Source: an optimization exercise on an open RTL-to-GDS flow (aim: small area, a short achievable clock period and few clock cycles per item). Production flows keep margins and buffers that such runs may drop. RTL that was checked went through simulation tests only; none was proved equivalent to the original. Not every run is shown, and edits may drop behaviour that the tests do not exercise. For runs 1 to 4, 11 and 12, only the layout was checked, not whether the RTL still works.

--- flow/design.v: outline only ---
// module PixelSolverMultiCore: 6556 lines
// module MandelFA: 4 lines
// module MandelHA: 4 lines
module PixelSolverMultiCore (
  input               io_cmd_valid,
  output              io_cmd_ready,
  input      [27:0]   io_cmd_payload_x,
  input      [27:0]   io_cmd_payload_y,
  output              io_rsp_valid,
  input               io_rsp_ready,
  output     [5:0]    io_rsp_payload_iteration,
  input               clk,
  input               reset
);
  // ...
==> flow/flow/run.sh <==
#!/bin/bash
set -euo pipefail
MARGIN=${MARGIN:-6.5}
sed "s/SETUP_SLACK_MARGIN=[0-9.]*/SETUP_SLACK_MARGIN=$MARGIN/" standard.sh > standard_margin.sh
bash standard_margin.sh > standard.log 2>&1
==> flow/standard.sh <==
#!/bin/bash
# synth_recipe.tcl (not shown) runs the flow's synth.tcl, then flattens the netlist and writes it again
# the make line also repeats each setting of config.mk as NAME=value (left out here)
make -C /OpenROAD-flow-scripts/flow DESIGN_CONFIG=/design/flow/config.mk WORK_HOME=/design/flow/orfs CLKGATE_MAP_FILE= SYNTH_SCRIPT=/design/flow/synth_recipe.tcl "${@:-finish}"
==> flow/config.mk <==
export PLATFORM = sky130hd
export DESIGN_NAME = PixelSolverMultiCore
export DESIGN_NICKNAME = PixelSolverMultiCore
export VERILOG_FILES = /design/flow/design.v
export SDC_FILE = /design/flow/constraint.sdc
export NUM_CORES = 8
export LEC_CHECK = 0
export CAP_MARGIN = 20
export CORE_MARGIN = 2
export CORE_UTILIZATION = 60
export CTS_BUF_LIST = sky130_fd_sc_hd__clkbuf_16
export CTS_CLUSTER_DIAMETER = 150
export CTS_CLUSTER_SIZE = 24
export SETUP_SLACK_MARGIN = 5
export SLEW_MARGIN = 20
export SYNTH_HIERARCHICAL = 1
==> flow/constraint.sdc <==
create_clock -name core_clock -period 10.0 [get_ports {clk}]
set_input_delay 2.0000 -clock core_clock [delete_from_list [all_inputs] [get_ports {clk}]]
set_output_delay 2.0000 -clock core_clock [all_outputs]
set_load 0.01 [all_outputs]
Figure 1. Wires at chosen ports, followed through buffers (run 1).
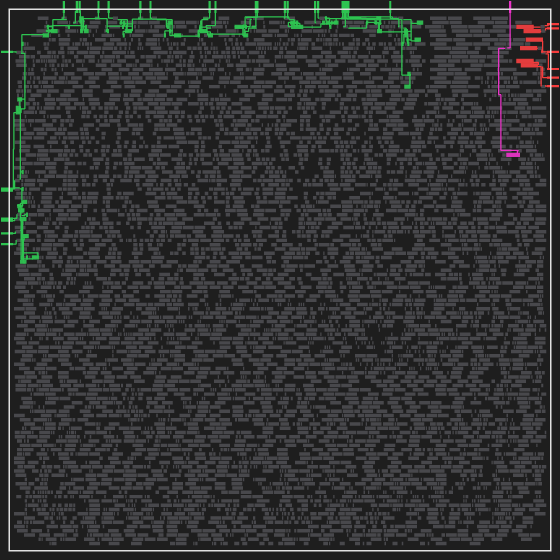
- io_cmd_ready: magenta (bits 1; direction output; edge top; end cells 1; wire 110 µm)
- io_rsp_payload_iteration: red (bits 6; direction output; edge right; end cells 6; wire 74.9 µm)
- io_cmd_payload_y: green (bits 28; direction input; edge 21 top, 7 left; end cells 95; wire 1320 µm)
I/O pin total: 68
number of buffers inserted by port buffering: 67

Figure 2. Routed clock nets over the placement (run 1).
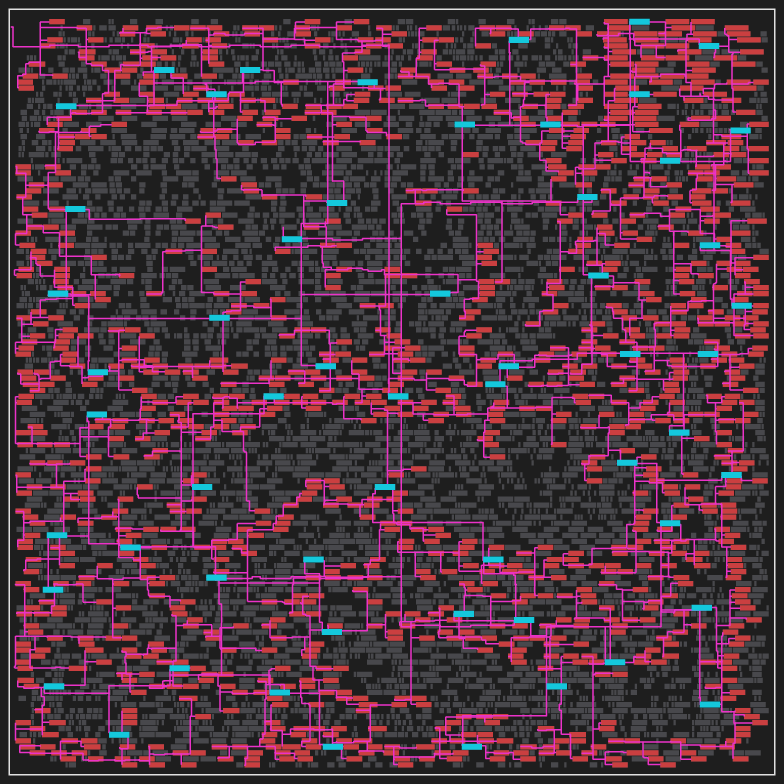
- flip-flops: red (count 1234)
- clock wires: magenta (length 13600 µm)
- cells driving clock nets: cyan (count 57)
- routed clock nets: 58
- flops lie: widely spread
Worst Skew: 0.04691 ns
Clock Latency Late Sink: 0.74 ns

Figure 3. Metal layers overlaid (run 1).
Scale bar: 100 µm.
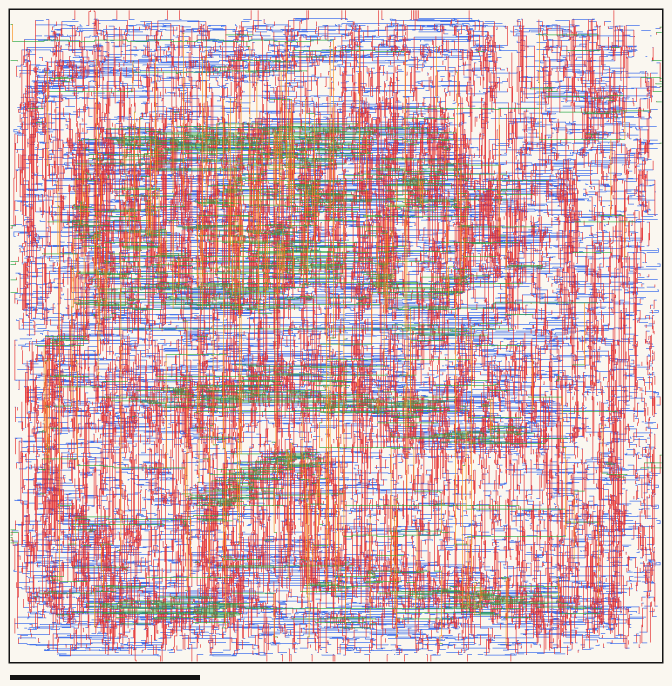
- met3: green (wire length 15900 µm)
- met2: red (wire length 86.0 mm)
- met4: orange (wire length 9280 µm)
- met1: blue (wire length 70.7 mm)
aggregate routed wire length: 181800 µm
Vias: 43250
overall routing resource usage: 0.3155
WL/cell: 24.53 µm

==> impl_results.md, run 1 <==
* # rows at about 120
* Number of buffers inserted during clock tree synthesis at 57
* Top cells by area in the synthesized netlist: dfxtp_1 33%, fa_1 30%, xnor2_1 4.9%, ha_1 4.2%, nand2_1 4.0%
* Cell-by-cell trace of the critical path: buf_4, nand2_1, fa_1, fa_1, fa_1
* Required arrival time at the worst endpoint at between 10 and 15 ns
* Initial detailed-routing violation count at 3704
* Initial antenna violation count at 6
* Relative max-transition margin at 0.2445
* Synthesized netlist cell count at between 6000 and 7000
* Effective utilization at floorplan at 0.6055
* Clock tree from TritonCTS: built
* Fin nets at 7237
* Hold-fix buffer count after cts at 0
* Synthesis-to-layout area growth at 5.389%
* Library cell occupying the most area in the post-synthesis netlist: dfxtp_1
* Worst hold-check path type: reg2reg
* Highest-delay cell along the critical path: dfxtp_2
* Sequential-to-total area share from yosys stat at 0.3657
* Number of synthesized register bits at around 1200
* Nature of the critical path startpoint: flop
* Critical Path Most Common Cell: fa_1
* Via count of the first global-routing pass at between 40000 and 50000
* Max capacitance violation total at 0
* Chip height at 343.9 µm
* Clock Tree Root: clkbuf_16
* Most used standard cells in the synthesized netlist: 1158 x dfxtp_1, 1054 x fa_1, 745 x nand2_1, 576 x inv_1, 391 x xnor2_1
* Flip-flop cell with the highest count after synthesis: dfxtp_1
* Dominant cell by count in the synthesized netlist: dfxtp_1
* Fraction of the cycle the final worst path needs at 0.3619
* Largest driver fanout on the critical path at 34
* Status: finished clean
* Count of cells along the worst register-to-register path at 5
* Placer's final routability congestion estimate at ~0.85
* Max Freq at roughly 0.28 GHz
* Buffers & Inverters on Critical Path at 1
* Routed Antenna Nets at 0
* Wire length of the first global-routing pass at ~280000 µm
* H-tree levels at 2
-- run 1: routing by layer --
metal	wire, µm	vias to the layer above	share of wire	GRT usage
met5	0	-	0	0
met4	9281	0	0.051	0.1361
met3	15860	463	0.087	0.06498
met2	86010	1982	0.47	0.5175
met1	70700	22020	0.39	0.4089
li1	-	18790	-	-
-- run 1: layout make-up --
class	count	area, µm²	area share
Clock buffer	57	1426	0.01952
Clock inverter	10	105.1	0.001438
Inverter	587	2220	0.03038
Antenna cell	1	2.502	0.00003425
Sequential cell	1234	25440	0.3482
Tap cell	1512	1892	0.02589
Timing Repair Buffer	176	1678	0.02296
Multi-Input combinational cell	3835	40300	0.5516
-- run 1: timing repair --
action | CTS | global route
setup buffers | 2 | 2
pin swaps | 0 | 6
gates resized for setup | 51 | 45
endpoints found under the setup margin | 89 | 88
-- run 1: cells in the final DEF (no fill, tap or decap), types with 19 or more instances in the layout --
master	netlist	routed
a21o_1	73	73
a21oi_1	96	94
a22oi_1	362	362
and2_1	89	89
buf_4	0	82
clkbuf_16	0	57
clkdlybuf4s50_1	0	59
dfrtp_1	22	21
dfxtp_1	1158	1115
dfxtp_2	0	31
edfxtp_1	54	54
fa_1	1054	1053
ha_1	232	231
inv_1	576	582
mux2_2	83	83
nand2_1	745	745
nand4_1	19	19
nor2_1	113	113
nor3_1	28	28
o21ai_0	191	191
xnor2_1	391	391
xor2_1	145	145
-- run 1: cells by family after synthesis --
group | Yosys count | share of synthesized area
adder cells (fa/ha/maj) | 1286 | 0.3462
XOR/XNOR | 538 | 0.06818
buffers and inverters | 1000 | 0.05427
AO/OA/AOI/OAI | 832 | 0.08107
AND/OR/NAND/NOR | 1081 | 0.06638
multiplexers | 98 | 0.01817
flip-flops | 1234 | 0.3657
-- run 1: metrics by stage --
step                setup slack, ns  instances  cell area, µm²    util
global placement              5.957       7340           71180  0.6217
detailed placement            5.950       7340           71190  0.6217
finish                        6.381       7412           73070  0.6381
global route                  6.339       7411           73060  0.6381
floorplan                     6.596       6069           69330       -
CTS                           6.300       7409           72900  0.6367
==> run 2: too many edits to list; what changed since run 1 <==
flow/design.v: 6564 -> 5790 lines; modules unchanged: 2
  PixelSolverMultiCore: edited, 6556 -> 5782 lines
==> flow/flow/run.sh (replaced) <==
#!/bin/bash
set -euo pipefail
MARGIN=${MARGIN:-6}
sed "s/SETUP_SLACK_MARGIN=[0-9.]*/SETUP_SLACK_MARGIN=$MARGIN/" standard.sh > standard_margin.sh
bash standard_margin.sh > standard.log 2>&1
--- a/flow/config.mk
+++ b/flow/config.mk
@@ -8,8 +8,5 @@
 export CAP_MARGIN = 20
 export CORE_MARGIN = 2
-export CORE_UTILIZATION = 60
-export CTS_BUF_LIST = sky130_fd_sc_hd__clkbuf_16
-export CTS_CLUSTER_DIAMETER = 150
-export CTS_CLUSTER_SIZE = 24
+export CORE_UTILIZATION = 50
 export SETUP_SLACK_MARGIN = 5
 export SLEW_MARGIN = 20
==> run 2 against run 1 <==
Still clean. Global-route usage decreased by 1.4 points. Sequential share of layout area fell by 15 points. Sequential cell count shrank 589. Worst hold slack got worse by 0.023 ns. Utilization is 4.7 points lower. Synthesized cell count shrank 11%. Clock skew is 0.010 ns lower. Routed wire length fell by 3.1%. Area after synthesis decreased by 18%. Non-clock buffer count rose by 165. Largest cell class unchanged. Highest routed layer unchanged.
==> impl_results.md, run 2 <==
* Setup CP Type: reg2reg (unchanged)
* Largest driver fanout on the critical path at 4 (was 34)
* Top cells by area in the synthesized netlist: fa_1 38%, dfxtp_1 21%, xnor2_1 6.6%, ha_1 4.9%, a22oi_1 4.8% (was dfxtp_1 33%, fa_1 30%, xnor2_1 4.9%, ha_1 4.2%, nand2_1 4.0%)
* Number of synthesized register bits at 645 (was 1234)
* Count of cells along the worst register-to-register path at 23 (was 5)
* Placer's final routability congestion estimate at 0.8493 (was 0.8541)
* Chip height at 341.9 µm (was 343.9 µm)
* Post-route cell area at 66660 µm² (was 73070 µm²)
* Flip-flop cell with the highest count after synthesis: dfxtp_1 (unchanged)
* Worst hold-check path type: reg2reg (unchanged)
* Effective utilization at floorplan at 0.5059 (was 0.6055)
* Dominant cell by count in the synthesized netlist: fa_1 (was dfxtp_1)
* Reg-to-reg setup timing slack at 4.98 ns (was 6.38 ns)
* Number of buffers inserted during clock tree synthesis at 79 (was 57)
* Cell-by-cell trace of the critical path: inv_2, ha_4, a31o_4, a21o_1, a21o_1, a21o_1, a21o_1, a2111oi_4, o21bai_2, a31oi_4, o21ai_4, fa_2, fa_2, a211oi_4, o21ai_2, a21bo_4, buf_4, o21a_4, a21o_1, a21o_1, xnor2_2, nor3_2, o31a_1 (was buf_4, nand2_1, fa_1, fa_1, fa_1)
* Nature of the critical path startpoint: flop (unchanged)
* Fin nets at 6823 (was 7237)
* I/O pin total at 68 (unchanged)
* Synthesized netlist cell count at 5430 (was 6069)
* Fraction of the cycle the final worst path needs at 0.5018 (was 0.3619)
* Synthesis-to-layout area growth at 16.80% (was 5.389%)
* Status: finished clean (unchanged)
* Initial detailed-routing violation count at 4082 (was 3704)
* Drt first pass iters at 8 (was 9)
* Wire length of the first global-routing pass at 263100 µm (was 278100 µm)
* Critical Path Most Common Cell: a21o_1 (was fa_1)
* Initial antenna violation count at 2 (was 6)
* Max capacitance violation total at 0 (unchanged)
* Remaining DRCs at 0 (unchanged)
* Most used standard cells in the synthesized netlist: 1084 x fa_1, 720 x nand2_1, 650 x inv_1, 600 x dfxtp_1, 431 x xnor2_1 (was 1158 x dfxtp_1, 1054 x fa_1, 745 x nand2_1, 576 x inv_1, 391 x xnor2_1)
* Number of buffers inserted by port buffering at 67 (unchanged)
* Routed Antenna Nets at 0 (unchanged)
* Hold-fix buffer count after cts at 0 (unchanged)
* Worst Skew at 0.03668 ns (was 0.04691 ns)
* Library cell occupying the most area in the post-synthesis netlist: fa_1 (was dfxtp_1)
* H-tree levels at 3 (was 2)
* Highest-delay cell along the critical path: fa_2 (was dfxtp_2)
* Setup TNS at 0 ns (unchanged)
* Clock Latency Late Sink at 0.69 ns (was 0.74 ns)
* Required arrival time at the worst endpoint at 10.57 ns (was 10.59 ns)
* Sequential-to-total area share from yosys stat at 0.2328 (was 0.3657)
* Relative max-transition margin at 0.1798 (was 0.2445)
* Placed standard-cell area at 59040 µm² (was 71190 µm²)
* Clock Tree Root: clkbuf_16 (unchanged)
* Leading cell type in the layout, fill and taps excluded: fa_1 (was dfxtp_1)
* Setup repair after global routing missed its margin: yes (unchanged)
* Clock tree from TritonCTS: built (unchanged)
==> run 2: final cells by class <==
class	instances	area, µm²	share of cell area
multi-input combinational	3724	41330	0.6201
sequential	645	13460	0.2019
timing repair buffer	341	4567	0.06851
inverter	663	2633	0.03949
clock buffer	99	2142	0.03213
tap	1500	1877	0.02815
clock inverter	45	615.6	0.009235
timing repair inverter	2	27.53	0.0004129
antenna	2	5.005	0.00007508
==> run 2: what timing repair did <==
action | CTS | global route
cloned | 17 | 15
pin swaps | 115 | 145
gates resized for setup | 400 | 203
setup buffers | 98 | 51
setup endpoints to repair | 224 | 144
==> run 2: stage by stage <==
| stage | cells | utilization | hold slack, ns |
|---|---|---|---|
| after floorplan | 5430 | - | 0.3096 |
| after global placement | 6694 | 0.5234 | 0.3101 |
| after detailed placement | 6694 | 0.5234 | 0.3132 |
| after CTS | 6953 | 0.5758 | 0.3126 |
| after global routing | 7019 | 0.5909 | 0.3272 |
| final | 7021 | 0.5909 | 0.3049 |
==> run 2: kinds of logic (layout without fill, tap and decap cells) <==
family,count (synthesis),count (layout),synth area share
AO/OA/AOI/OAI,728,728,0.08795
buffers and inverters,1061,1150,0.06982
AND/OR/NAND/NOR,1080,1080,0.08195
adder cells (fa/ha/maj),1307,1307,0.4291
XOR/XNOR,527,527,0.08087
other,0,2,0
flip-flops,645,645,0.2328
multiplexers,82,82,0.01747
==> run 2: routing by layer <==
metal | GRT usage | wire, µm | up-vias
met5 | 0 | 0 | -
met4 | 0.1473 | 10280 | 0
met3 | 0.06819 | 17040 | 549
met2 | 0.4920 | 84140 | 2104
met1 | 0.3788 | 64730 | 20880
li1 | - | - | 17130
Figure 4. Routed clock nets over the placement (run 2).
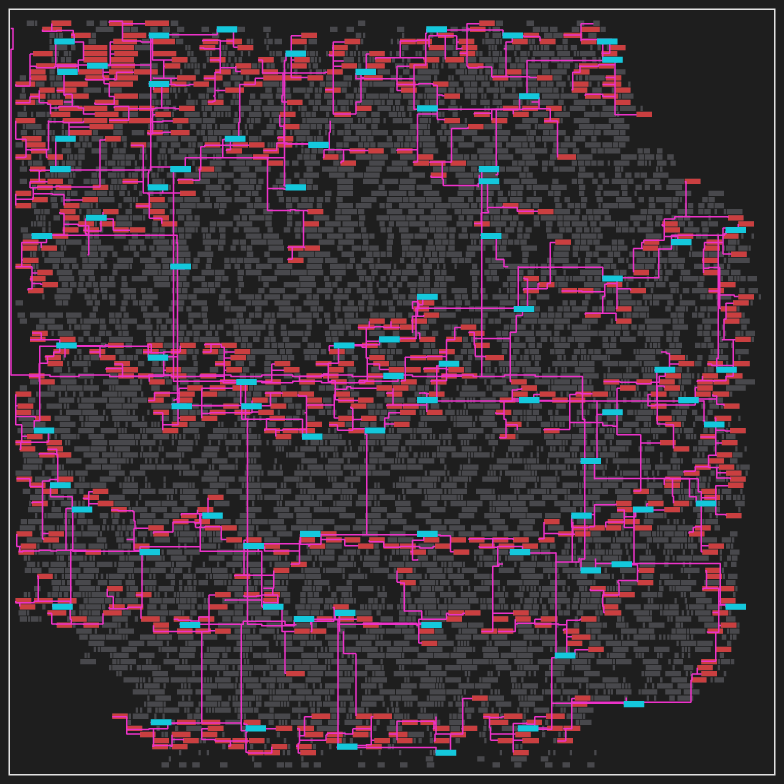
- cells driving clock nets: cyan (count 79)
- flip-flops: red (count 645)
- clock wires: magenta (length 9410 µm)
- flops lie: widely spread
- routed clock nets: 80

Figure 5. Metal layers overlaid (run 2).
Scale bar: 100 µm.
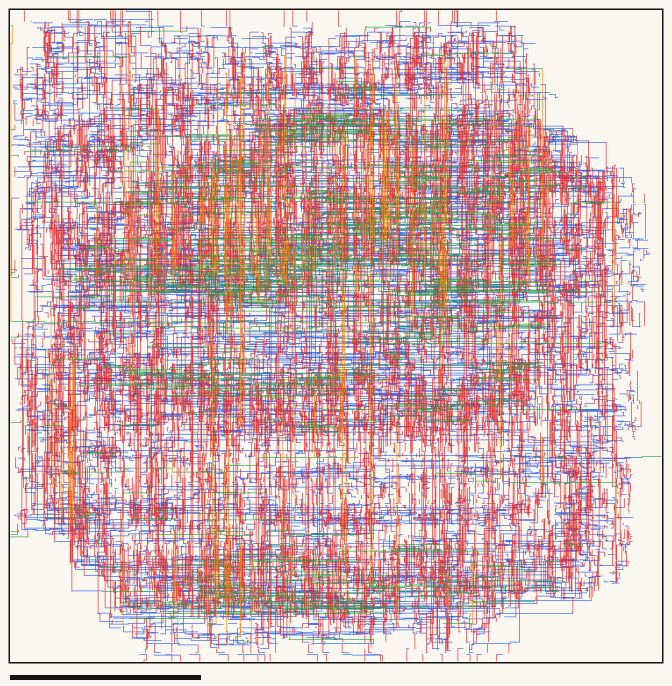
- met3: green (wire length 17000 µm)
- met4: orange (wire length 10300 µm)
- met2: red (wire length 84.1 mm)
- met1: blue (wire length 64.7 mm)
overall routing resource usage: 0.3012
Vias: 40660
WL/cell: 25.09 µm
aggregate routed wire length: 176200 µm

Figure 6. Path with the least slack (run 2).
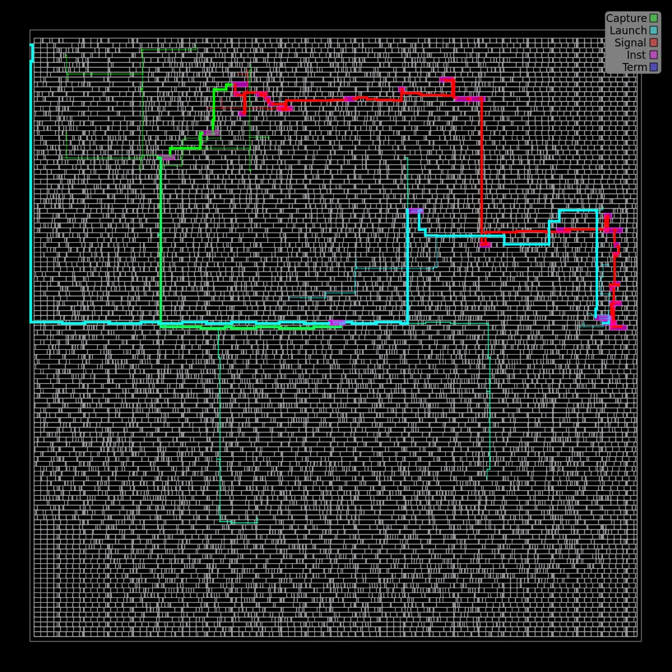
fin cells: 7021
post-route minimum period: 5.018 ns
post-layout worst setup margin: 4.982 ns
share of the core filled with cells: 0.5909

## Run 3: large edit since run 2, in outline
flow/design.v: 5790 -> 6390 lines; modules unchanged: 2
  PixelSolverMultiCore: edited, 5782 -> 6382 lines
==> flow/flow/run.sh (replaced) <==
#!/bin/bash
set -euo pipefail
MARGIN=${MARGIN:-6.5}
sed "s/SETUP_SLACK_MARGIN=[0-9.]*/SETUP_SLACK_MARGIN=$MARGIN/" standard.sh > standard_margin.sh
bash standard_margin.sh > standard.log 2>&1
--- a/flow/config.mk
+++ b/flow/config.mk
@@ -8,5 +8,8 @@
 export CAP_MARGIN = 20
 export CORE_MARGIN = 2
-export CORE_UTILIZATION = 50
+export CORE_UTILIZATION = 60
+export CTS_BUF_LIST = sky130_fd_sc_hd__clkbuf_16
+export CTS_CLUSTER_DIAMETER = 150
+export CTS_CLUSTER_SIZE = 24
 export SETUP_SLACK_MARGIN = 5
 export SLEW_MARGIN = 20
Figure 7. Routed clock nets over the placement (run 3).
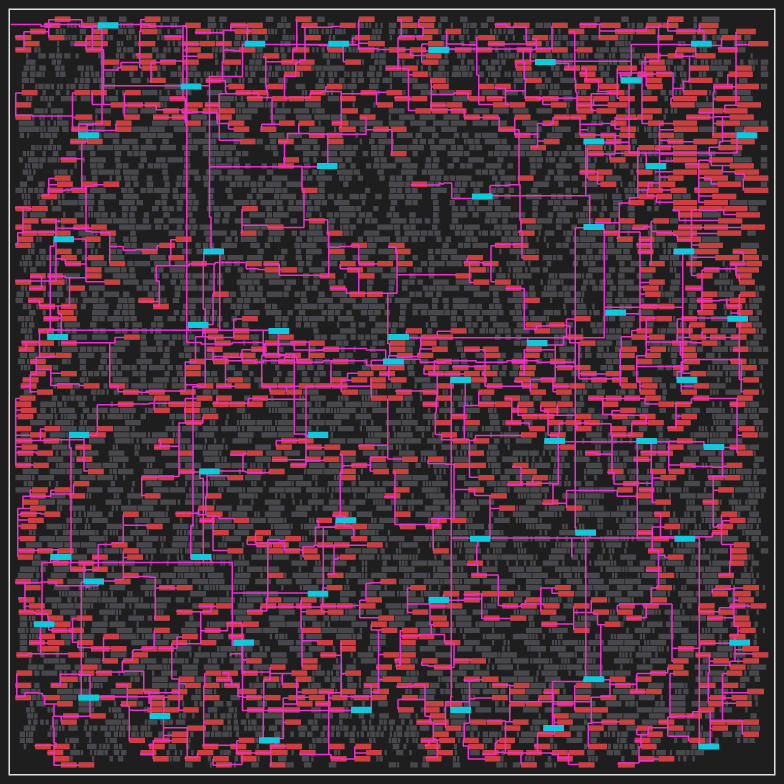
- cells driving clock nets: cyan (count 54)
- clock wires: magenta (length 13200 µm)
- flip-flops: red (count 1157)
- routed clock nets: 55
Clock Latency Late Sink: 0.72 ns

Figure 8. Metal layers overlaid (run 3).
Scale bar: 100 µm.
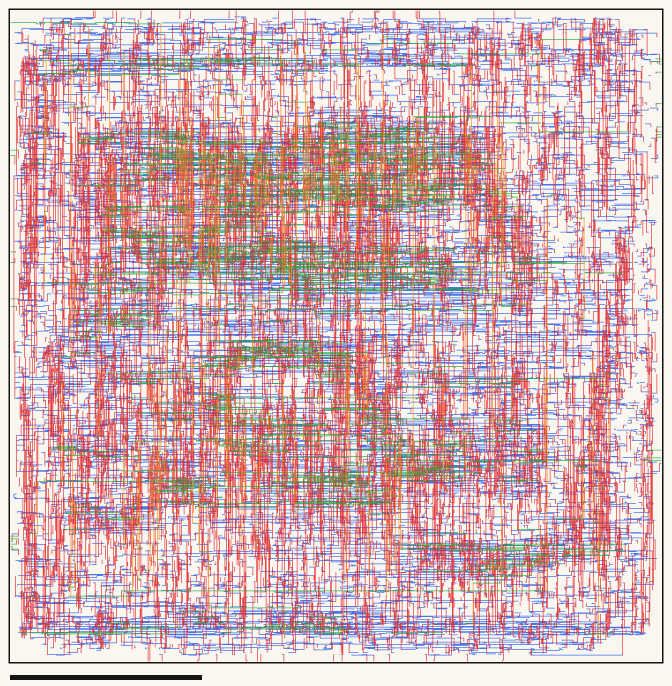
- met3: green (wire length 16000 µm)
- met1: blue (wire length 69.7 mm)
- met4: orange (wire length 9490 µm)
- met2: red (wire length 84.7 mm)
Vias: 43350
overall routing resource usage: 0.3188

==> run 3 against run 2 <==
Still clean on timing, DRC and antenna. Global-route usage rose by 1.8 points. Register-to-register slack improved by 1.6 ns. Final cell count rose by 4.1%. Largest cell class unchanged.
==> impl_results.md, run 3 <==
* Clock tree from TritonCTS: built (unchanged)
* Nature of the critical path startpoint: flop (unchanged)
* Synthesis-to-layout area growth at 4.894% (was 16.80%)
* Antenna fix cells at 0 (was 2)
* I/O pin total at 68 (unchanged)
* Clock Tree Root: clkbuf_16 (unchanged)
* Routed Antenna Nets at 0 (unchanged)
* Required arrival time at the worst endpoint at 10.60 ns (was 10.57 ns)
* Number of synthesized register bits at 1157 (was 645)
* Aggregate routed wire length at 179900 µm (was 176200 µm)
* Chip height at 340.0 µm (was 341.9 µm)
* H-tree levels at 2 (was 3)
* Max Freq at 0.2897 GHz (was 0.1993 GHz)
* Leading cell type in the layout, fill and taps excluded: fa_1 (unchanged)
* Hold-fix buffer count after cts at 0 (unchanged)
* Top cells by area in the synthesized netlist: dfxtp_1 32%, fa_1 31%, xnor2_1 5.2%, nand2_1 4.5%, a22oi_1 4.0% (was fa_1 38%, dfxtp_1 21%, xnor2_1 6.6%, ha_1 4.9%, a22oi_1 4.8%)
* Most used standard cells in the synthesized netlist: 1081 x dfxtp_1, 1061 x fa_1, 820 x nand2_1, 548 x inv_1, 404 x xnor2_1 (was 1084 x fa_1, 720 x nand2_1, 650 x inv_1, 600 x dfxtp_1, 431 x xnor2_1)
* Flip-flop cell with the highest count after synthesis: dfxtp_1 (unchanged)
* Synthesized netlist cell count at 5997 (was 5430)
* Status: finished clean (unchanged)
* Number of buffers inserted during clock tree synthesis at 54 (was 79)
* Largest driver fanout on the critical path at 30 (was 4)
* Initial detailed-routing violation count at 3860 (was 4082)
* Max capacitance violation total at 0 (unchanged)
* # rows at 123 (unchanged)
* WL/cell at 24.61 µm (was 25.09 µm)
* Average footprint of a synthesized cell at 11.30 µm² (was 10.51 µm²)
* Reg-to-reg setup timing slack at 6.55 ns (was 4.98 ns)
* Count of cells along the worst register-to-register path at 6 (was 23)
* Fin nets at 7127 (was 6823)
* Dominant cell by count in the synthesized netlist: dfxtp_1 (was fa_1)
* Setup repair after global routing missed its margin: yes (unchanged)
* Placer's final routability congestion estimate at 0.8773 (was 0.8493)
* Effective utilization at floorplan at 0.6039 (was 0.5059)
* Worst Skew at 0.04016 ns (was 0.03668 ns)
* Highest-count cells in the layout ignoring fill and taps: 1061 x fa_1, 1031 x dfxtp_1, 820 x nand2_1 (was 1063 x fa_1, 717 x nand2_1, 641 x inv_1)
* Worst hold-check path type: reg2reg (unchanged)
* Library cell occupying the most area in the post-synthesis netlist: dfxtp_1 (was fa_1)
* Placed standard-cell area at 69450 µm² (was 59040 µm²)
* Post-route cell area at 71070 µm² (was 66660 µm²)
* Remaining DRCs at 0 (unchanged)
* Number of buffers inserted by port buffering at 67 (unchanged)
* Relative max-transition margin at 0.1755 (was 0.1798)
* Sequential-to-total area share from yosys stat at 0.3515 (was 0.2328)
* Initial antenna violation count at 1 (was 2)
* Setup CP Type: reg2reg (unchanged)
* Fraction of the cycle the final worst path needs at 0.3451 (was 0.5018)
* Wire length of the first global-routing pass at 278200 µm (was 263100 µm)
Figure 9. Path with the least slack (run 3).
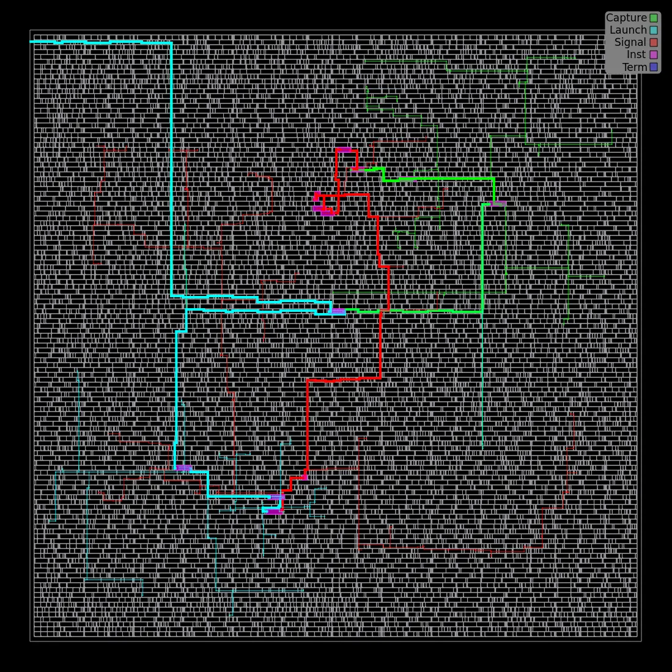
fin cells: 7312
post-layout worst setup margin: 6.549 ns
post-route minimum period: 3.451 ns
setup TNS: 0 ns
share of the core filled with cells: 0.6335

[run 3: cell count changes after synthesis, moves of 19 or more]
cell,delta
xnor2_1,-27
o21ai_0,+66
dfxtp_1,+481
edfxtp_1,+24
nand2_1,+100
buf_1,+28
xor2_1,+27
a211oi_1,+19
a21o_1,+26
fa_1,-23
and2_1,-50
inv_1,-102
[run 3: area by class of cell]
type / instances / area (µm²)
inverter: 560 / 2106
clock inverter: 16 / 98.84
clock buffer: 54 / 1351
sequential: 1157 / 23910
multi-input combinational: 3868 / 40290
timing repair buffer: 157 / 1441
tap: 1500 / 1877
fill: 8991 / 41120
[run 3: critical path, cell delays in order (launching register included)]
cell and delay [ns]:
dfxtp_4 0.76, buf_4 0.59, a22oi_1 0.20, xnor2_1 0.26, fa_1 0.47, fa_1 0.54, fa_1 0.51
[run 3: metrics by stage]
step                setup WS, ns  hold WS (ns)  std cells    util
detailed placement         5.936        0.3121       7237  0.6190
CTS                        6.344        0.3272       7310  0.6327
floorplan                  6.605        0.3096       5997       -
global route               6.495        0.3330       7312  0.6335
global placement           5.959        0.3097       7236  0.6189
finish                     6.549        0.3173       7312  0.6335
[run 3: cells by family after synthesis]
| family | Yosys count | share of synthesized area |
|---|---|---|
| xor gates and xnor gates | 527 | 0.06812 |
| adders and majority gates | 1269 | 0.3519 |
| buffers and inverters | 972 | 0.05437 |
| and+or+nand+nor | 1118 | 0.06881 |
| muxes | 101 | 0.01900 |
| AOI/OAI and AO/OA | 853 | 0.08635 |
| DFF | 1157 | 0.3515 |
[run 3: routing by layer]
metal / vias up / wire, µm / GRT usage / part of all wire
met4: 0 / 9493 / 0.1486 / 0.053
met1: 22060 / 69680 / 0.4182 / 0.39
met5: - / 0 / 0 / 0
met2: 2128 / 84740 / 0.5123 / 0.47
met3: 513 / 16010 / 0.06485 / 0.089
li1: 18650 / - / - / -
[run 3: what timing repair did]
item,in CTS,in global routing
setup buffers,3,2
resized for setup,23,23
pin swaps,0,3
endpoints found under the setup margin,107,92
## Run 4: what changed since run 3
==> flow/flow/run.sh (replaced) <==
#!/bin/bash
set -euo pipefail
MARGIN=${MARGIN:-7}
sed "s/SETUP_SLACK_MARGIN=[0-9.]*/SETUP_SLACK_MARGIN=$MARGIN/" standard.sh > standard_margin.sh
bash standard_margin.sh > standard.log 2>&1
Figure 10. Wires at chosen ports, followed through buffers (run 4).
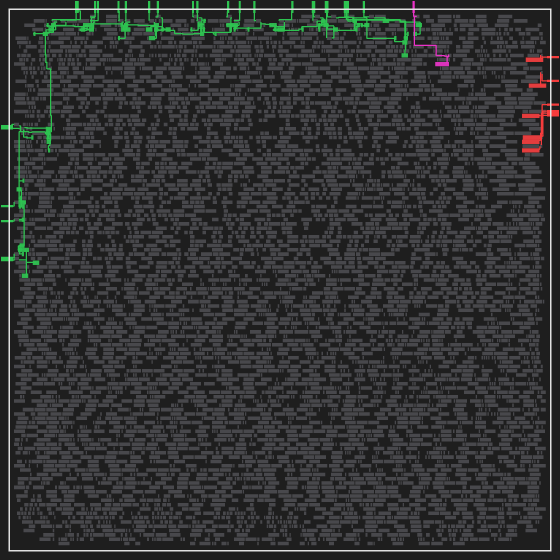
- io_cmd_ready: magenta (bits 1; direction output; edge top; end cells 1; wire 57.9 µm)
- io_rsp_payload_iteration: red (bits 6; direction output; edge right; end cells 6; wire 111 µm)
- io_cmd_payload_y: green (bits 28; direction input; edge 22 top, 6 left; end cells 96; wire 1270 µm)

Figure 11. Path with the least slack (run 4).
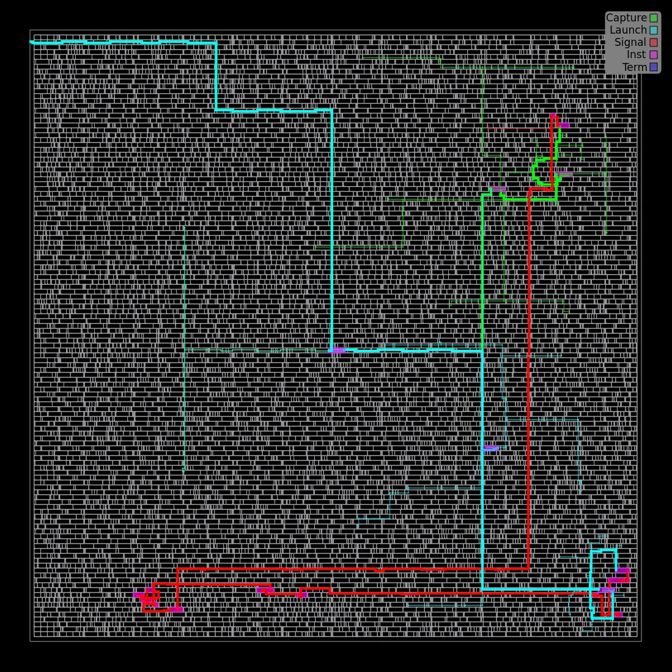
post-route minimum period: 3.251 ns
post-layout worst setup margin: 6.749 ns
fin cells: 7367
share of the core filled with cells: 0.6538

Figure 12. Placed cells, one color a class (run 4).
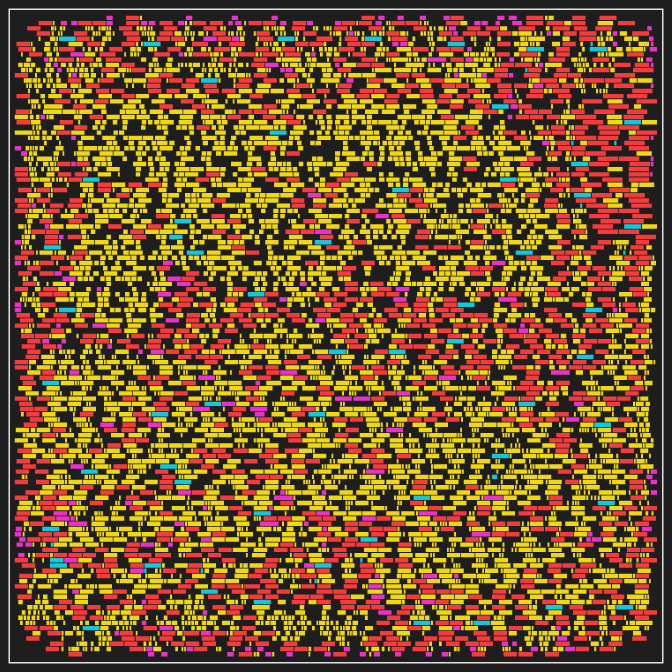
- flip-flops: red (cells 1157; share of their area 34%)
- all other logic: yellow (cells 4428; share of their area 61%)
- other buffers and delay cells: magenta (cells 213; share of their area 3.8%)
- clock drivers and dummy loads: cyan (cells 69; share of their area 2.1%)
post-route cell area: 73350 µm²
Seq area share: 0.3272
# rows: 123
area of the placeable core: 112200 µm²

==> run 4 against run 3 <==
Still clean. Clock skew decreased by 0.0013 ns. Die area stayed put. Sequential cell count unchanged. Critical path depth up 6. Non-clock buffer count rose by 56. Critical path type unchanged. Largest cell class unchanged. Highest routed layer is now met5.
==> impl_results.md, run 4 <==
* Via count of the first global-routing pass at 46820 (was 46540)
* Overall routing resource usage at 0.3272 (was 0.3188)
* Count of cells along the worst register-to-register path at 12 (was 6)
* Fraction of the cycle the final worst path needs at 0.3251 (was 0.3451)
* Nature of the critical path startpoint: flop (unchanged)
* Library cell occupying the most area in the post-synthesis netlist: dfxtp_1 (unchanged)
* Number of synthesized register bits at 1157 (unchanged)
* Vias at 44240 (was 43350)
* Status: finished clean (unchanged)
* I/O pin total at 68 (unchanged)
* Largest driver fanout on the critical path at 7 (was 30)
* Antenna fix cells at 0 (unchanged)
* Most used standard cells in the synthesized netlist: 1081 x dfxtp_1, 1061 x fa_1, 820 x nand2_1, 548 x inv_1, 404 x xnor2_1 (unchanged)
* Flip-flop cell with the highest count after synthesis: dfxtp_1 (unchanged)
* Max Freq at 0.3076 GHz (was 0.2897 GHz)
* Clock Tree Root: clkbuf_16 (unchanged)
* Worst Skew at 0.03881 ns (was 0.04016 ns)
* Top cells by area in the synthesized netlist: dfxtp_1 32%, fa_1 31%, xnor2_1 5.2%, nand2_1 4.5%, a22oi_1 4.0% (unchanged)
* Cell-by-cell trace of the critical path: inv_2, ha_4, a211oi_2, o211ai_1, o2111ai_2, a311oi_4, buf_4, mux2i_2, a2111oi_2, a32oi_2, buf_12, a31oi_1 (was buf_4, a22oi_1, xnor2_1, fa_1, fa_1, fa_1)
* Worst hold-check path type: reg2reg (unchanged)
* Average footprint of a synthesized cell at 11.30 µm² (unchanged)
* Biggest cell delay along the critical path at 0.64 ns (was 0.76 ns)
* Setup CP Type: reg2reg (unchanged)
* Routed Antenna Nets at 0 (unchanged)
* Required arrival time at the worst endpoint at 10.58 ns (was 10.60 ns)
* Reg-to-reg setup timing slack at 6.75 ns (was 6.55 ns)
* Placer's final routability congestion estimate at 0.8584 (was 0.8773)
* Number of buffers inserted during clock tree synthesis at 54 (unchanged)
* Wire length of the first global-routing pass at 284500 µm (was 278200 µm)
* Chip height at 340.0 µm (unchanged)
* Setup repair after global routing missed its margin: yes (unchanged)
* Initial antenna violation count at 2 (was 1)
* Clock Latency Late Sink at 0.73 ns (was 0.72 ns)
* Aggregate routed wire length at 190600 µm (was 179900 µm)
* Area of combinational cells with multiple inputs at 41160 µm² (was 40290 µm²)
* Remaining DRCs at 0 (unchanged)
* Sequential-to-total area share from yosys stat at 0.3515 (unchanged)
* Relative max-transition margin at 0.3696 (was 0.1755)
* Setup TNS at 0 ns (unchanged)
* Synthesis-to-layout area growth at 8.260% (was 4.894%)
* Buffers & Inverters on Critical Path at 3 (was 1)
* Combined flip-flop and latch cell area at 24000 µm² (was 23910 µm²)
-- run 4: cell counts after synthesis --
Identical to the previous run, type by type.
-- run 4: timing repair --
item / in CTS / in global routing
gates cloned: 0 / 9
resized for setup: 271 / 154
hold buffers: 0 / 0
pin swaps: 63 / 40
endpoints found under the setup margin: 342 / 151
endpoints found under the hold margin: 0 / 0
setup buffers: 20 / 33
-- run 4: final cells by class --
type	count	share of cell area
Inverter	560	0.02910
Timing Repair Buffer	213	0.03703
Clock buffer	55	0.01876
Tap cell	1500	0.02559
Multi-Input combinational cell	3868	0.5611
Sequential cell	1157	0.3272
Clock inverter	14	0.001228
-- run 4: metrics by stage --
stage / worst slack [ns] / area [µm²]
2_1_floorplan: 6.714 / 67800
3_3_place_gp: 5.954 / 69480
3_5_place_dp: 5.954 / 69480
4_1_cts: 6.721 / 72000
5_1_grt: 6.678 / 73350
6_report: 6.749 / 73350
-- run 4: kinds of logic (layout without fill, tap and decap cells) --
kind of cell | count (synthesis) | in the layout | synth area share
DFF | 1157 | 1157 | 0.3515
adders and majority gates | 1269 | 1269 | 0.3519
AOI/OAI and AO/OA | 853 | 853 | 0.08635
and+or+nand+nor | 1118 | 1118 | 0.06881
muxes | 101 | 101 | 0.01900
buffers and inverters | 972 | 842 | 0.05437
xor gates and xnor gates | 527 | 527 | 0.06812
-- run 4: layer usage --
layer,wire (µm),vias up,track usage
li1,-,18770,-
met1,72360,22630,0.4315
met2,90080,2276,0.5350
met3,17870,558,0.06244
met4,10300,4,0.1347
met5,22,-,0
==> run 5: too many edits to list; what changed since run 4 <==
flow/design.v: 6390 -> 6399 lines; modules unchanged: 2
  PixelSolverMultiCore: edited, 6382 -> 6391 lines
==> run 5 against run 4 <==
First-iteration DRC count decreased by 18%. Final cell count increased by 0.58%. Area after synthesis increased by 0.14%. Via count decreased by 1.4%. Worst setup slack got worse by 0.011 ns. Clock skew increased by 0.023 ns. Routed wire length decreased by 3.5%. Synthesized cell count increased by 0.55%. Non-clock buffer count decreased by 8. Design area decreased by 1.0%.
==> impl_results.md, run 5 <==
* Number of buffers inserted by port buffering at 67 (unchanged)
* Synthesized netlist cell count at 6030 (was 5997)
* Clock Tree Root: clkbuf_16 (unchanged)
* Number of buffers inserted during clock tree synthesis at 55 (was 54)
* Critical path depth at 1 (was 12)
* Count of cells along the worst register-to-register path at 12 (unchanged)
* Highest-count cells in the layout ignoring fill and taps: 1050 x dfxtp_1, 1021 x fa_1, 814 x nand2_1 (was 1031 x fa_1, 1007 x dfxtp_1, 819 x nand2_1)
* Area of the placeable core at 112300 µm² (was 112200 µm²)
* Filler cells at 8907 (was 8792)
* Worst hold-check path type: reg2reg (unchanged)
* Dominant cell by count in the synthesized netlist: dfxtp_1 (unchanged)
* H-tree levels at 2 (unchanged)
* Nature of the critical path startpoint: flop (unchanged)
* Clock Latency Late Sink at 0.75 ns (was 0.73 ns)
* # rows at 123 (unchanged)
* Cell-by-cell trace of the critical path: buf_2 (was inv_2, ha_4, a211oi_2, o211ai_1, o2111ai_2, a311oi_4, buf_4, mux2i_2, a2111oi_2, a32oi_2, buf_12, a31oi_1)
* I/O pin total at 68 (unchanged)
* Max Freq at 0.3065 GHz (was 0.3076 GHz)
* Effective utilization at floorplan at 0.6039 (about the same)
* Placer's final routability congestion estimate at 0.8638 (was 0.8584)
* Worst hold margin at 0.3149 ns (was 0.3179 ns)
* Required arrival time at the worst endpoint at 8.00 ns (was 10.58 ns)
* Initial antenna violation count at 3 (was 2)
* Fraction of the cycle the final worst path needs at 0.3263 (was 0.3251)
* Worst Skew at 0.06175 ns (was 0.03881 ns)
* Library cell occupying the most area in the post-synthesis netlist: dfxtp_1 (unchanged)
* Initial detailed-routing violation count at 3527 (was 4310)
* Sequential-to-total area share from yosys stat at 0.3592 (was 0.3515)
* Largest driver fanout on the critical path at 1 (was 7)
* Reg-to-reg setup timing slack at 6.89 ns (was 6.75 ns)
* Relative max-transition margin at 0.3289 (was 0.3696)
* Hold-fix buffer count after cts at 0 (unchanged)
* Setup repair after global routing missed its margin: yes (unchanged)
* Total placed cells including tap cells at 7277 (was 7236)
* Cell family with the largest share of critical-path delay: flip-flops (was compound AO/OA/AOI/OAI gates)
* Drt first pass iters at 7 (unchanged)
* Overall routing resource usage at 0.3263 (was 0.3272)
* Chip height at 340.3 µm (was 340.0 µm)
* Number of synthesized register bits at 1185 (was 1157)
* Biggest cell delay along the critical path at 0.38 ns (was 0.64 ns)
* Average footprint of a synthesized cell at 11.25 µm² (was 11.30 µm²)
* Wire length of the first global-routing pass at 284700 µm (was 284500 µm)
* Status: finished clean (unchanged)
* Buffers & Inverters on Critical Path at 1 (was 3)
* Synthesis-to-layout area growth at 7.011% (was 8.260%)
Testbench counts for the RTL of run 5, summed over its fixed seeds: cycles 255,610, pixels 8,192.
-- run 5: changes by cell type after synthesis, sizes merged, moves of 22 or more --
cell | before | now
a22oi | 363 | 0
o22ai | 2 | 364
xnor2 | 404 | 455
inv | 551 | 601
xor2 | 123 | 76
dfxtp | 1081 | 1109
clkbuf | 281 | 259
o21ai | 205 | 183
-- run 5: layout make-up --
type | count | area, µm² | area share
Tap cell | 1500 | 1877 | 0.02585
Antenna cell | 4 | 10.01 | 0.0001379
Clock inverter | 10 | 115.1 | 0.001585
Multi-Input combinational cell | 3845 | 40390 | 0.5563
Timing Repair Buffer | 205 | 1964 | 0.02706
Clock buffer | 55 | 1376 | 0.01896
Inverter | 603 | 2351 | 0.03238
Timing Repair inverter | 3 | 22.52 | 0.0003102
Sequential cell | 1185 | 24500 | 0.3375
-- run 5: worst register-to-register path: stages (launching register included) --
cell       delay [ns]
dfxtp_2          0.34
inv_2            0.04
ha_4             0.24
a2111oi_4        0.38
o21ai_4          0.15
a211oi_4         0.23
buf_6            0.16
o21ai_4          0.09
a2111o_1         0.44
a31o_1           0.30
xor2_4           0.19
and2_4           0.16
a221o_1          0.31
-- run 5: repair_timing --
item	CTS	global route
setup endpoints to repair	305	152
resized for setup	196	104
setup buffers	43	17
cloned	4	0
pin swaps	68	29
-- run 5: logic make-up (layout without fill, tap and decap cells) --
kind of cell / Yosys count / in the layout / synth area share
compound gates: 854 / 854 / 0.07935
xor+xnor: 531 / 531 / 0.06866
fa+ha+maj: 1269 / 1269 / 0.3514
buf+inv: 1000 / 876 / 0.05534
flops: 1185 / 1185 / 0.3592
mux: 103 / 103 / 0.01933
other cells: 0 / 4 / 0
simple gates: 1088 / 1088 / 0.06667
-- run 5: stage by stage --
stage / setup WS [ns] / area [µm²]
final: 6.737 / 72600
after CTS: 6.678 / 72060
after detailed placement: 5.944 / 69600
after global routing: 6.669 / 72590
after global placement: 5.946 / 69600
after floorplan: 6.714 / 67900
-- run 5: metal layers --
metal | GRT usage | up-vias | share of wire
met5 | 0 | - | 0
met4 | 0.1375 | 0 | 0.046
met3 | 0.06043 | 543 | 0.084
met2 | 0.5066 | 2094 | 0.45
met1 | 0.4544 | 22130 | 0.42
li1 | - | 18830 | -
Figure 13. Metal layers overlaid (run 5).
Scale bar: 100 µm.
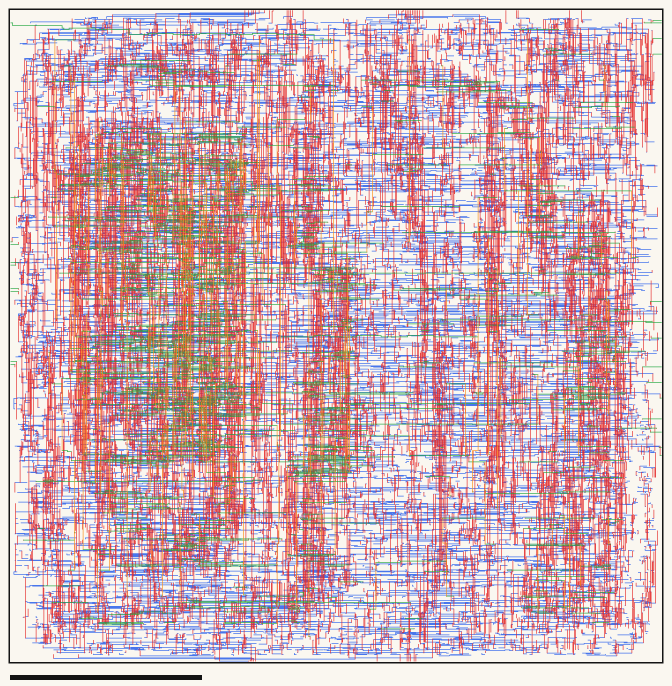
- met3: green (wire length 15400 µm)
- met2: red (wire length 83.2 mm)
- met4: orange (wire length 8550 µm)
- met1: blue (wire length 76.8 mm)
WL/cell: 24.82 µm
Vias: 43600

Figure 14. Wires at chosen ports, followed through buffers (run 5).
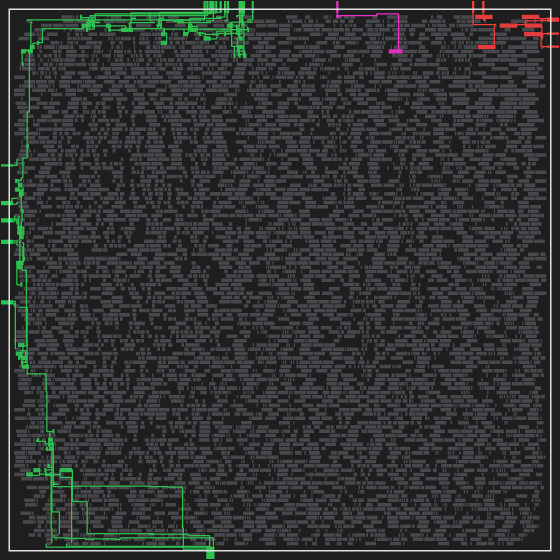
- io_cmd_ready: magenta (bits 1; direction output; edge top; end cells 1; wire 71.0 µm)
- io_rsp_payload_iteration: red (bits 6; direction output; edge 4 right, 2 top; end cells 6; wire 109 µm)
- io_cmd_payload_y: green (bits 28; direction input; edge 14 top, 9 left, 5 bottom; end cells 93; wire 2470 µm)

Figure 15. Path with the least slack (run 5).
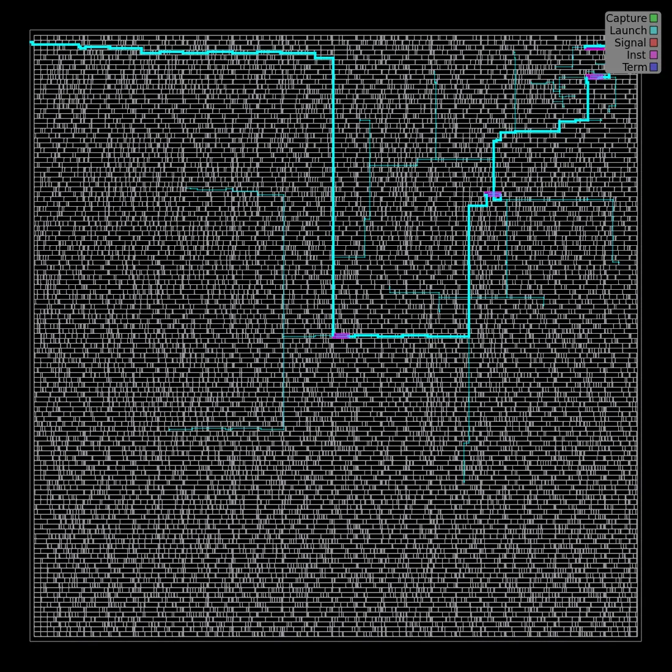
fin cells: 7410
post-route minimum period: 3.263 ns
share of the core filled with cells: 0.6463
post-layout worst setup margin: 6.737 ns

## Run 6: what changed since run 5
--- a/flow/design.v
+++ b/flow/design.v
@@ -14,7 +14,7 @@
   reg         r0_lesc;     
   reg  [2:0] r0_seq;
   reg         r0_act;      
-  reg  [55:0] r0_snap;
+  reg  [44:0] r0_snap;
   reg  [2:1] act;        
   reg  [13:0] r0_bo, r0_bt;  
   reg  [13:0] r0_bn;         
@@ -39,8 +39,9 @@
   wire [3:0]  qx = r0_x[21:18] ^ {4{r0_x[27]}};
   wire [3:0]  qy = r0_y[21:18] ^ {4{r0_y[27]}};
   wire        big = inx & iny & (qx[3] | qy[3] | (qx[2] & qy[2] & ((~qx[1] & qy[1] & qy[0]) | (qx[1] & ~qx[0] & qy[1]) | (qx[1] & qx[0]))));
-  wire        cyc = (itc > 6'd4) & ({r0_x, r0_y} == r0_snap);
-  wire [55:0] snape = (itc[1:0] == 0) ? {r0_x, r0_y} : r0_snap;
+  wire        zsmall = (r0_x[27:21] == {7{r0_x[21]}}) & (r0_y[27:21] == {7{r0_y[21]}});
+  wire        cyc = (itc > 6'd4) & zsmall & r0_snap[44] & ({r0_x[21:0], r0_y[21:0]} == r0_snap[43:0]);
+  wire [44:0] snape = (itc[1:0] == 0) ? {zsmall, r0_x[21:0], r0_y[21:0]} : r0_snap;
   wire        live = r0_act & ~r0_lesc;
   wire        fe0 = live & (big | cyc | (itc == 6'd62));    
   wire        f620 = ~big & ~cyc;                           
@@ -3177,8 +3178,8 @@
   reg [0:0] p2_bg;
   reg [0:0] p1_fl;
   reg [0:0] p2_fl;
-  reg [55:0] p1_snap;
-  reg [55:0] p2_snap;
+  reg [44:0] p1_snap;
+  reg [44:0] p2_snap;
   reg q1_r0_y0_0;
   reg q2_q1_r0_y0_0;
   assign pp1 = ~(r0_x[0] & r0_x[1]);
==> flow/flow/run.sh (replaced) <==
#!/bin/bash
set -euo pipefail
MARGIN=${MARGIN:-6.8}
sed "s/SETUP_SLACK_MARGIN=[0-9.]*/SETUP_SLACK_MARGIN=$MARGIN/" standard.sh > standard_margin.sh
bash standard_margin.sh > standard.log 2>&1
Figure 16. Routed clock nets over the placement (run 6).
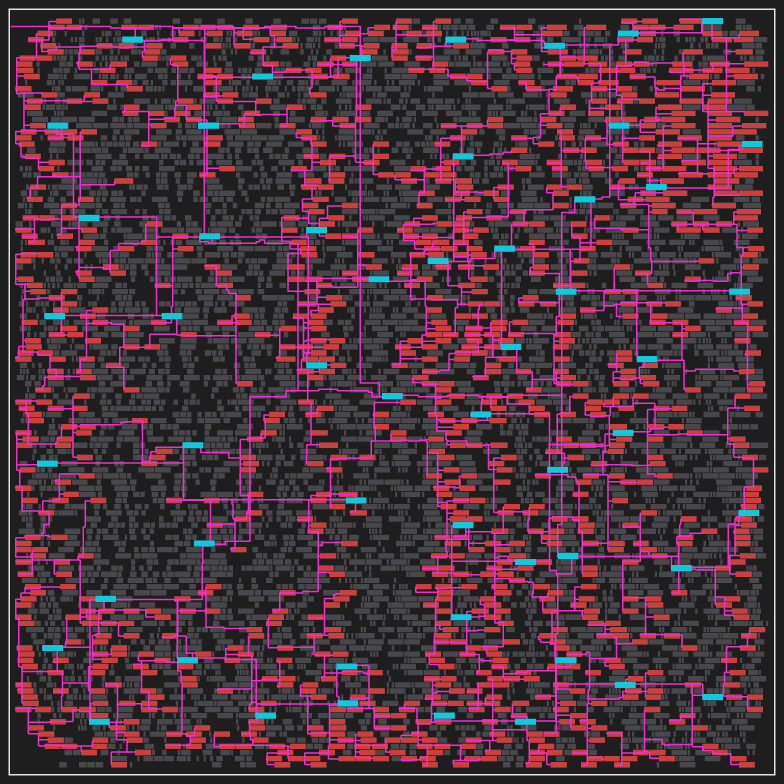
- clock wires: magenta (length 12800 µm)
- flip-flops: red (count 1152)
- cells driving clock nets: cyan (count 53)
- routed clock nets: 54
Worst Skew: 0.03087 ns

Figure 17. Wires at chosen ports, followed through buffers (run 6).
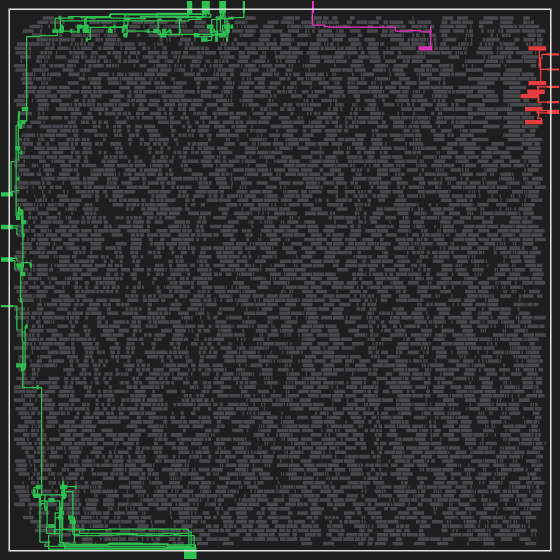
- io_cmd_payload_y: green (bits 28; direction input; edge 13 top, 8 bottom, 7 left; end cells 92; wire 2530 µm)
- io_rsp_payload_iteration: red (bits 6; direction output; edge right; end cells 6; wire 104 µm)
- io_cmd_ready: magenta (bits 1; direction output; edge top; end cells 1; wire 102 µm)

==> run 6 against run 5 <==
Still clean on timing, DRC and antenna. Critical path depth unchanged. Clock skew down 0.031 ns. Synthesized cell count decreased by 0.95%. Utilization fell by 0.78 points. Non-clock buffer count down 46. Clock-buffer cell count is 1 lower.
==> impl_results.md, run 6 <==
* Library cell occupying the most area in the post-synthesis netlist: dfxtp_1 (unchanged)
* Largest driver fanout on the critical path at 1 (unchanged)
* Biggest cell delay along the critical path at 0.38 ns (about the same)
* H-tree levels at 2 (unchanged)
* Area of the placeable core at 110700 µm² (was 112300 µm²)
* Nature of the critical path startpoint: flop (unchanged)
* Number of synthesized register bits at 1152 (was 1185)
* I/O pin total at 68 (unchanged)
* Most used standard cells in the synthesized netlist: 1076 x dfxtp_1, 1061 x fa_1, 802 x nand2_1, 581 x inv_1, 455 x xnor2_1 (was 1109 x dfxtp_1, 1061 x fa_1, 816 x nand2_1, 590 x inv_1, 455 x xnor2_1)
* Highest-delay cell along the critical path: edfxtp_1 (unchanged)
* Fin cells at 7300 (was 7410)
* Critical path depth at 1 (unchanged)
* Post-route minimum period at 3.243 ns (was 3.263 ns)
* Flip-flop cell with the highest count after synthesis: dfxtp_1 (unchanged)
* Count of cells along the worst register-to-register path at 5 (was 12)
* Highest-count cells in the layout ignoring fill and taps: 1043 x fa_1, 1023 x dfxtp_1, 801 x nand2_1 (was 1050 x dfxtp_1, 1021 x fa_1, 814 x nand2_1)
* Buffers & Inverters on Critical Path at 1 (unchanged)
* Fraction of the cycle the final worst path needs at 0.3243 (was 0.3263)
* Cell family with the largest share of critical-path delay: flip-flops (unchanged)
* Worst Setup Slack post-DPL at 5.896 ns (was 5.944 ns)
* Max capacitance violation total at 0 (unchanged)
* Initial detailed-routing violation count at 3533 (was 3527)
* Wire length of the first global-routing pass at 280000 µm (was 284700 µm)
* Worst hold margin at 0.3237 ns (was 0.3149 ns)
* Fin nets at 7138 (was 7227)
* Status: finished clean (unchanged)
* Sequential-to-total area share from yosys stat at 0.3540 (was 0.3592)
* Average footprint of a synthesized cell at 11.22 µm² (was 11.25 µm²)
* Number of buffers inserted during clock tree synthesis at 53 (was 55)
Testbench counts for the RTL of run 6, summed over its fixed seeds: cycles 255,610, pixels 8,192.
Figure 18. Metal layers overlaid (run 6).
Scale bar: 100 µm.
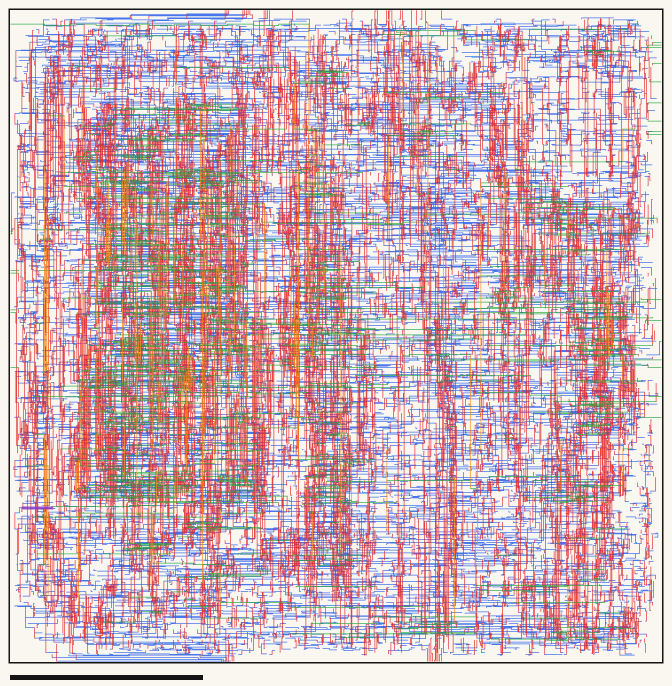
- met1: blue (wire length 75.3 mm)
- met5: purple (wire length 14.7 µm)
- met4: orange (wire length 7720 µm)
- met3: green (wire length 15500 µm)
- met2: red (wire length 81.7 mm)
overall routing resource usage: 0.3225
aggregate routed wire length: 180200 µm
WL/cell: 24.68 µm
Vias: 42960

-- run 6: cell types whose count changed in the layout (fill, tap and decap cells not counted), sizes merged, moves of 10 or more --
cell	before	now
a21o	75	64
buf	141	99
dfxtp	1109	1076
mux2	84	71
nand2	816	802
nand3	19	30
nor2	87	113
o21a	25	35
o21ai	183	168
or3	1	14
xor2	76	56
-- run 6: repair_timing --
item / 4_1_cts / 5_1_grt
pin swaps: 5 / 27
hold endpoints to repair: 0 / 0
setup buffers: 6 / 8
cloned: 1 / 0
hold buffers: 0 / 0
setup endpoints to repair: 221 / 86
resized for setup: 81 / 50
-- run 6: cell type report --
cell class	count	area [µm²]
Fill cell	8907	40010
Multi-Input combinational cell	3839	39870
Sequential cell	1152	23800
Inverter	595	2271
Tap cell	1488	1862
Timing Repair Buffer	159	1428
Clock buffer	54	1351
Clock inverter	9	62.56
Timing Repair inverter	1	7.507
Antenna cell	3	7.507
-- run 6: metal layers --
| layer | vias up | GRT usage | wire, µm |
|---|---|---|---|
| met5 | - | 0.002083 | 14 |
| met4 | 2 | 0.1271 | 7721 |
| met3 | 461 | 0.06295 | 15450 |
| met2 | 2016 | 0.5024 | 81650 |
| met1 | 21860 | 0.4481 | 75330 |
| li1 | 18630 | - | - |
-- run 6: stage by stage --
step | util
floorplan | -
global placement | 0.6213
detailed placement | 0.6213
CTS | 0.6359
global route | 0.6384
finish | 0.6385
-- run 6: cells by family after synthesis --
group | synth area share
fa+ha+maj | 0.3574
flops | 0.3540
simple gates | 0.07039
buf+inv | 0.05504
compound gates | 0.07904
xor+xnor | 0.06680
mux | 0.01739
-- run 6: worst register-to-register path, stage by stage, from the launching register on --
cell and delay [ns]:
dfxtp_2 0.33, buf_6 0.58, inv_1 0.59, fa_1 0.62, fa_1 0.57, fa_1 0.40
## Run 7: what changed since run 6
==> flow/flow/run.sh (replaced) <==
#!/bin/bash
set -euo pipefail
MARGIN=${MARGIN:-7.25}
sed "s/SETUP_SLACK_MARGIN=[0-9.]*/SETUP_SLACK_MARGIN=$MARGIN/" standard.sh > standard_margin.sh
bash standard_margin.sh > standard.log 2>&1
Figure 19. Path with the least slack (run 7).
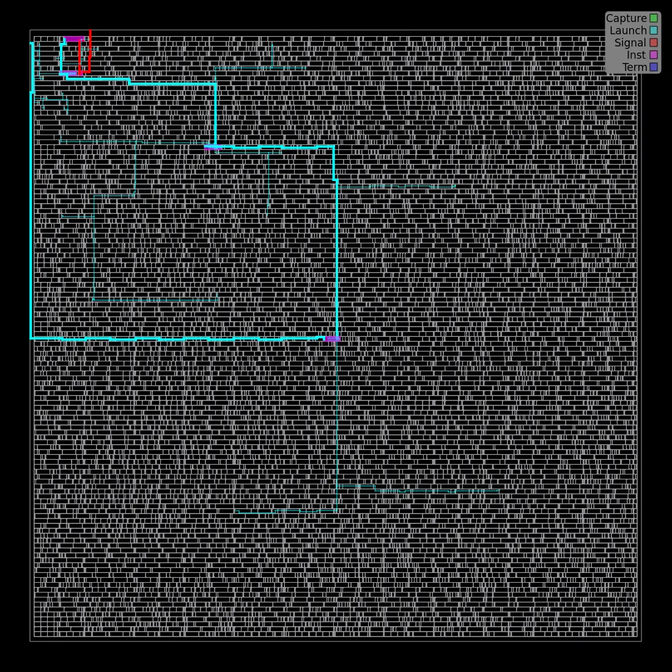
post-layout worst setup margin: 6.763 ns
share of the core filled with cells: 0.6818
post-route minimum period: 3.237 ns

Figure 20. Routed clock nets over the placement (run 7).
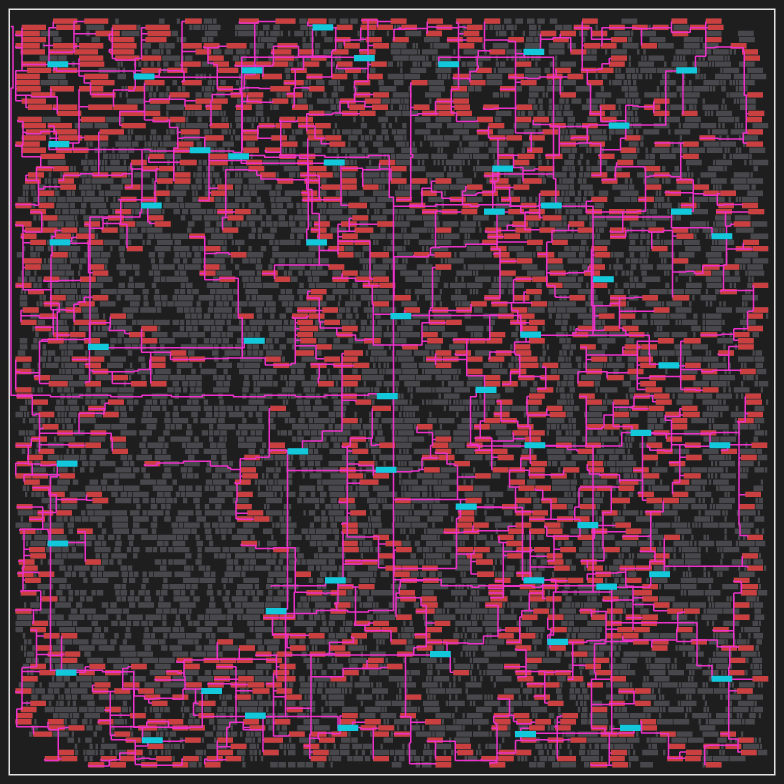
- flip-flops: red (count 1152)
- cells driving clock nets: cyan (count 53)
- clock wires: magenta (length 13000 µm)
- routed clock nets: 54
- flops lie: widely spread
Worst Skew: 0.03038 ns

==> run 7 against run 6 <==
Clock-buffer cell count rose by 1. Final cell count is 2.6% higher. Via count increased by 4.9%. Critical path type unchanged. Still clean on timing, DRC and antenna. Sequential cell count unchanged. Design area increased by 6.8%. Register-to-register slack improved by 0.10 ns. Highest routed layer unchanged. Area after synthesis is the same. Critical path depth is the same. First-iteration DRC count grew 14%.
==> impl_results.md, run 7 <==
* Highest-delay cell along the critical path: edfxtp_1 (unchanged)
* Initial detailed-routing violation count at 4043 (was 3533)
* Average footprint of a synthesized cell at 11.22 µm² (unchanged)
* Fraction of the cycle the final worst path needs at 0.3237 (was 0.3243)
* Most used standard cells in the synthesized netlist: 1076 x dfxtp_1, 1061 x fa_1, 802 x nand2_1, 581 x inv_1, 455 x xnor2_1 (unchanged)
* Chip height at 338.2 µm (unchanged)
* Clock Tree Root: clkbuf_16 (unchanged)
* H-tree levels at 2 (unchanged)
* Number of synthesized register bits at 1152 (unchanged)
* Total placed cells including tap cells at 7219 (was 7218)
* Biggest cell delay along the critical path at 0.38 ns (about the same)
* Status: finished clean (unchanged)
* Max Freq at 0.3089 GHz (was 0.3083 GHz)
* Cell family with the largest share of critical-path delay: flip-flops (unchanged)
* Clock tree from TritonCTS: built (unchanged)
* Synthesized netlist cell count at 5973 (unchanged)
* Required arrival time at the worst endpoint at 8.00 ns (about the same)
* Setup CP Type: reg2out (unchanged)
* Placer's final routability congestion estimate at 0.8822 (was 0.9089)
* Routed Antenna Nets at 0 (unchanged)
* Clock Latency Late Sink at 0.72 ns (about the same)
* Number of buffers inserted during clock tree synthesis at 53 (unchanged)
* # rows at 122 (unchanged)
* Initial antenna violation count at 5 (was 3)
* Sequential-to-total area share from yosys stat at 0.3540 (unchanged)
* Relative max-transition margin at 0.4148 (was 0.2000)
* Top cells by area in the synthesized netlist: dfxtp_1 32%, fa_1 32%, xnor2_1 5.9%, nand2_1 4.5%, ha_1 4.0% (unchanged)
* I/O pin total at 68 (unchanged)
* Filler cells at 8344 (was 8907)
* Library cell occupying the most area in the post-synthesis netlist: dfxtp_1 (unchanged)
* Wire length of the first global-routing pass at 294100 µm (was 280000 µm)
* Buffers & Inverters on Critical Path at 1 (unchanged)
* Fin nets at 7329 (was 7138)
* Effective utilization at floorplan at 0.6054 (unchanged)
* Area of the placeable core at 110700 µm² (unchanged)
* Flip-flop cell with the highest count after synthesis: dfxtp_1 (unchanged)
* Largest driver fanout on the critical path at 1 (unchanged)
* Reg-to-reg setup timing slack at 6.89 ns (was 6.79 ns)
* Worst hold-check path type: reg2reg (unchanged)
* Highest-count cells in the layout ignoring fill and taps: 992 x dfxtp_1, 972 x fa_1, 796 x nand2_1 (was 1043 x fa_1, 1023 x dfxtp_1, 801 x nand2_1)
* Hold-fix buffer count after cts at 0 (unchanged)
* Mux cell area share after synthesis at 0.01739 (unchanged)
* Nature of the critical path startpoint: flop (unchanged)
Figure 21. Metal layers overlaid (run 7).
Scale bar: 100 µm.
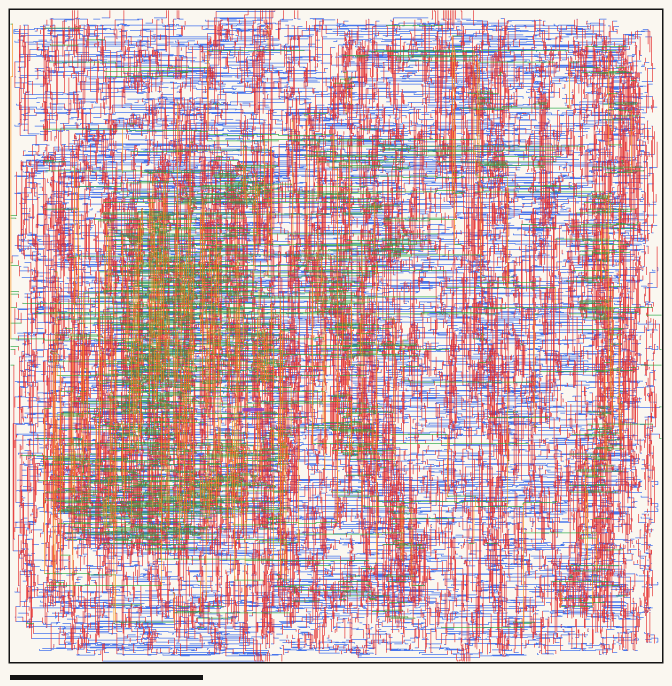
- met5: purple (wire length 9.90 µm)
- met2: red (wire length 89.4 mm)
- met4: orange (wire length 10600 µm)
- met3: green (wire length 19600 µm)
- met1: blue (wire length 77.8 mm)
WL/cell: 26.36 µm
aggregate routed wire length: 197400 µm
Vias: 45060
overall routing resource usage: 0.3406

-- run 7: cells by family after synthesis --
group           after synthesis
compound gates              841
xor+xnor                    511
fa+ha+maj                  1277
buf+inv                     982
flops                      1152
mux                          90
simple gates               1120
-- run 7: cell type report --
type | count | area (µm²) | area share
diodes | 2 | 5.005 | 0.00006633
clock buffers | 55 | 1376 | 0.01824
clock inverters | 8 | 35.03 | 0.0004643
inverters | 595 | 2416 | 0.03202
multi-input cells | 3839 | 41430 | 0.5490
flip-flops and latches | 1152 | 23940 | 0.3172
well taps | 1488 | 1862 | 0.02467
repair buffers | 346 | 4360 | 0.05779
repair inverters | 5 | 37.54 | 0.0004974
-- run 7: repair_timing --
item,CTS,global route
pin swaps,130,132
gates resized for setup,435,285
buffers inserted,109,72
setup endpoints to repair,476,287
cloned,15,10
-- run 7: metal layers --
layer | vias to the layer above | track usage | part of all wire | wire (µm)
li1 | 19010 | - | - | -
met1 | 22880 | 0.4641 | 0.39 | 77840
met2 | 2466 | 0.5358 | 0.45 | 89420
met3 | 704 | 0.07042 | 0.099 | 19580
met4 | 2 | 0.1401 | 0.054 | 10580
met5 | - | 0 | 0.000046 | 9
-- run 7: metrics by stage --
step           cell area (µm²)  utilization
2_1_floorplan            67160            -
3_3_place_gp             68820       0.6219
3_5_place_dp             68850       0.6221
4_1_cts                  73190       0.6613
5_1_grt                  75450       0.6818
6_report                 75460       0.6818
## Run 8: what changed since run 7
==> flow/flow/run.sh (replaced) <==
#!/bin/bash
set -euo pipefail
MARGIN=${MARGIN:-7}
sed "s/SETUP_SLACK_MARGIN=[0-9.]*/SETUP_SLACK_MARGIN=$MARGIN/" standard.sh > standard_margin.sh
bash standard_margin.sh > standard.log 2>&1
Figure 22. Routed clock nets over the placement (run 8).
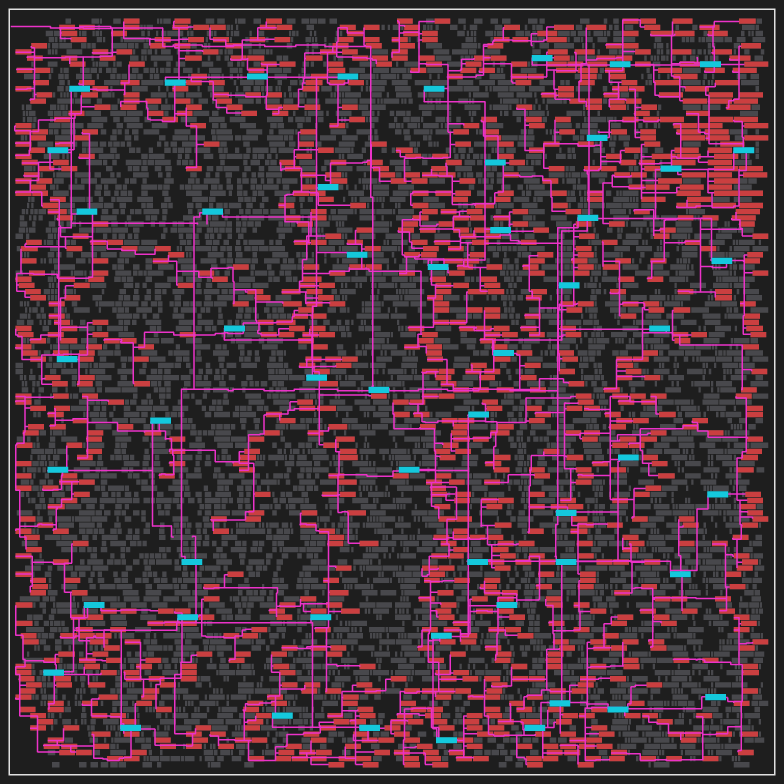
- clock wires: magenta (length 12700 µm)
- cells driving clock nets: cyan (count 53)
- flip-flops: red (count 1152)
- flops lie: widely spread

Figure 23. Path with the least slack (run 8).
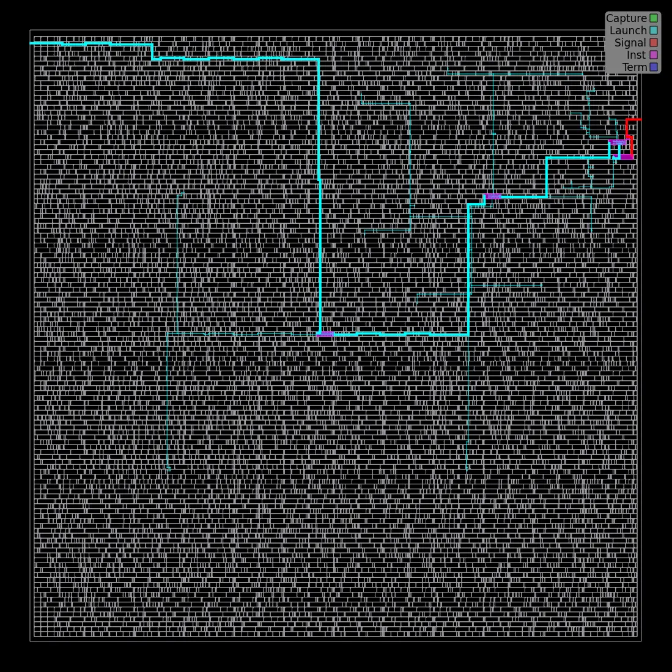
post-layout worst setup margin: 6.775 ns
post-route minimum period: 3.225 ns

Figure 24. Wires at chosen ports, followed through buffers (run 8).
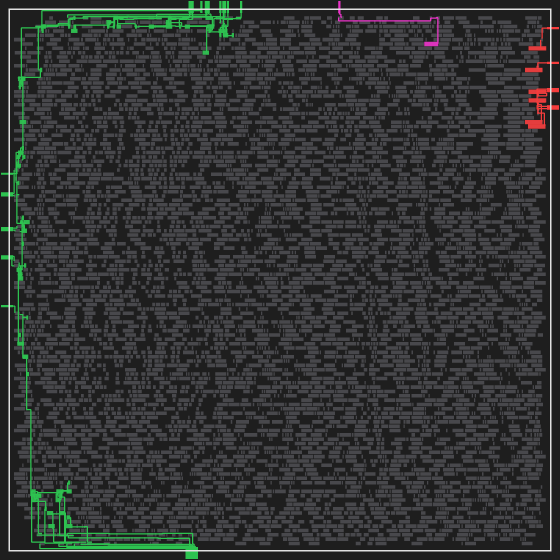
- io_cmd_payload_y: green (bits 28; direction input; edge 12 top, 8 bottom, 8 left; end cells 92; wire 2430 µm)
- io_cmd_ready: magenta (bits 1; direction output; edge top; end cells 1; wire 88.1 µm)
- io_rsp_payload_iteration: red (bits 6; direction output; edge right; end cells 6; wire 125 µm)

==> run 8 against run 7 <==
Global-route usage shrank 1.5 points. Sequential share of layout area grew 1.5 points. Utilization shrank 3.1 points. Non-clock buffer count shrank 127. First-iteration DRC count shrank 13%. Critical endpoint is now io_rsp_payload_iteration[3].
==> impl_results.md, run 8 <==
* Relative max-transition margin at 0.3253 (was 0.4148)
* Wire length of the first global-routing pass at 282000 µm (was 294100 µm)
* Compound-Gate Fraction of Synth Area at 0.07904 (unchanged)
* Sequential-to-total area share from yosys stat at 0.3540 (unchanged)
* Most used standard cells in the synthesized netlist: 1076 x dfxtp_1, 1061 x fa_1, 802 x nand2_1, 581 x inv_1, 455 x xnor2_1 (unchanged)
* Drt first pass iters at 6 (unchanged)
* Leading cell type in the layout, fill and taps excluded: fa_1 (was dfxtp_1)
* Highest-delay cell along the critical path: edfxtp_1 (unchanged)
* Max Freq at 0.3101 GHz (was 0.3089 GHz)
* Worst hold margin at 0.3199 ns (was 0.3281 ns)
* Mux cell area share after synthesis at 0.01739 (unchanged)
* Nature of the critical path startpoint: flop (unchanged)
* # rows at 122 (unchanged)
* Initial antenna violation count at 6 (was 5)
* Flip-flop cell with the highest count after synthesis: dfxtp_1 (unchanged)
* WL/cell at 24.78 µm (was 26.36 µm)
* Vias at 43390 (was 45060)
* Remaining DRCs at 0 (unchanged)
* Worst Skew at 0.03271 ns (was 0.03038 ns)
* Largest driver fanout on the critical path at 1 (unchanged)
* Top cells by area in the synthesized netlist: dfxtp_1 32%, fa_1 32%, xnor2_1 5.9%, nand2_1 4.5%, ha_1 4.0% (unchanged)
* I/O pin total at 68 (unchanged)
* Library cell occupying the most area in the post-synthesis netlist: dfxtp_1 (unchanged)
* Setup CP Type: reg2out (unchanged)
* Average footprint of a synthesized cell at 11.22 µm² (unchanged)
* Fraction of the cycle the final worst path needs at 0.3225 (was 0.3237)
* H-tree levels at 2 (unchanged)
* Setup repair after global routing missed its margin: yes (unchanged)
* Cell-by-cell trace of the critical path: buf_2 (unchanged)
* Critical path depth at 1 (unchanged)
* Synthesis-to-layout area growth at 7.437% (was 12.63%)
* Max capacitance violation total at 0 (unchanged)
* Status: finished clean (unchanged)
* Synthesized netlist cell count at 5973 (unchanged)
* Reg-to-reg setup timing slack at 6.87 ns (was 6.89 ns)
* Biggest cell delay along the critical path at 0.37 ns (was 0.38 ns)
* Setup TNS at 0 ns (unchanged)
* Post-Synth Adder-Cell Area at 0.3574 (unchanged)
* Post-synthesis share of cell area spent on and, or, nand and nor gates at 0.07039 (unchanged)
* Clock Latency Late Sink at 0.71 ns (was 0.72 ns)
* Effective utilization at floorplan at 0.6054 (unchanged)
* Clock tree from TritonCTS: built (unchanged)
* Buffers & Inverters on Critical Path at 1 (unchanged)
* Aggregate routed wire length at 182400 µm (was 197400 µm)
run 8: changes by cell type in the layout (fill, tap and decap cells not counted), moves of 19 or more:
cell / delta
buf_12: -38
buf_4: -20
buf_6: -29
dfxtp_4: -19
fa_1: +47
fa_2: -47
o21ai_0: +22
o22ai_1: +21
xnor2_1: +19
run 8: layout make-up:
class,count,area (µm²)
multi-input cells,3839,40380
fillers,8641,38690
flip-flops and latches,1152,23890
inverters,595,2332
repair buffers,219,2079
well taps,1488,1862
clock buffers,53,1326
clock inverters,9,72.57
repair inverters,5,37.54
diodes,2,5.005
run 8: cell families after synthesis:
family / after synthesis
xor+xnor: 511
compound gates: 841
flops: 1152
simple gates: 1120
buf+inv: 982
mux: 90
fa+ha+maj: 1277
run 8: metal layers:
layer | global-route usage | up-vias | share of wire
li1 | - | 18750 | -
met1 | 0.4510 | 22030 | 0.41
met2 | 0.5088 | 2096 | 0.45
met3 | 0.06503 | 517 | 0.089
met4 | 0.1250 | 4 | 0.046
met5 | 0 | - | 0.00014
run 8: stage by stage:
stage,cell area [µm²],instances
final,71980,7362
after floorplan,67040,5973
after global placement,68730,7214
after CTS,71170,7326
after detailed placement,68730,7214
after global routing,71970,7360
run 8: timing repair:
item	in CTS	in global routing
cloned	5	1
resized for setup	196	143
endpoints found under the hold margin	0	0
pin swaps	81	72
hold buffers	0	0
endpoints found under the setup margin	308	203
setup buffers	45	33
## Run 9: what changed since run 8
==> flow/flow/run.sh (replaced) <==
#!/bin/bash
set -euo pipefail
MARGIN=${MARGIN:-6.8}
sed "s/SETUP_SLACK_MARGIN=[0-9.]*/SETUP_SLACK_MARGIN=$MARGIN/" standard.sh > standard_margin.sh
bash standard_margin.sh > standard.log 2>&1
--- a/flow/config.mk
+++ b/flow/config.mk
@@ -7,7 +7,7 @@
 export LEC_CHECK = 0
 export CAP_MARGIN = 20
 export CORE_MARGIN = 2
-export CORE_UTILIZATION = 60
+export CORE_UTILIZATION = 65
 export CTS_BUF_LIST = sky130_fd_sc_hd__clkbuf_16
 export CTS_CLUSTER_DIAMETER = 150
 export CTS_CLUSTER_SIZE = 24
Figure 25. Placed cells, one color a class (run 9).
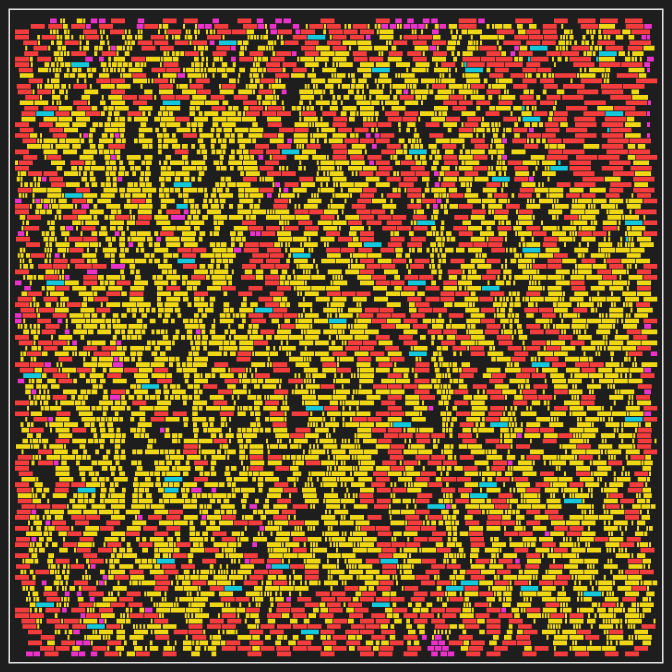
- all other logic: yellow (cells 4435; share of their area 61%)
- other buffers and delay cells: magenta (cells 165; share of their area 2.1%)
- flip-flops: red (cells 1152; share of their area 35%)
- clock drivers and dummy loads: cyan (cells 63; share of their area 2.1%)
post-route cell area: 70500 µm²
# rows: 117
share of the core filled with cells: 0.6910
area of the placeable core: 102000 µm²

Figure 26. Metal layers overlaid (run 9).
Scale bar: 100 µm.
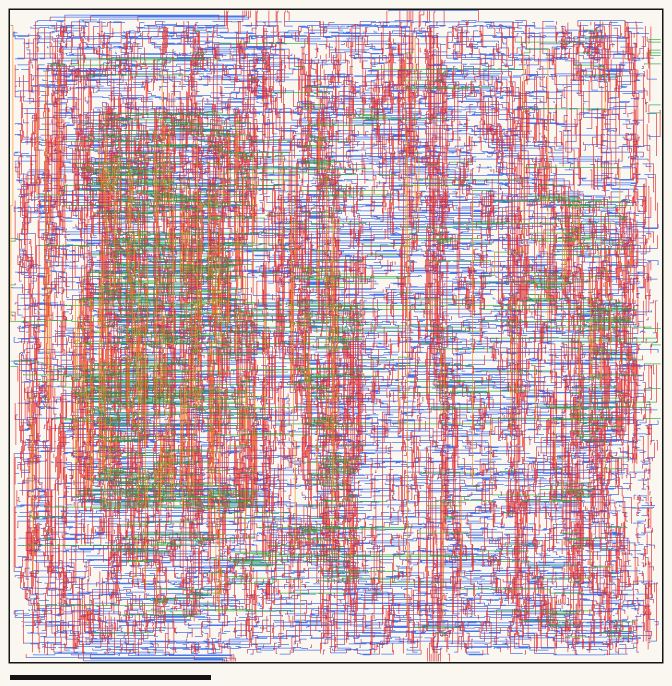
- met2: red (wire length 80.5 mm)
- met1: blue (wire length 72.1 mm)
- met4: orange (wire length 8270 µm)
- met3: green (wire length 17500 µm)
WL/cell: 24.83 µm
Vias: 43560
aggregate routed wire length: 178400 µm
overall routing resource usage: 0.3465

Figure 27. Routed clock nets over the placement (run 9).
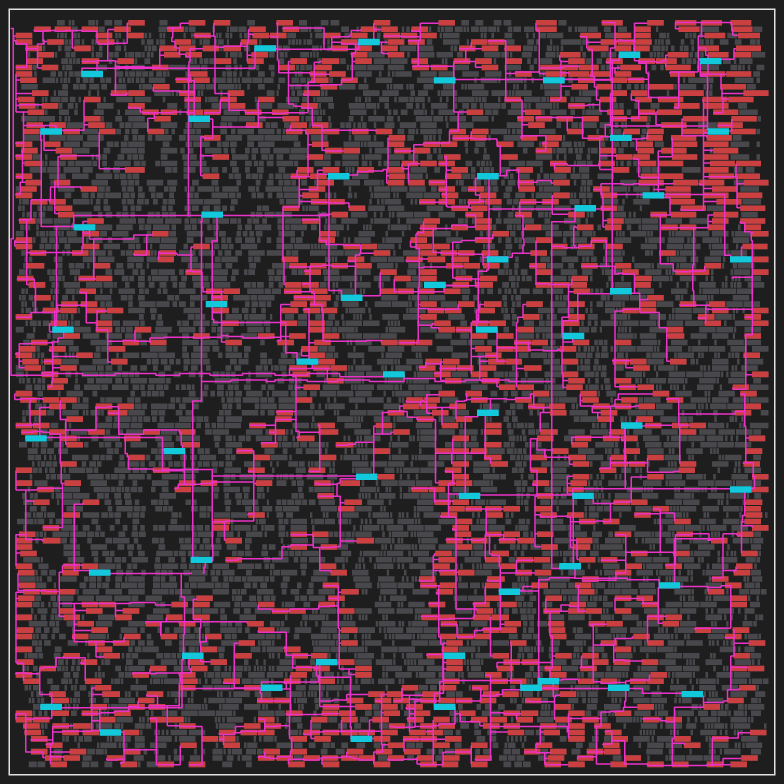
- clock wires: magenta (length 12600 µm)
- flip-flops: red (count 1152)
- cells driving clock nets: cyan (count 53)
- flops lie: widely spread
- routed clock nets: 54
Worst Skew: 0.04359 ns

==> run 9 against run 8 <==
Highest routed layer is now met4. Global-route usage up 2.1 points. Utilization increased by 4.1 points. Still clean. Sequential share of layout area grew 0.57 points. Critical endpoint is now io_rsp_payload_iteration[2]. First-iteration DRC count rose by 23%. Worst setup slack better by 0.0094 ns. Final cell count decreased by 2.4%.
==> impl_results.md, run 9 <==
* Status: finished clean (unchanged)
* Post-synthesis share of cell area spent on and, or, nand and nor gates at 0.07039 (unchanged)
* Buffers & Inverters on Critical Path at 1 (unchanged)
* Met1 Wirelength at 72110 µm (was 75310 µm)
* Required arrival time at the worst endpoint at 8.00 ns (about the same)
* Fraction of the cycle the final worst path needs at 0.3215 (was 0.3225)
* Largest driver fanout on the critical path at 1 (unchanged)
* Top cells by area in the synthesized netlist: dfxtp_1 32%, fa_1 32%, xnor2_1 5.9%, nand2_1 4.5%, ha_1 4.0% (unchanged)
* Cell-by-cell trace of the critical path: buf_2 (unchanged)
* Most used standard cells in the synthesized netlist: 1076 x dfxtp_1, 1061 x fa_1, 802 x nand2_1, 581 x inv_1, 455 x xnor2_1 (unchanged)
* Average footprint of a synthesized cell at 11.22 µm² (unchanged)
* Cell family with the largest share of critical-path delay: flip-flops (unchanged)
* Relative max-transition margin at 0.2279 (was 0.3253)
* Hold-fix buffer count after cts at 0 (unchanged)
* Initial detailed-routing violation count at 4314 (was 3500)
* Number of synthesized register bits at 1152 (unchanged)
* Max Freq at 0.3110 GHz (was 0.3101 GHz)
* Post-Synth Adder-Cell Area at 0.3574 (unchanged)
* H-tree levels at 2 (unchanged)
* Drt first pass iters at 8 (was 6)
* Number of buffers inserted by port buffering at 67 (unchanged)
* Total placed cells including tap cells at 7091 (was 7214)
* Fin nets at 7144 (was 7202)
* Reg-to-reg setup timing slack at 6.80 ns (was 6.87 ns)
* Worst hold margin at 0.3182 ns (was 0.3199 ns)
* Number of buffers inserted during clock tree synthesis at 53 (unchanged)
* Max capacitance violation total at 0 (unchanged)
* Routed Antenna Nets at 0 (unchanged)
* Leading cell type in the layout, fill and taps excluded: fa_1 (unchanged)
* Setup CP Type: reg2out (unchanged)
* Top routing layer in use: met4 (was met5)
run 9: cell type report:
type / instances / area, µm² / area share
Multi-Input combinational cell: 3839 / 39830 / 0.5649
Sequential cell: 1152 / 23800 / 0.3375
Inverter: 595 / 2278 / 0.03232
Tap cell: 1368 / 1712 / 0.02428
Timing Repair Buffer: 165 / 1459 / 0.02069
Clock buffer: 54 / 1351 / 0.01917
Clock inverter: 9 / 62.56 / 0.0008873
Timing Repair inverter: 1 / 7.507 / 0.0001065
Antenna cell: 2 / 5.005 / 0.00007099
run 9: per-stage QoR:
step	instance area (µm²)	worst slack, ns
floorplan	67030	6.714
global placement	68550	5.902
detailed placement	68550	5.905
CTS	70180	6.707
global route	70500	6.722
finish	70500	6.785
run 9: cell families (layout without fill, tap and decap cells):
logic type / after synthesis / count (layout)
fa+ha+maj: 1277 / 1277
xor+xnor: 511 / 511
flops: 1152 / 1152
other cells: 0 / 2
mux: 90 / 90
buf+inv: 982 / 824
simple gates: 1120 / 1120
compound gates: 841 / 841
run 9: per-layer routing:
metal / global-route usage / up-vias
met2: 0.5394 / 2350
met3: 0.08019 / 576
li1: - / 18630
met4: 0.1421 / 0
met5: 0.002264 / -
met1: 0.4729 / 22010
run 9: timing repair:
| action | 4_1_cts | 5_1_grt |
|---|---|---|
| buffers inserted | 10 | 18 |
| cloned | 1 | 0 |
| pin swaps | 4 | 24 |
| setup endpoints to repair | 235 | 128 |
| resized for setup | 77 | 46 |
## Run 10: what changed since run 9
--- a/flow/config.mk
+++ b/flow/config.mk
@@ -7,10 +7,10 @@
 export LEC_CHECK = 0
 export CAP_MARGIN = 20
 export CORE_MARGIN = 2
-export CORE_UTILIZATION = 65
+export CORE_UTILIZATION = 60
 export CTS_BUF_LIST = sky130_fd_sc_hd__clkbuf_16
-export CTS_CLUSTER_DIAMETER = 150
-export CTS_CLUSTER_SIZE = 24
+export CTS_CLUSTER_DIAMETER = 120
+export CTS_CLUSTER_SIZE = 20
 export SETUP_SLACK_MARGIN = 5
 export SLEW_MARGIN = 20
 export SYNTH_HIERARCHICAL = 1
Figure 28. Routed clock nets over the placement (run 10).
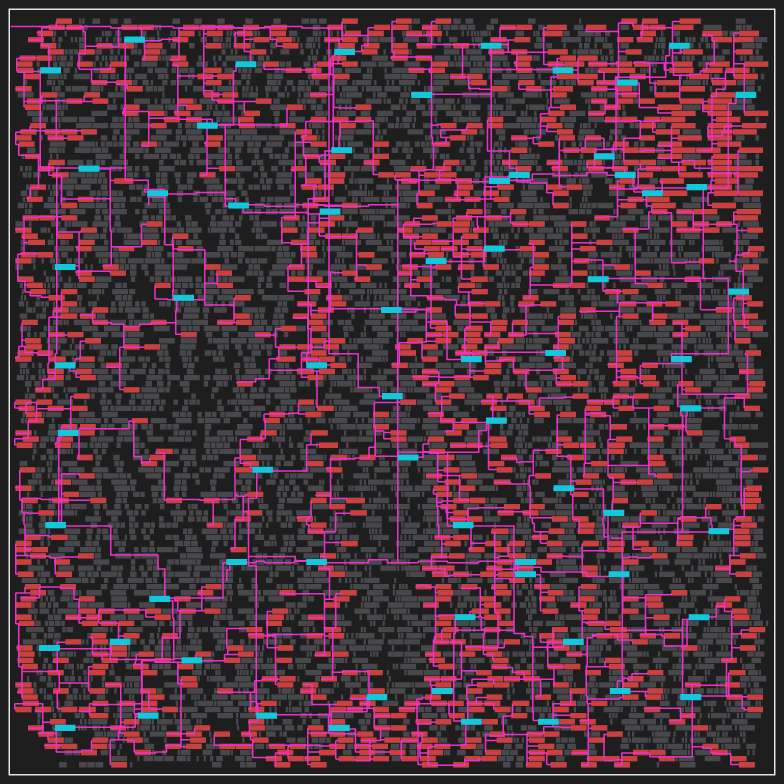
- cells driving clock nets: cyan (count 67)
- clock wires: magenta (length 13400 µm)
- flip-flops: red (count 1152)
- flops lie: widely spread
- routed clock nets: 68
Worst Skew: 0.02460 ns

Figure 29. Placed cells, one color a class (run 10).
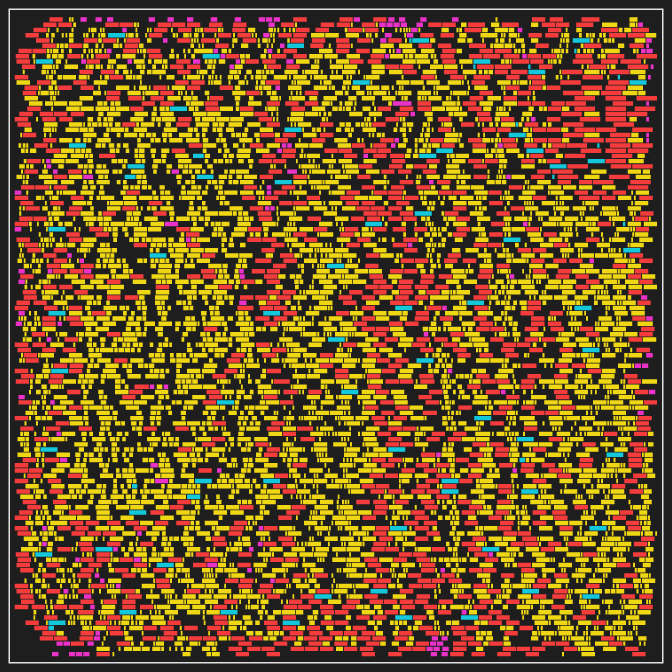
- all other logic: yellow (cells 4435; share of their area 61%)
- clock drivers and dummy loads: cyan (cells 82; share of their area 2.6%)
- other buffers and delay cells: magenta (cells 160; share of their area 2.1%)
- flip-flops: red (cells 1152; share of their area 34%)
area of the placeable core: 110700 µm²
Seq area share: 0.3348
# rows: 122

==> run 10 against run 9 <==
Critical path type unchanged. First-iteration DRC count shrank 23%. Clock skew shrank 0.019 ns. Register-to-register slack gained 0.02 ns.
==> impl_results.md, run 10 <==
* Status: finished clean (unchanged)
* Nature of the critical path startpoint: flop (unchanged)
* Global routing met3 resource utilization at 0.06520 (was 0.08019)
* Global-route track usage on met1 at 0.4487 (was 0.4729)
* Top cells by area in the synthesized netlist: dfxtp_1 32%, fa_1 32%, xnor2_1 5.9%, nand2_1 4.5%, ha_1 4.0% (unchanged)
* I/O pin total at 68 (unchanged)
* Number of synthesized register bits at 1152 (unchanged)
* Clock tree from TritonCTS: built (unchanged)
* Most used standard cells in the synthesized netlist: 1076 x dfxtp_1, 1061 x fa_1, 802 x nand2_1, 581 x inv_1, 455 x xnor2_1 (unchanged)
* Setup TNS at 0 ns (unchanged)
* Number of buffers inserted during clock tree synthesis at 67 (was 53)
* Via count of the first global-routing pass at 46830 (was 46370)
* Max Freq at 0.3132 GHz (was 0.3110 GHz)
* Sequential-to-total area share from yosys stat at 0.3540 (unchanged)
* Post-synthesis share of cell area spent on and, or, nand and nor gates at 0.07039 (unchanged)
* Vias at 43190 (was 43560)
* Average footprint of a synthesized cell at 11.22 µm² (unchanged)
* Worst hold margin at 0.3235 ns (was 0.3182 ns)
* Fin nets at 7153 (was 7144)
* Compound-Gate Fraction of Synth Area at 0.07904 (unchanged)
* Worst hold-check path type: reg2reg (unchanged)
* Remaining DRCs at 0 (unchanged)
* Library cell occupying the most area in the post-synthesis netlist: dfxtp_1 (unchanged)
* Synthesis-to-layout area growth at 6.094% (was 5.237%)
* Highest-delay cell along the critical path: edfxtp_1 (unchanged)
Figure 30. Path with the least slack (run 10).
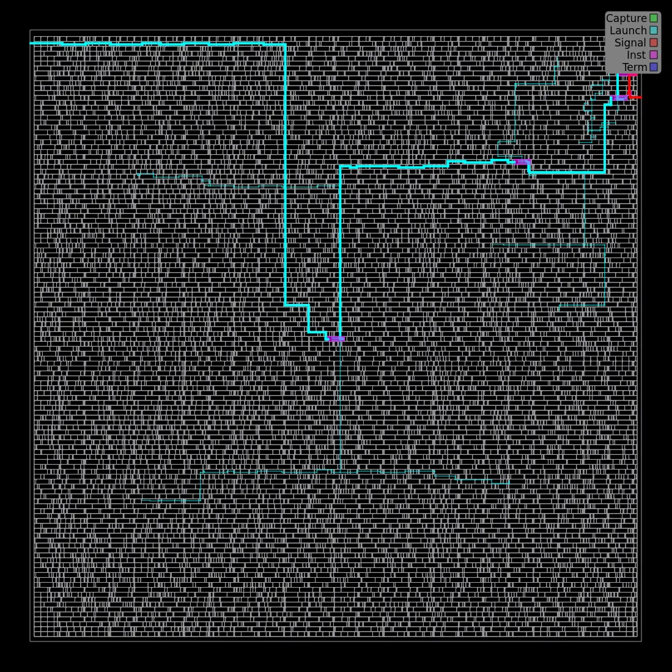
fin cells: 7319
post-route minimum period: 3.193 ns
post-layout worst setup margin: 6.807 ns

[run 10: cell types whose count changed in the layout (fill, tap and decap cells not counted), moves of 2 or more]
cell	before	now
a211oi_2	4	2
a21oi_2	2	4
buf_4	85	78
clkbuf_16	54	67
clkinvlp_4	9	7
fa_1	1041	1043
fa_2	20	18
ha_1	213	210
ha_4	1	4
inv_1	578	582
inv_6	0	3
nor3_1	20	18
nor3_2	1	3
[run 10: per-stage QoR]
| stage | worst slack, ns |
|---|---|
| after floorplan | 6.714 |
| after global placement | 5.915 |
| after detailed placement | 5.896 |
| after CTS | 6.756 |
| after global routing | 6.672 |
| final | 6.807 |
[run 10: layout make-up]
type,count,area share
Tap cell,1488,0.02619
Inverter,595,0.03195
Clock buffer,67,0.02359
Sequential cell,1152,0.3348
Timing Repair Buffer,160,0.02019
Multi-Input combinational cell,3839,0.5615
Timing Repair inverter,1,0.0001056
Clock inverter,15,0.001584
Antenna cell,2,0.00007041
[run 10: logic make-up (layout without fill, tap and decap cells)]
kind of cell / count (synthesis) / count (layout)
compound gates: 841 / 841
xor+xnor: 511 / 511
fa+ha+maj: 1277 / 1277
buf+inv: 982 / 838
flops: 1152 / 1152
mux: 90 / 90
other cells: 0 / 2
simple gates: 1120 / 1120
[run 10: timing repair]
action / CTS / global route
setup buffers: 8 / 7
pin swaps: 7 / 25
endpoints found under the setup margin: 210 / 89
gates resized for setup: 78 / 59
cloned: 1 / 0
[run 10: per-layer routing]
metal	vias up	routed length [µm]
met4	4	8539
met2	2108	81260
met1	21860	74780
li1	18660	-
met5	-	49
met3	562	15890
## Run 11: what changed since run 10
--- a/flow/design.v
+++ b/flow/design.v
@@ -29,7 +29,8 @@
   reg  [3:0] used;
   reg         o_v;
   reg  [5:0]  o_it;
-  assign io_cmd_ready = tk;
+  reg         tk_o;        
+  assign io_cmd_ready = tk_o;
   wire        acc = tk & io_cmd_valid;
   assign io_rsp_valid = o_v;
   assign io_rsp_payload_iteration = o_it;
@@ -46,8 +47,9 @@
   wire        fe0 = live & (big | cyc | (itc == 6'd62));    
   wire        f620 = ~big & ~cyc;                           
   wire        fl0 = r0_act & r0_lesc;                       
-  wire        ld = ~o_v | io_rsp_ready;
-  wire        pop = ld & rob_v[head];
+  wire        pop = o_v & io_rsp_ready;
+  wire [2:0] head_n = head + {2'd0, pop};
+  wire        byp = wr & (wr_seq == head_n);
   wire        wr = wb_v | fl0;
   wire [2:0] wr_seq = wb_v ? wb_seq : r0_seq;
   wire [5:0]  wr_res = wb_v ? wb_res : r0_it;
@@ -6366,12 +6368,13 @@
     wb_seq <= p2_seq;
     wb_res <= (bg_l | (f62_l & esc_l)) ? it_l : 6'd63;
     if (wr) rob_d[wr_seq] <= wr_res;
-    if (ld) o_it <= rob_d[head];
-    tk <= free_n & room;
-    o_v <= ~reset & (ld ? rob_v[head] : o_v);
+    o_it <= byp ? wr_res : rob_d[head_n];
+    tk_o <= ~reset & free_n & room;
+    o_v <= ~reset & (byp | rob_v[head_n]);
   end
   always @(posedge clk or posedge reset) begin
     if (reset) begin
+      tk <= 1'b0;
       r0_act <= 1'b0;
       act <= 2'd0;
       wb_v <= 1'b0;
@@ -6380,6 +6383,7 @@
       alloc <= 3'd0;
       used <= 4'd0;
     end else begin
+      tk <= free_n & room;
       r0_act <= acc | cont_l;
       act <= {act[1:1], r0_act};
       wb_v <= act[2] & fe_l;
==> flow/flow/run.sh (replaced) <==
#!/bin/bash
set -euo pipefail
MARGIN=${MARGIN:-7}
sed "s/SETUP_SLACK_MARGIN=[0-9.]*/SETUP_SLACK_MARGIN=$MARGIN/" standard.sh > standard_margin.sh
bash standard_margin.sh > standard.log 2>&1
--- a/flow/config.mk
+++ b/flow/config.mk
@@ -9,8 +9,8 @@
 export CORE_MARGIN = 2
 export CORE_UTILIZATION = 60
 export CTS_BUF_LIST = sky130_fd_sc_hd__clkbuf_16
-export CTS_CLUSTER_DIAMETER = 120
-export CTS_CLUSTER_SIZE = 20
+export CTS_CLUSTER_DIAMETER = 150
+export CTS_CLUSTER_SIZE = 24
 export SETUP_SLACK_MARGIN = 5
 export SLEW_MARGIN = 20
 export SYNTH_HIERARCHICAL = 1
Figure 31. Routed clock nets over the placement (run 11).
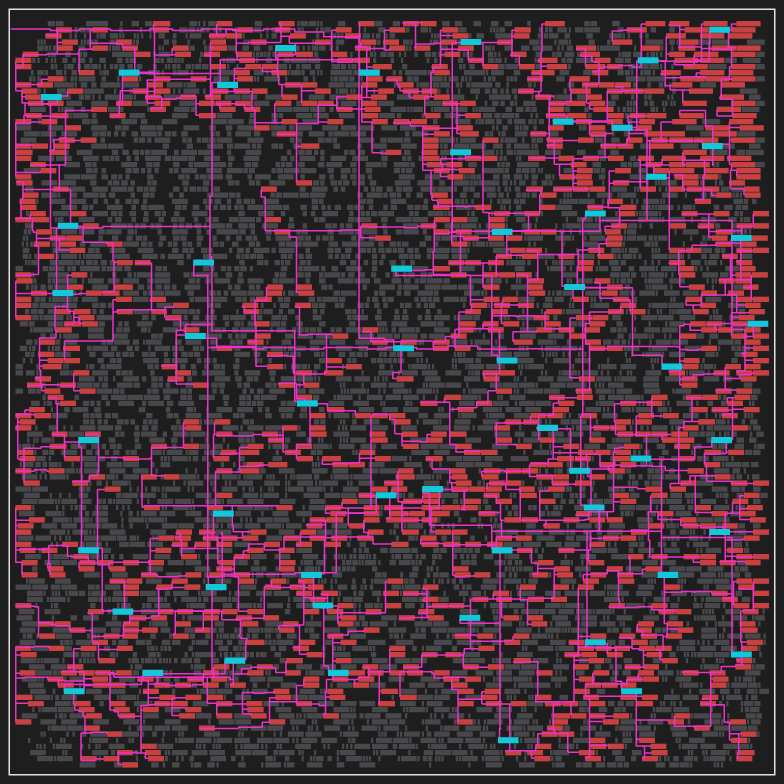
- cells driving clock nets: cyan (count 53)
- flip-flops: red (count 1150)
- clock wires: magenta (length 12800 µm)
- routed clock nets: 54
Clock Latency Late Sink: 0.74 ns
Worst Skew: 0.05598 ns

Figure 32. Wires at chosen ports, followed through buffers (run 11).
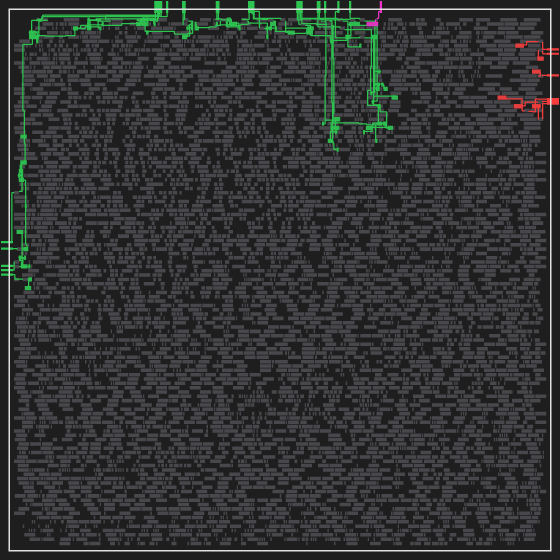
- io_cmd_ready: magenta (bits 1; direction output; edge top; end cells 1; wire 10.7 µm)
- io_cmd_payload_y: green (bits 28; direction input; edge 23 top, 5 left; end cells 96; wire 2030 µm)
- io_rsp_payload_iteration: red (bits 6; direction output; edge right; end cells 6; wire 121 µm)

==> run 11 against run 10 <==
Area after synthesis grew 0.67%. Sequential share of layout area shrank 0.70 points. Final cell count grew 1.4%. Clock skew grew 0.031 ns. Via count grew 1.7%. Worst setup slack lost 0.93 ns. Die area grew 0.66%. Synthesized cell count grew 1.0%. Worst hold slack lost 0.0013 ns. Highest routed layer unchanged.
==> impl_results.md, run 11 <==
* Remaining DRCs at 0 (unchanged)
* Initial antenna violation count at 7 (was 3)
* Post-route cell area at 72540 µm² (was 71080 µm²)
* Filler cells at 8858 (was 8896)
* Drt first pass iters at 6 (was 8)
* Highest-count cells in the layout ignoring fill and taps: 1021 x fa_1, 1000 x dfxtp_1, 804 x nand2_1 (was 1043 x fa_1, 1023 x dfxtp_1, 801 x nand2_1)
* Max capacitance violation total at 0 (unchanged)
* Average footprint of a synthesized cell at 11.18 µm² (was 11.22 µm²)
* Required arrival time at the worst endpoint at 8.00 ns (about the same)
* Number of synthesized register bits at 1150 (was 1152)
* I/O pin total at 68 (unchanged)
* Number of buffers inserted during clock tree synthesis at 53 (was 67)
* Max Freq at 0.2427 GHz (was 0.3132 GHz)
* Overall routing resource usage at 0.3277 (was 0.3239)
* Library cell occupying the most area in the post-synthesis netlist: dfxtp_1 (unchanged)
* Via count of the first global-routing pass at 46920 (was 46830)
* Placed standard-cell area at 69240 µm² (was 68760 µm²)
* Fraction of the cycle the final worst path needs at 0.4120 (was 0.3193)
* Nature of the critical path startpoint: flop (unchanged)
* Status: finished clean (unchanged)
* Clock tree from TritonCTS: built (unchanged)
* Worst Setup Slack post-DPL at 6.135 ns (was 5.896 ns)
* Fin cells at 7422 (was 7319)
* Total placed cells including tap cells at 7274 (was 7218)
* Synthesized netlist cell count at 6034 (was 5973)
* Setup CP Type: reg2out (unchanged)
* Fin nets at 7267 (was 7153)
* Aggregate routed wire length at 185300 µm (was 180500 µm)
* Routed Antenna Nets at 0 (unchanged)
* Dominant cell by count in the synthesized netlist: dfxtp_1 (unchanged)
Figure 33. Placed cells, one color a class (run 11).
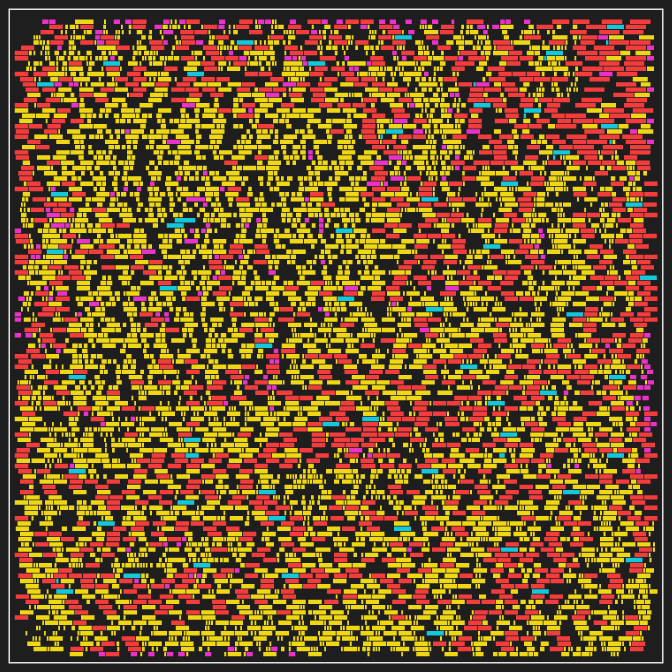
- flip-flops: red (cells 1150; share of their area 34%)
- other buffers and delay cells: magenta (cells 218; share of their area 3.1%)
- all other logic: yellow (cells 4501; share of their area 61%)
- clock drivers and dummy loads: cyan (cells 64; share of their area 2.0%)
share of the core filled with cells: 0.6528
area of the placeable core: 111100 µm²

run 11: changes by cell type in the layout (fill, tap and decap cells not counted), moves of 15 or more:
cell | previous run | this run
buf_12 | 2 | 21
inv_1 | 582 | 597
dfxtp_4 | 7 | 25
buf_4 | 78 | 114
o21ai_0 | 164 | 142
a21o_1 | 63 | 83
dfxtp_1 | 1023 | 1000
fa_2 | 18 | 40
fa_1 | 1043 | 1021
run 11: area by class of cell:
cell class                 instances  share of cell area
timing repair buffer             218             0.02992
timing repair inverter             5           0.0005174
inverter                         621             0.03327
antenna                            1          0.00003450
multi-input combinational       3875              0.5632
tap                             1488             0.02566
sequential                      1150              0.3278
clock buffer                      53             0.01828
clock inverter                    11            0.001225
run 11: per-layer routing:
metal | up-vias | wire length (µm)
met3 | 498 | 16270
met2 | 2084 | 85640
met5 | - | 9
met1 | 22390 | 75200
li1 | 18950 | -
met4 | 2 | 8136
run 11: kinds of logic after synthesis:
group	synth area share
AO/OA/AOI/OAI	0.08321
XOR/XNOR	0.06705
adder cells (fa/ha/maj)	0.3561
buffers and inverters	0.05627
flip-flops	0.3502
multiplexers	0.01762
AND/OR/NAND/NOR	0.06955
run 11: stage by stage:
stage          hold slack [ns]
3_5_place_dp            0.3121
4_1_cts                 0.3172
2_1_floorplan           0.3096
5_1_grt                 0.3339
6_report                0.3223
3_3_place_gp            0.3095
run 11: repair_timing:
action                     in CTS  in global routing
cloned                          4                  1
setup endpoints to repair     317                157
pin swaps                      66                 59
gates resized for setup       215                135
buffers inserted               42                 36
hold buffers                    0                  0
run 11: worst max-delay path, stage by stage, from the launching register on:
cell,delay (ns)
dfxtp_4,0.38
buf_12,0.13
mux4_2,0.49
mux2_4,0.29
buf_6,0.12
## Run 12: what changed since run 11
--- a/flow/design.v
+++ b/flow/design.v
@@ -23,7 +23,7 @@
   reg         wb_v;        
   reg  [2:0] wb_seq;      
   reg  [5:0]  wb_res;      
-  reg  [5:0]  rob_d [0:7];
+  reg  [47:0] rob_d;    
   reg  [7:0] rob_v;
   reg  [2:0] head, alloc;
   reg  [3:0] used;
@@ -6367,8 +6367,8 @@
     r0_snap <= p2_snap;
     wb_seq <= p2_seq;
     wb_res <= (bg_l | (f62_l & esc_l)) ? it_l : 6'd63;
-    if (wr) rob_d[wr_seq] <= wr_res;
-    o_it <= byp ? wr_res : rob_d[head_n];
+    if (wr) rob_d[wr_seq*6 +: 6] <= wr_res;
+    o_it <= byp ? wr_res : rob_d[head_n*6 +: 6];
     tk_o <= ~reset & free_n & room;
     o_v <= ~reset & (byp | rob_v[head_n]);
   end
Figure 34. Metal layers overlaid (run 12).
Scale bar: 100 µm.
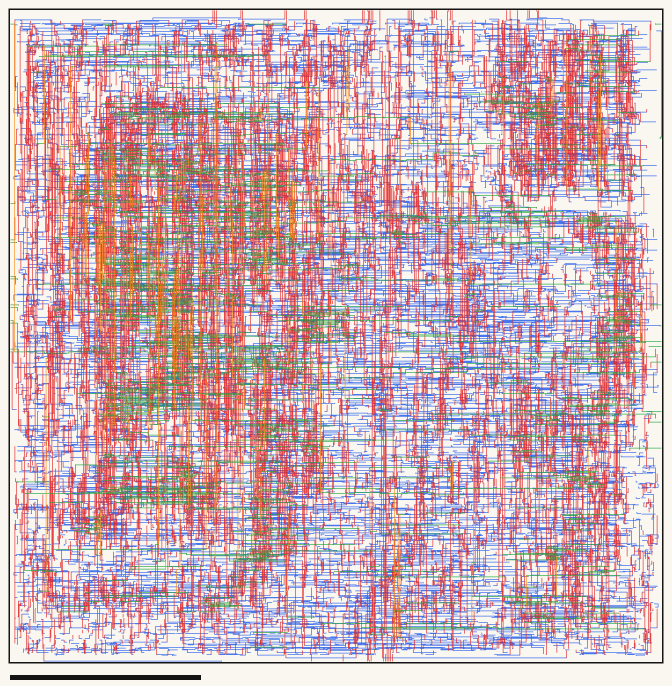
- met4: orange (wire length 9170 µm)
- met2: red (wire length 85.4 mm)
- met3: green (wire length 18100 µm)
- met1: blue (wire length 80.5 mm)
aggregate routed wire length: 193200 µm
WL/cell: 25.19 µm
Vias: 45630
overall routing resource usage: 0.3391

Figure 35. Wires at chosen ports, followed through buffers (run 12).
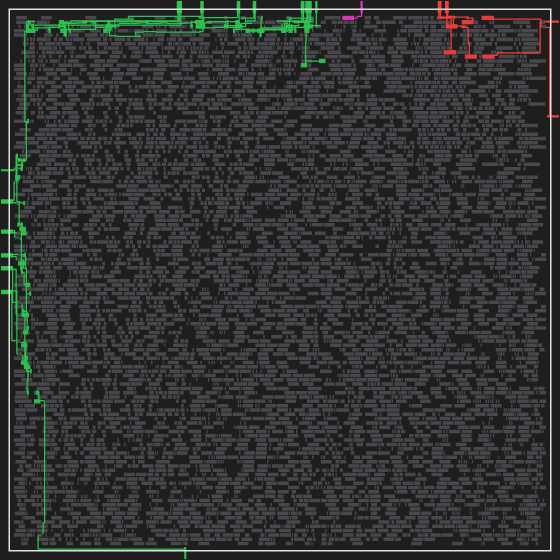
- io_cmd_payload_y: green (bits 28; direction input; edge 16 top, 11 left, 1 bottom; end cells 95; wire 1920 µm)
- io_cmd_ready: magenta (bits 1; direction output; edge top; end cells 1; wire 8.70 µm)
- io_rsp_payload_iteration: red (bits 6; direction output; edge 4 top, 2 right; end cells 6; wire 279 µm)

Figure 36. Placed cells, one color a class (run 12).
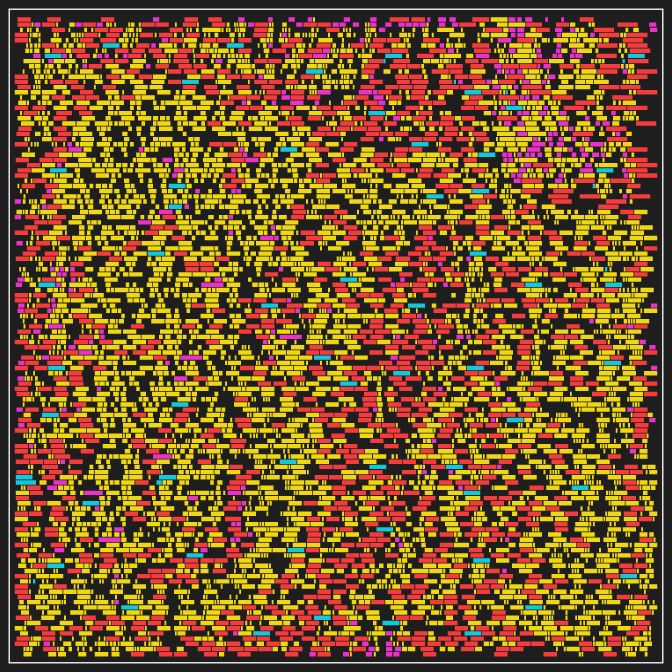
- flip-flops: red (cells 1153; share of their area 33%)
- other buffers and delay cells: magenta (cells 307; share of their area 4.2%)
- all other logic: yellow (cells 4645; share of their area 61%)
- clock drivers and dummy loads: cyan (cells 65; share of their area 2.0%)
# rows: 123
share of the core filled with cells: 0.6657
post-route cell area: 74890 µm²
area of the placeable core: 112500 µm²
Seq area share: 0.3186

==> run 12 against run 11 <==
Global-route usage rose by 1.1 points. Clock-buffer cell count grew 2. Synthesized cell count up 2.6%. Clock skew is 0.018 ns lower. Sequential share of layout area shrank 0.92 points. Non-clock buffer count increased by 89. Critical path type is now reg2reg.
==> impl_results.md, run 12 <==
* Status: finished clean (unchanged)
* Synthesized netlist cell count at 6188 (was 6034)
* Most used standard cells in the synthesized netlist: 1082 x dfxtp_1, 1062 x fa_1, 855 x nand2_1, 606 x inv_1, 458 x xnor2_1 (was 1079 x dfxtp_1, 1061 x fa_1, 809 x nand2_1, 607 x inv_1, 455 x xnor2_1)
* Library cell occupying the most area in the post-synthesis netlist: dfxtp_1 (unchanged)
* Critical path depth at 15 (was 4)
* Critical Path Most Common Cell: buf_6
* Top cells by area in the synthesized netlist: dfxtp_1 32%, fa_1 31%, xnor2_1 5.9%, nand2_1 4.7%, ha_1 4.2% (was dfxtp_1 32%, fa_1 31%, xnor2_1 5.9%, nand2_1 4.5%, ha_1 4.1%)
* Highest-delay cell along the critical path: fa_2 (was mux4_2)
* Biggest cell delay along the critical path at 0.62 ns (was 0.49 ns)
* Count of cells along the worst register-to-register path at 15 (was 6)
* Reg-to-reg setup timing slack at 6.60 ns (was 6.91 ns)
* Largest driver fanout on the critical path at 6 (unchanged)
* Synthesis-to-layout area growth at 9.997% (was 7.562%)
* Initial detailed-routing violation count at 3973 (was 3760)
* Drt first pass iters at 6 (unchanged)
* Number of synthesized register bits at 1153 (was 1150)
* Cell family with the largest share of critical-path delay: adder cells (was multiplexers)
* Cell-by-cell trace of the critical path: buf_12, mux2i_4, clkinv_4, ha_4, fa_2, nor3b_2, buf_4, o21ai_4, buf_6, nand2b_4, buf_6, or3_4, nor2_4, a21oi_4, o21ai_1 (was buf_12, mux4_2, mux2_4, buf_6)
* Leading cell type in the layout, fill and taps excluded: fa_1 (unchanged)
* Via count of the first global-routing pass at 48070 (was 46920)
* Setup repair after global routing missed its margin: yes (unchanged)
* Flip-flop cell with the highest count after synthesis: dfxtp_1 (unchanged)
* Effective utilization at floorplan at 0.6052 (was 0.6069)
* Worst Setup Slack post-DPL at 4.852 ns (was 6.135 ns)
run 12: cell count changes after synthesis, sizes merged, moves of 7 or more:
cell / delta
a211oi: -10
and2: +9
buf: +7
mux2: -11
mux2i: +8
nand2: +45
nand2b: +7
nor2: +21
o211ai: +9
o21ai: +56
xor2: +9
run 12: metal layers:
| layer | routed length [µm] | share of wire | global-route usage | vias to the layer above |
|---|---|---|---|---|
| met3 | 18150 | 0.094 | 0.07136 | 565 |
| met2 | 85400 | 0.44 | 0.5136 | 2347 |
| met4 | 9171 | 0.047 | 0.1367 | 0 |
| li1 | - | - | - | 19620 |
| met5 | 0 | 0 | 0 | - |
| met1 | 80480 | 0.42 | 0.4805 | 23100 |
run 12: worst register-to-register path: cells and delay by family (launching register included):
family | cells | cell delay, ns
AO/OA/AOI/OAI | 3 | 0.29
adder cells (fa/ha/maj) | 2 | 0.80
multiplexers | 1 | 0.23
AND/OR/NAND/NOR | 4 | 0.76
flip-flops | 1 | 0.53
buffers and inverters | 5 | 0.66
run 12: cells by family after synthesis:
group           count (synthesis)  share of synthesized area
flops                        1153                     0.3478
fa+ha+maj                    1290                     0.3541
compound gates                924                    0.08466
xor+xnor                      522                    0.06737
buf+inv                      1018                    0.05616
simple gates                 1192                    0.07292
mux                            89                    0.01700
run 12: through the flow:
stage | util
after global placement | 0.6223
after floorplan | -
after detailed placement | 0.6223
after global routing | 0.6657
after CTS | 0.6558
final | 0.6657
run 12: layout make-up:
class | count | area (µm²)
clock inverters | 10 | 85.08
multi-input cells | 4018 | 42160
repair buffers | 307 | 3064
clock buffers | 55 | 1376
flip-flops and latches | 1153 | 23860
inverters | 622 | 2426
well taps | 1500 | 1877
fillers | 8712 | 37600
repair inverters | 5 | 37.54
run 12: what timing repair did:
item / 4_1_cts / 5_1_grt
endpoints found under the setup margin: 398 / 279
pin swaps: 141 / 106
buffers inserted: 106 / 50
gates cloned: 12 / 0
resized for setup: 377 / 210

## what the ideal ports hide
In the flow no input, the clock included, has a driving cell. The finished layouts below were timed again as built, in two steps.
Step 1 (the two cells are an assumption about what drives the block):
set clk [get_ports {clk}]
set_driving_cell -lib_cell sky130_fd_sc_hd__clkbuf_16 $clk
set_driving_cell -lib_cell sky130_fd_sc_hd__buf_2 [delete_from_list [all_inputs] $clk]
Step 2, shift: input delay + t, output delay - t, t = (earliest + latest rising clock arrival at the registers) / 2. This alone moves slack from input paths to output paths.
Slacks: no drivers / after step 1 / after step 2; pairs: no drivers / after step 1.
run | t, ns | setup slack, ns | worst register clock-pin slew, ns
run 1 | 0.795 | 6.381 / 6.381 / 5.981 | 0.12 / 0.12
run 2 | 0.740 | 4.982 / 4.982 / 4.982 | 0.07 / 0.07
run 3 | 0.778 | 6.549 / 6.538 / 5.939 | 0.11 / 0.11
run 4 | 0.784 | 6.749 / 6.700 / 6.447 | 0.12 / 0.12
run 5 | 0.798 | 6.737 / 6.659 / 6.260 | 0.11 / 0.11
run 6 | 0.783 | 6.757 / 6.677 / 6.194 | 0.11 / 0.11
run 7 | 0.775 | 6.763 / 6.688 / 6.551 | 0.11 / 0.11
run 8 | 0.772 | 6.775 / 6.697 / 6.390 | 0.11 / 0.11
run 9 | 0.770 | 6.785 / 6.713 / 6.159 | 0.11 / 0.11
run 10 | 0.746 | 6.807 / 6.728 / 6.177 | 0.10 / 0.10
run 11 | 0.789 | 5.880 / 5.799 / 6.380 | 0.12 / 0.12
run 12 | 0.793 | 6.600 / 6.600 / 6.266 | 0.11 / 0.11
After both steps setup and hold are still met in every run listed. The setup slack of run 10, which loses most, moves by -0.079 ns with the drivers and by -0.630 ns with both steps.
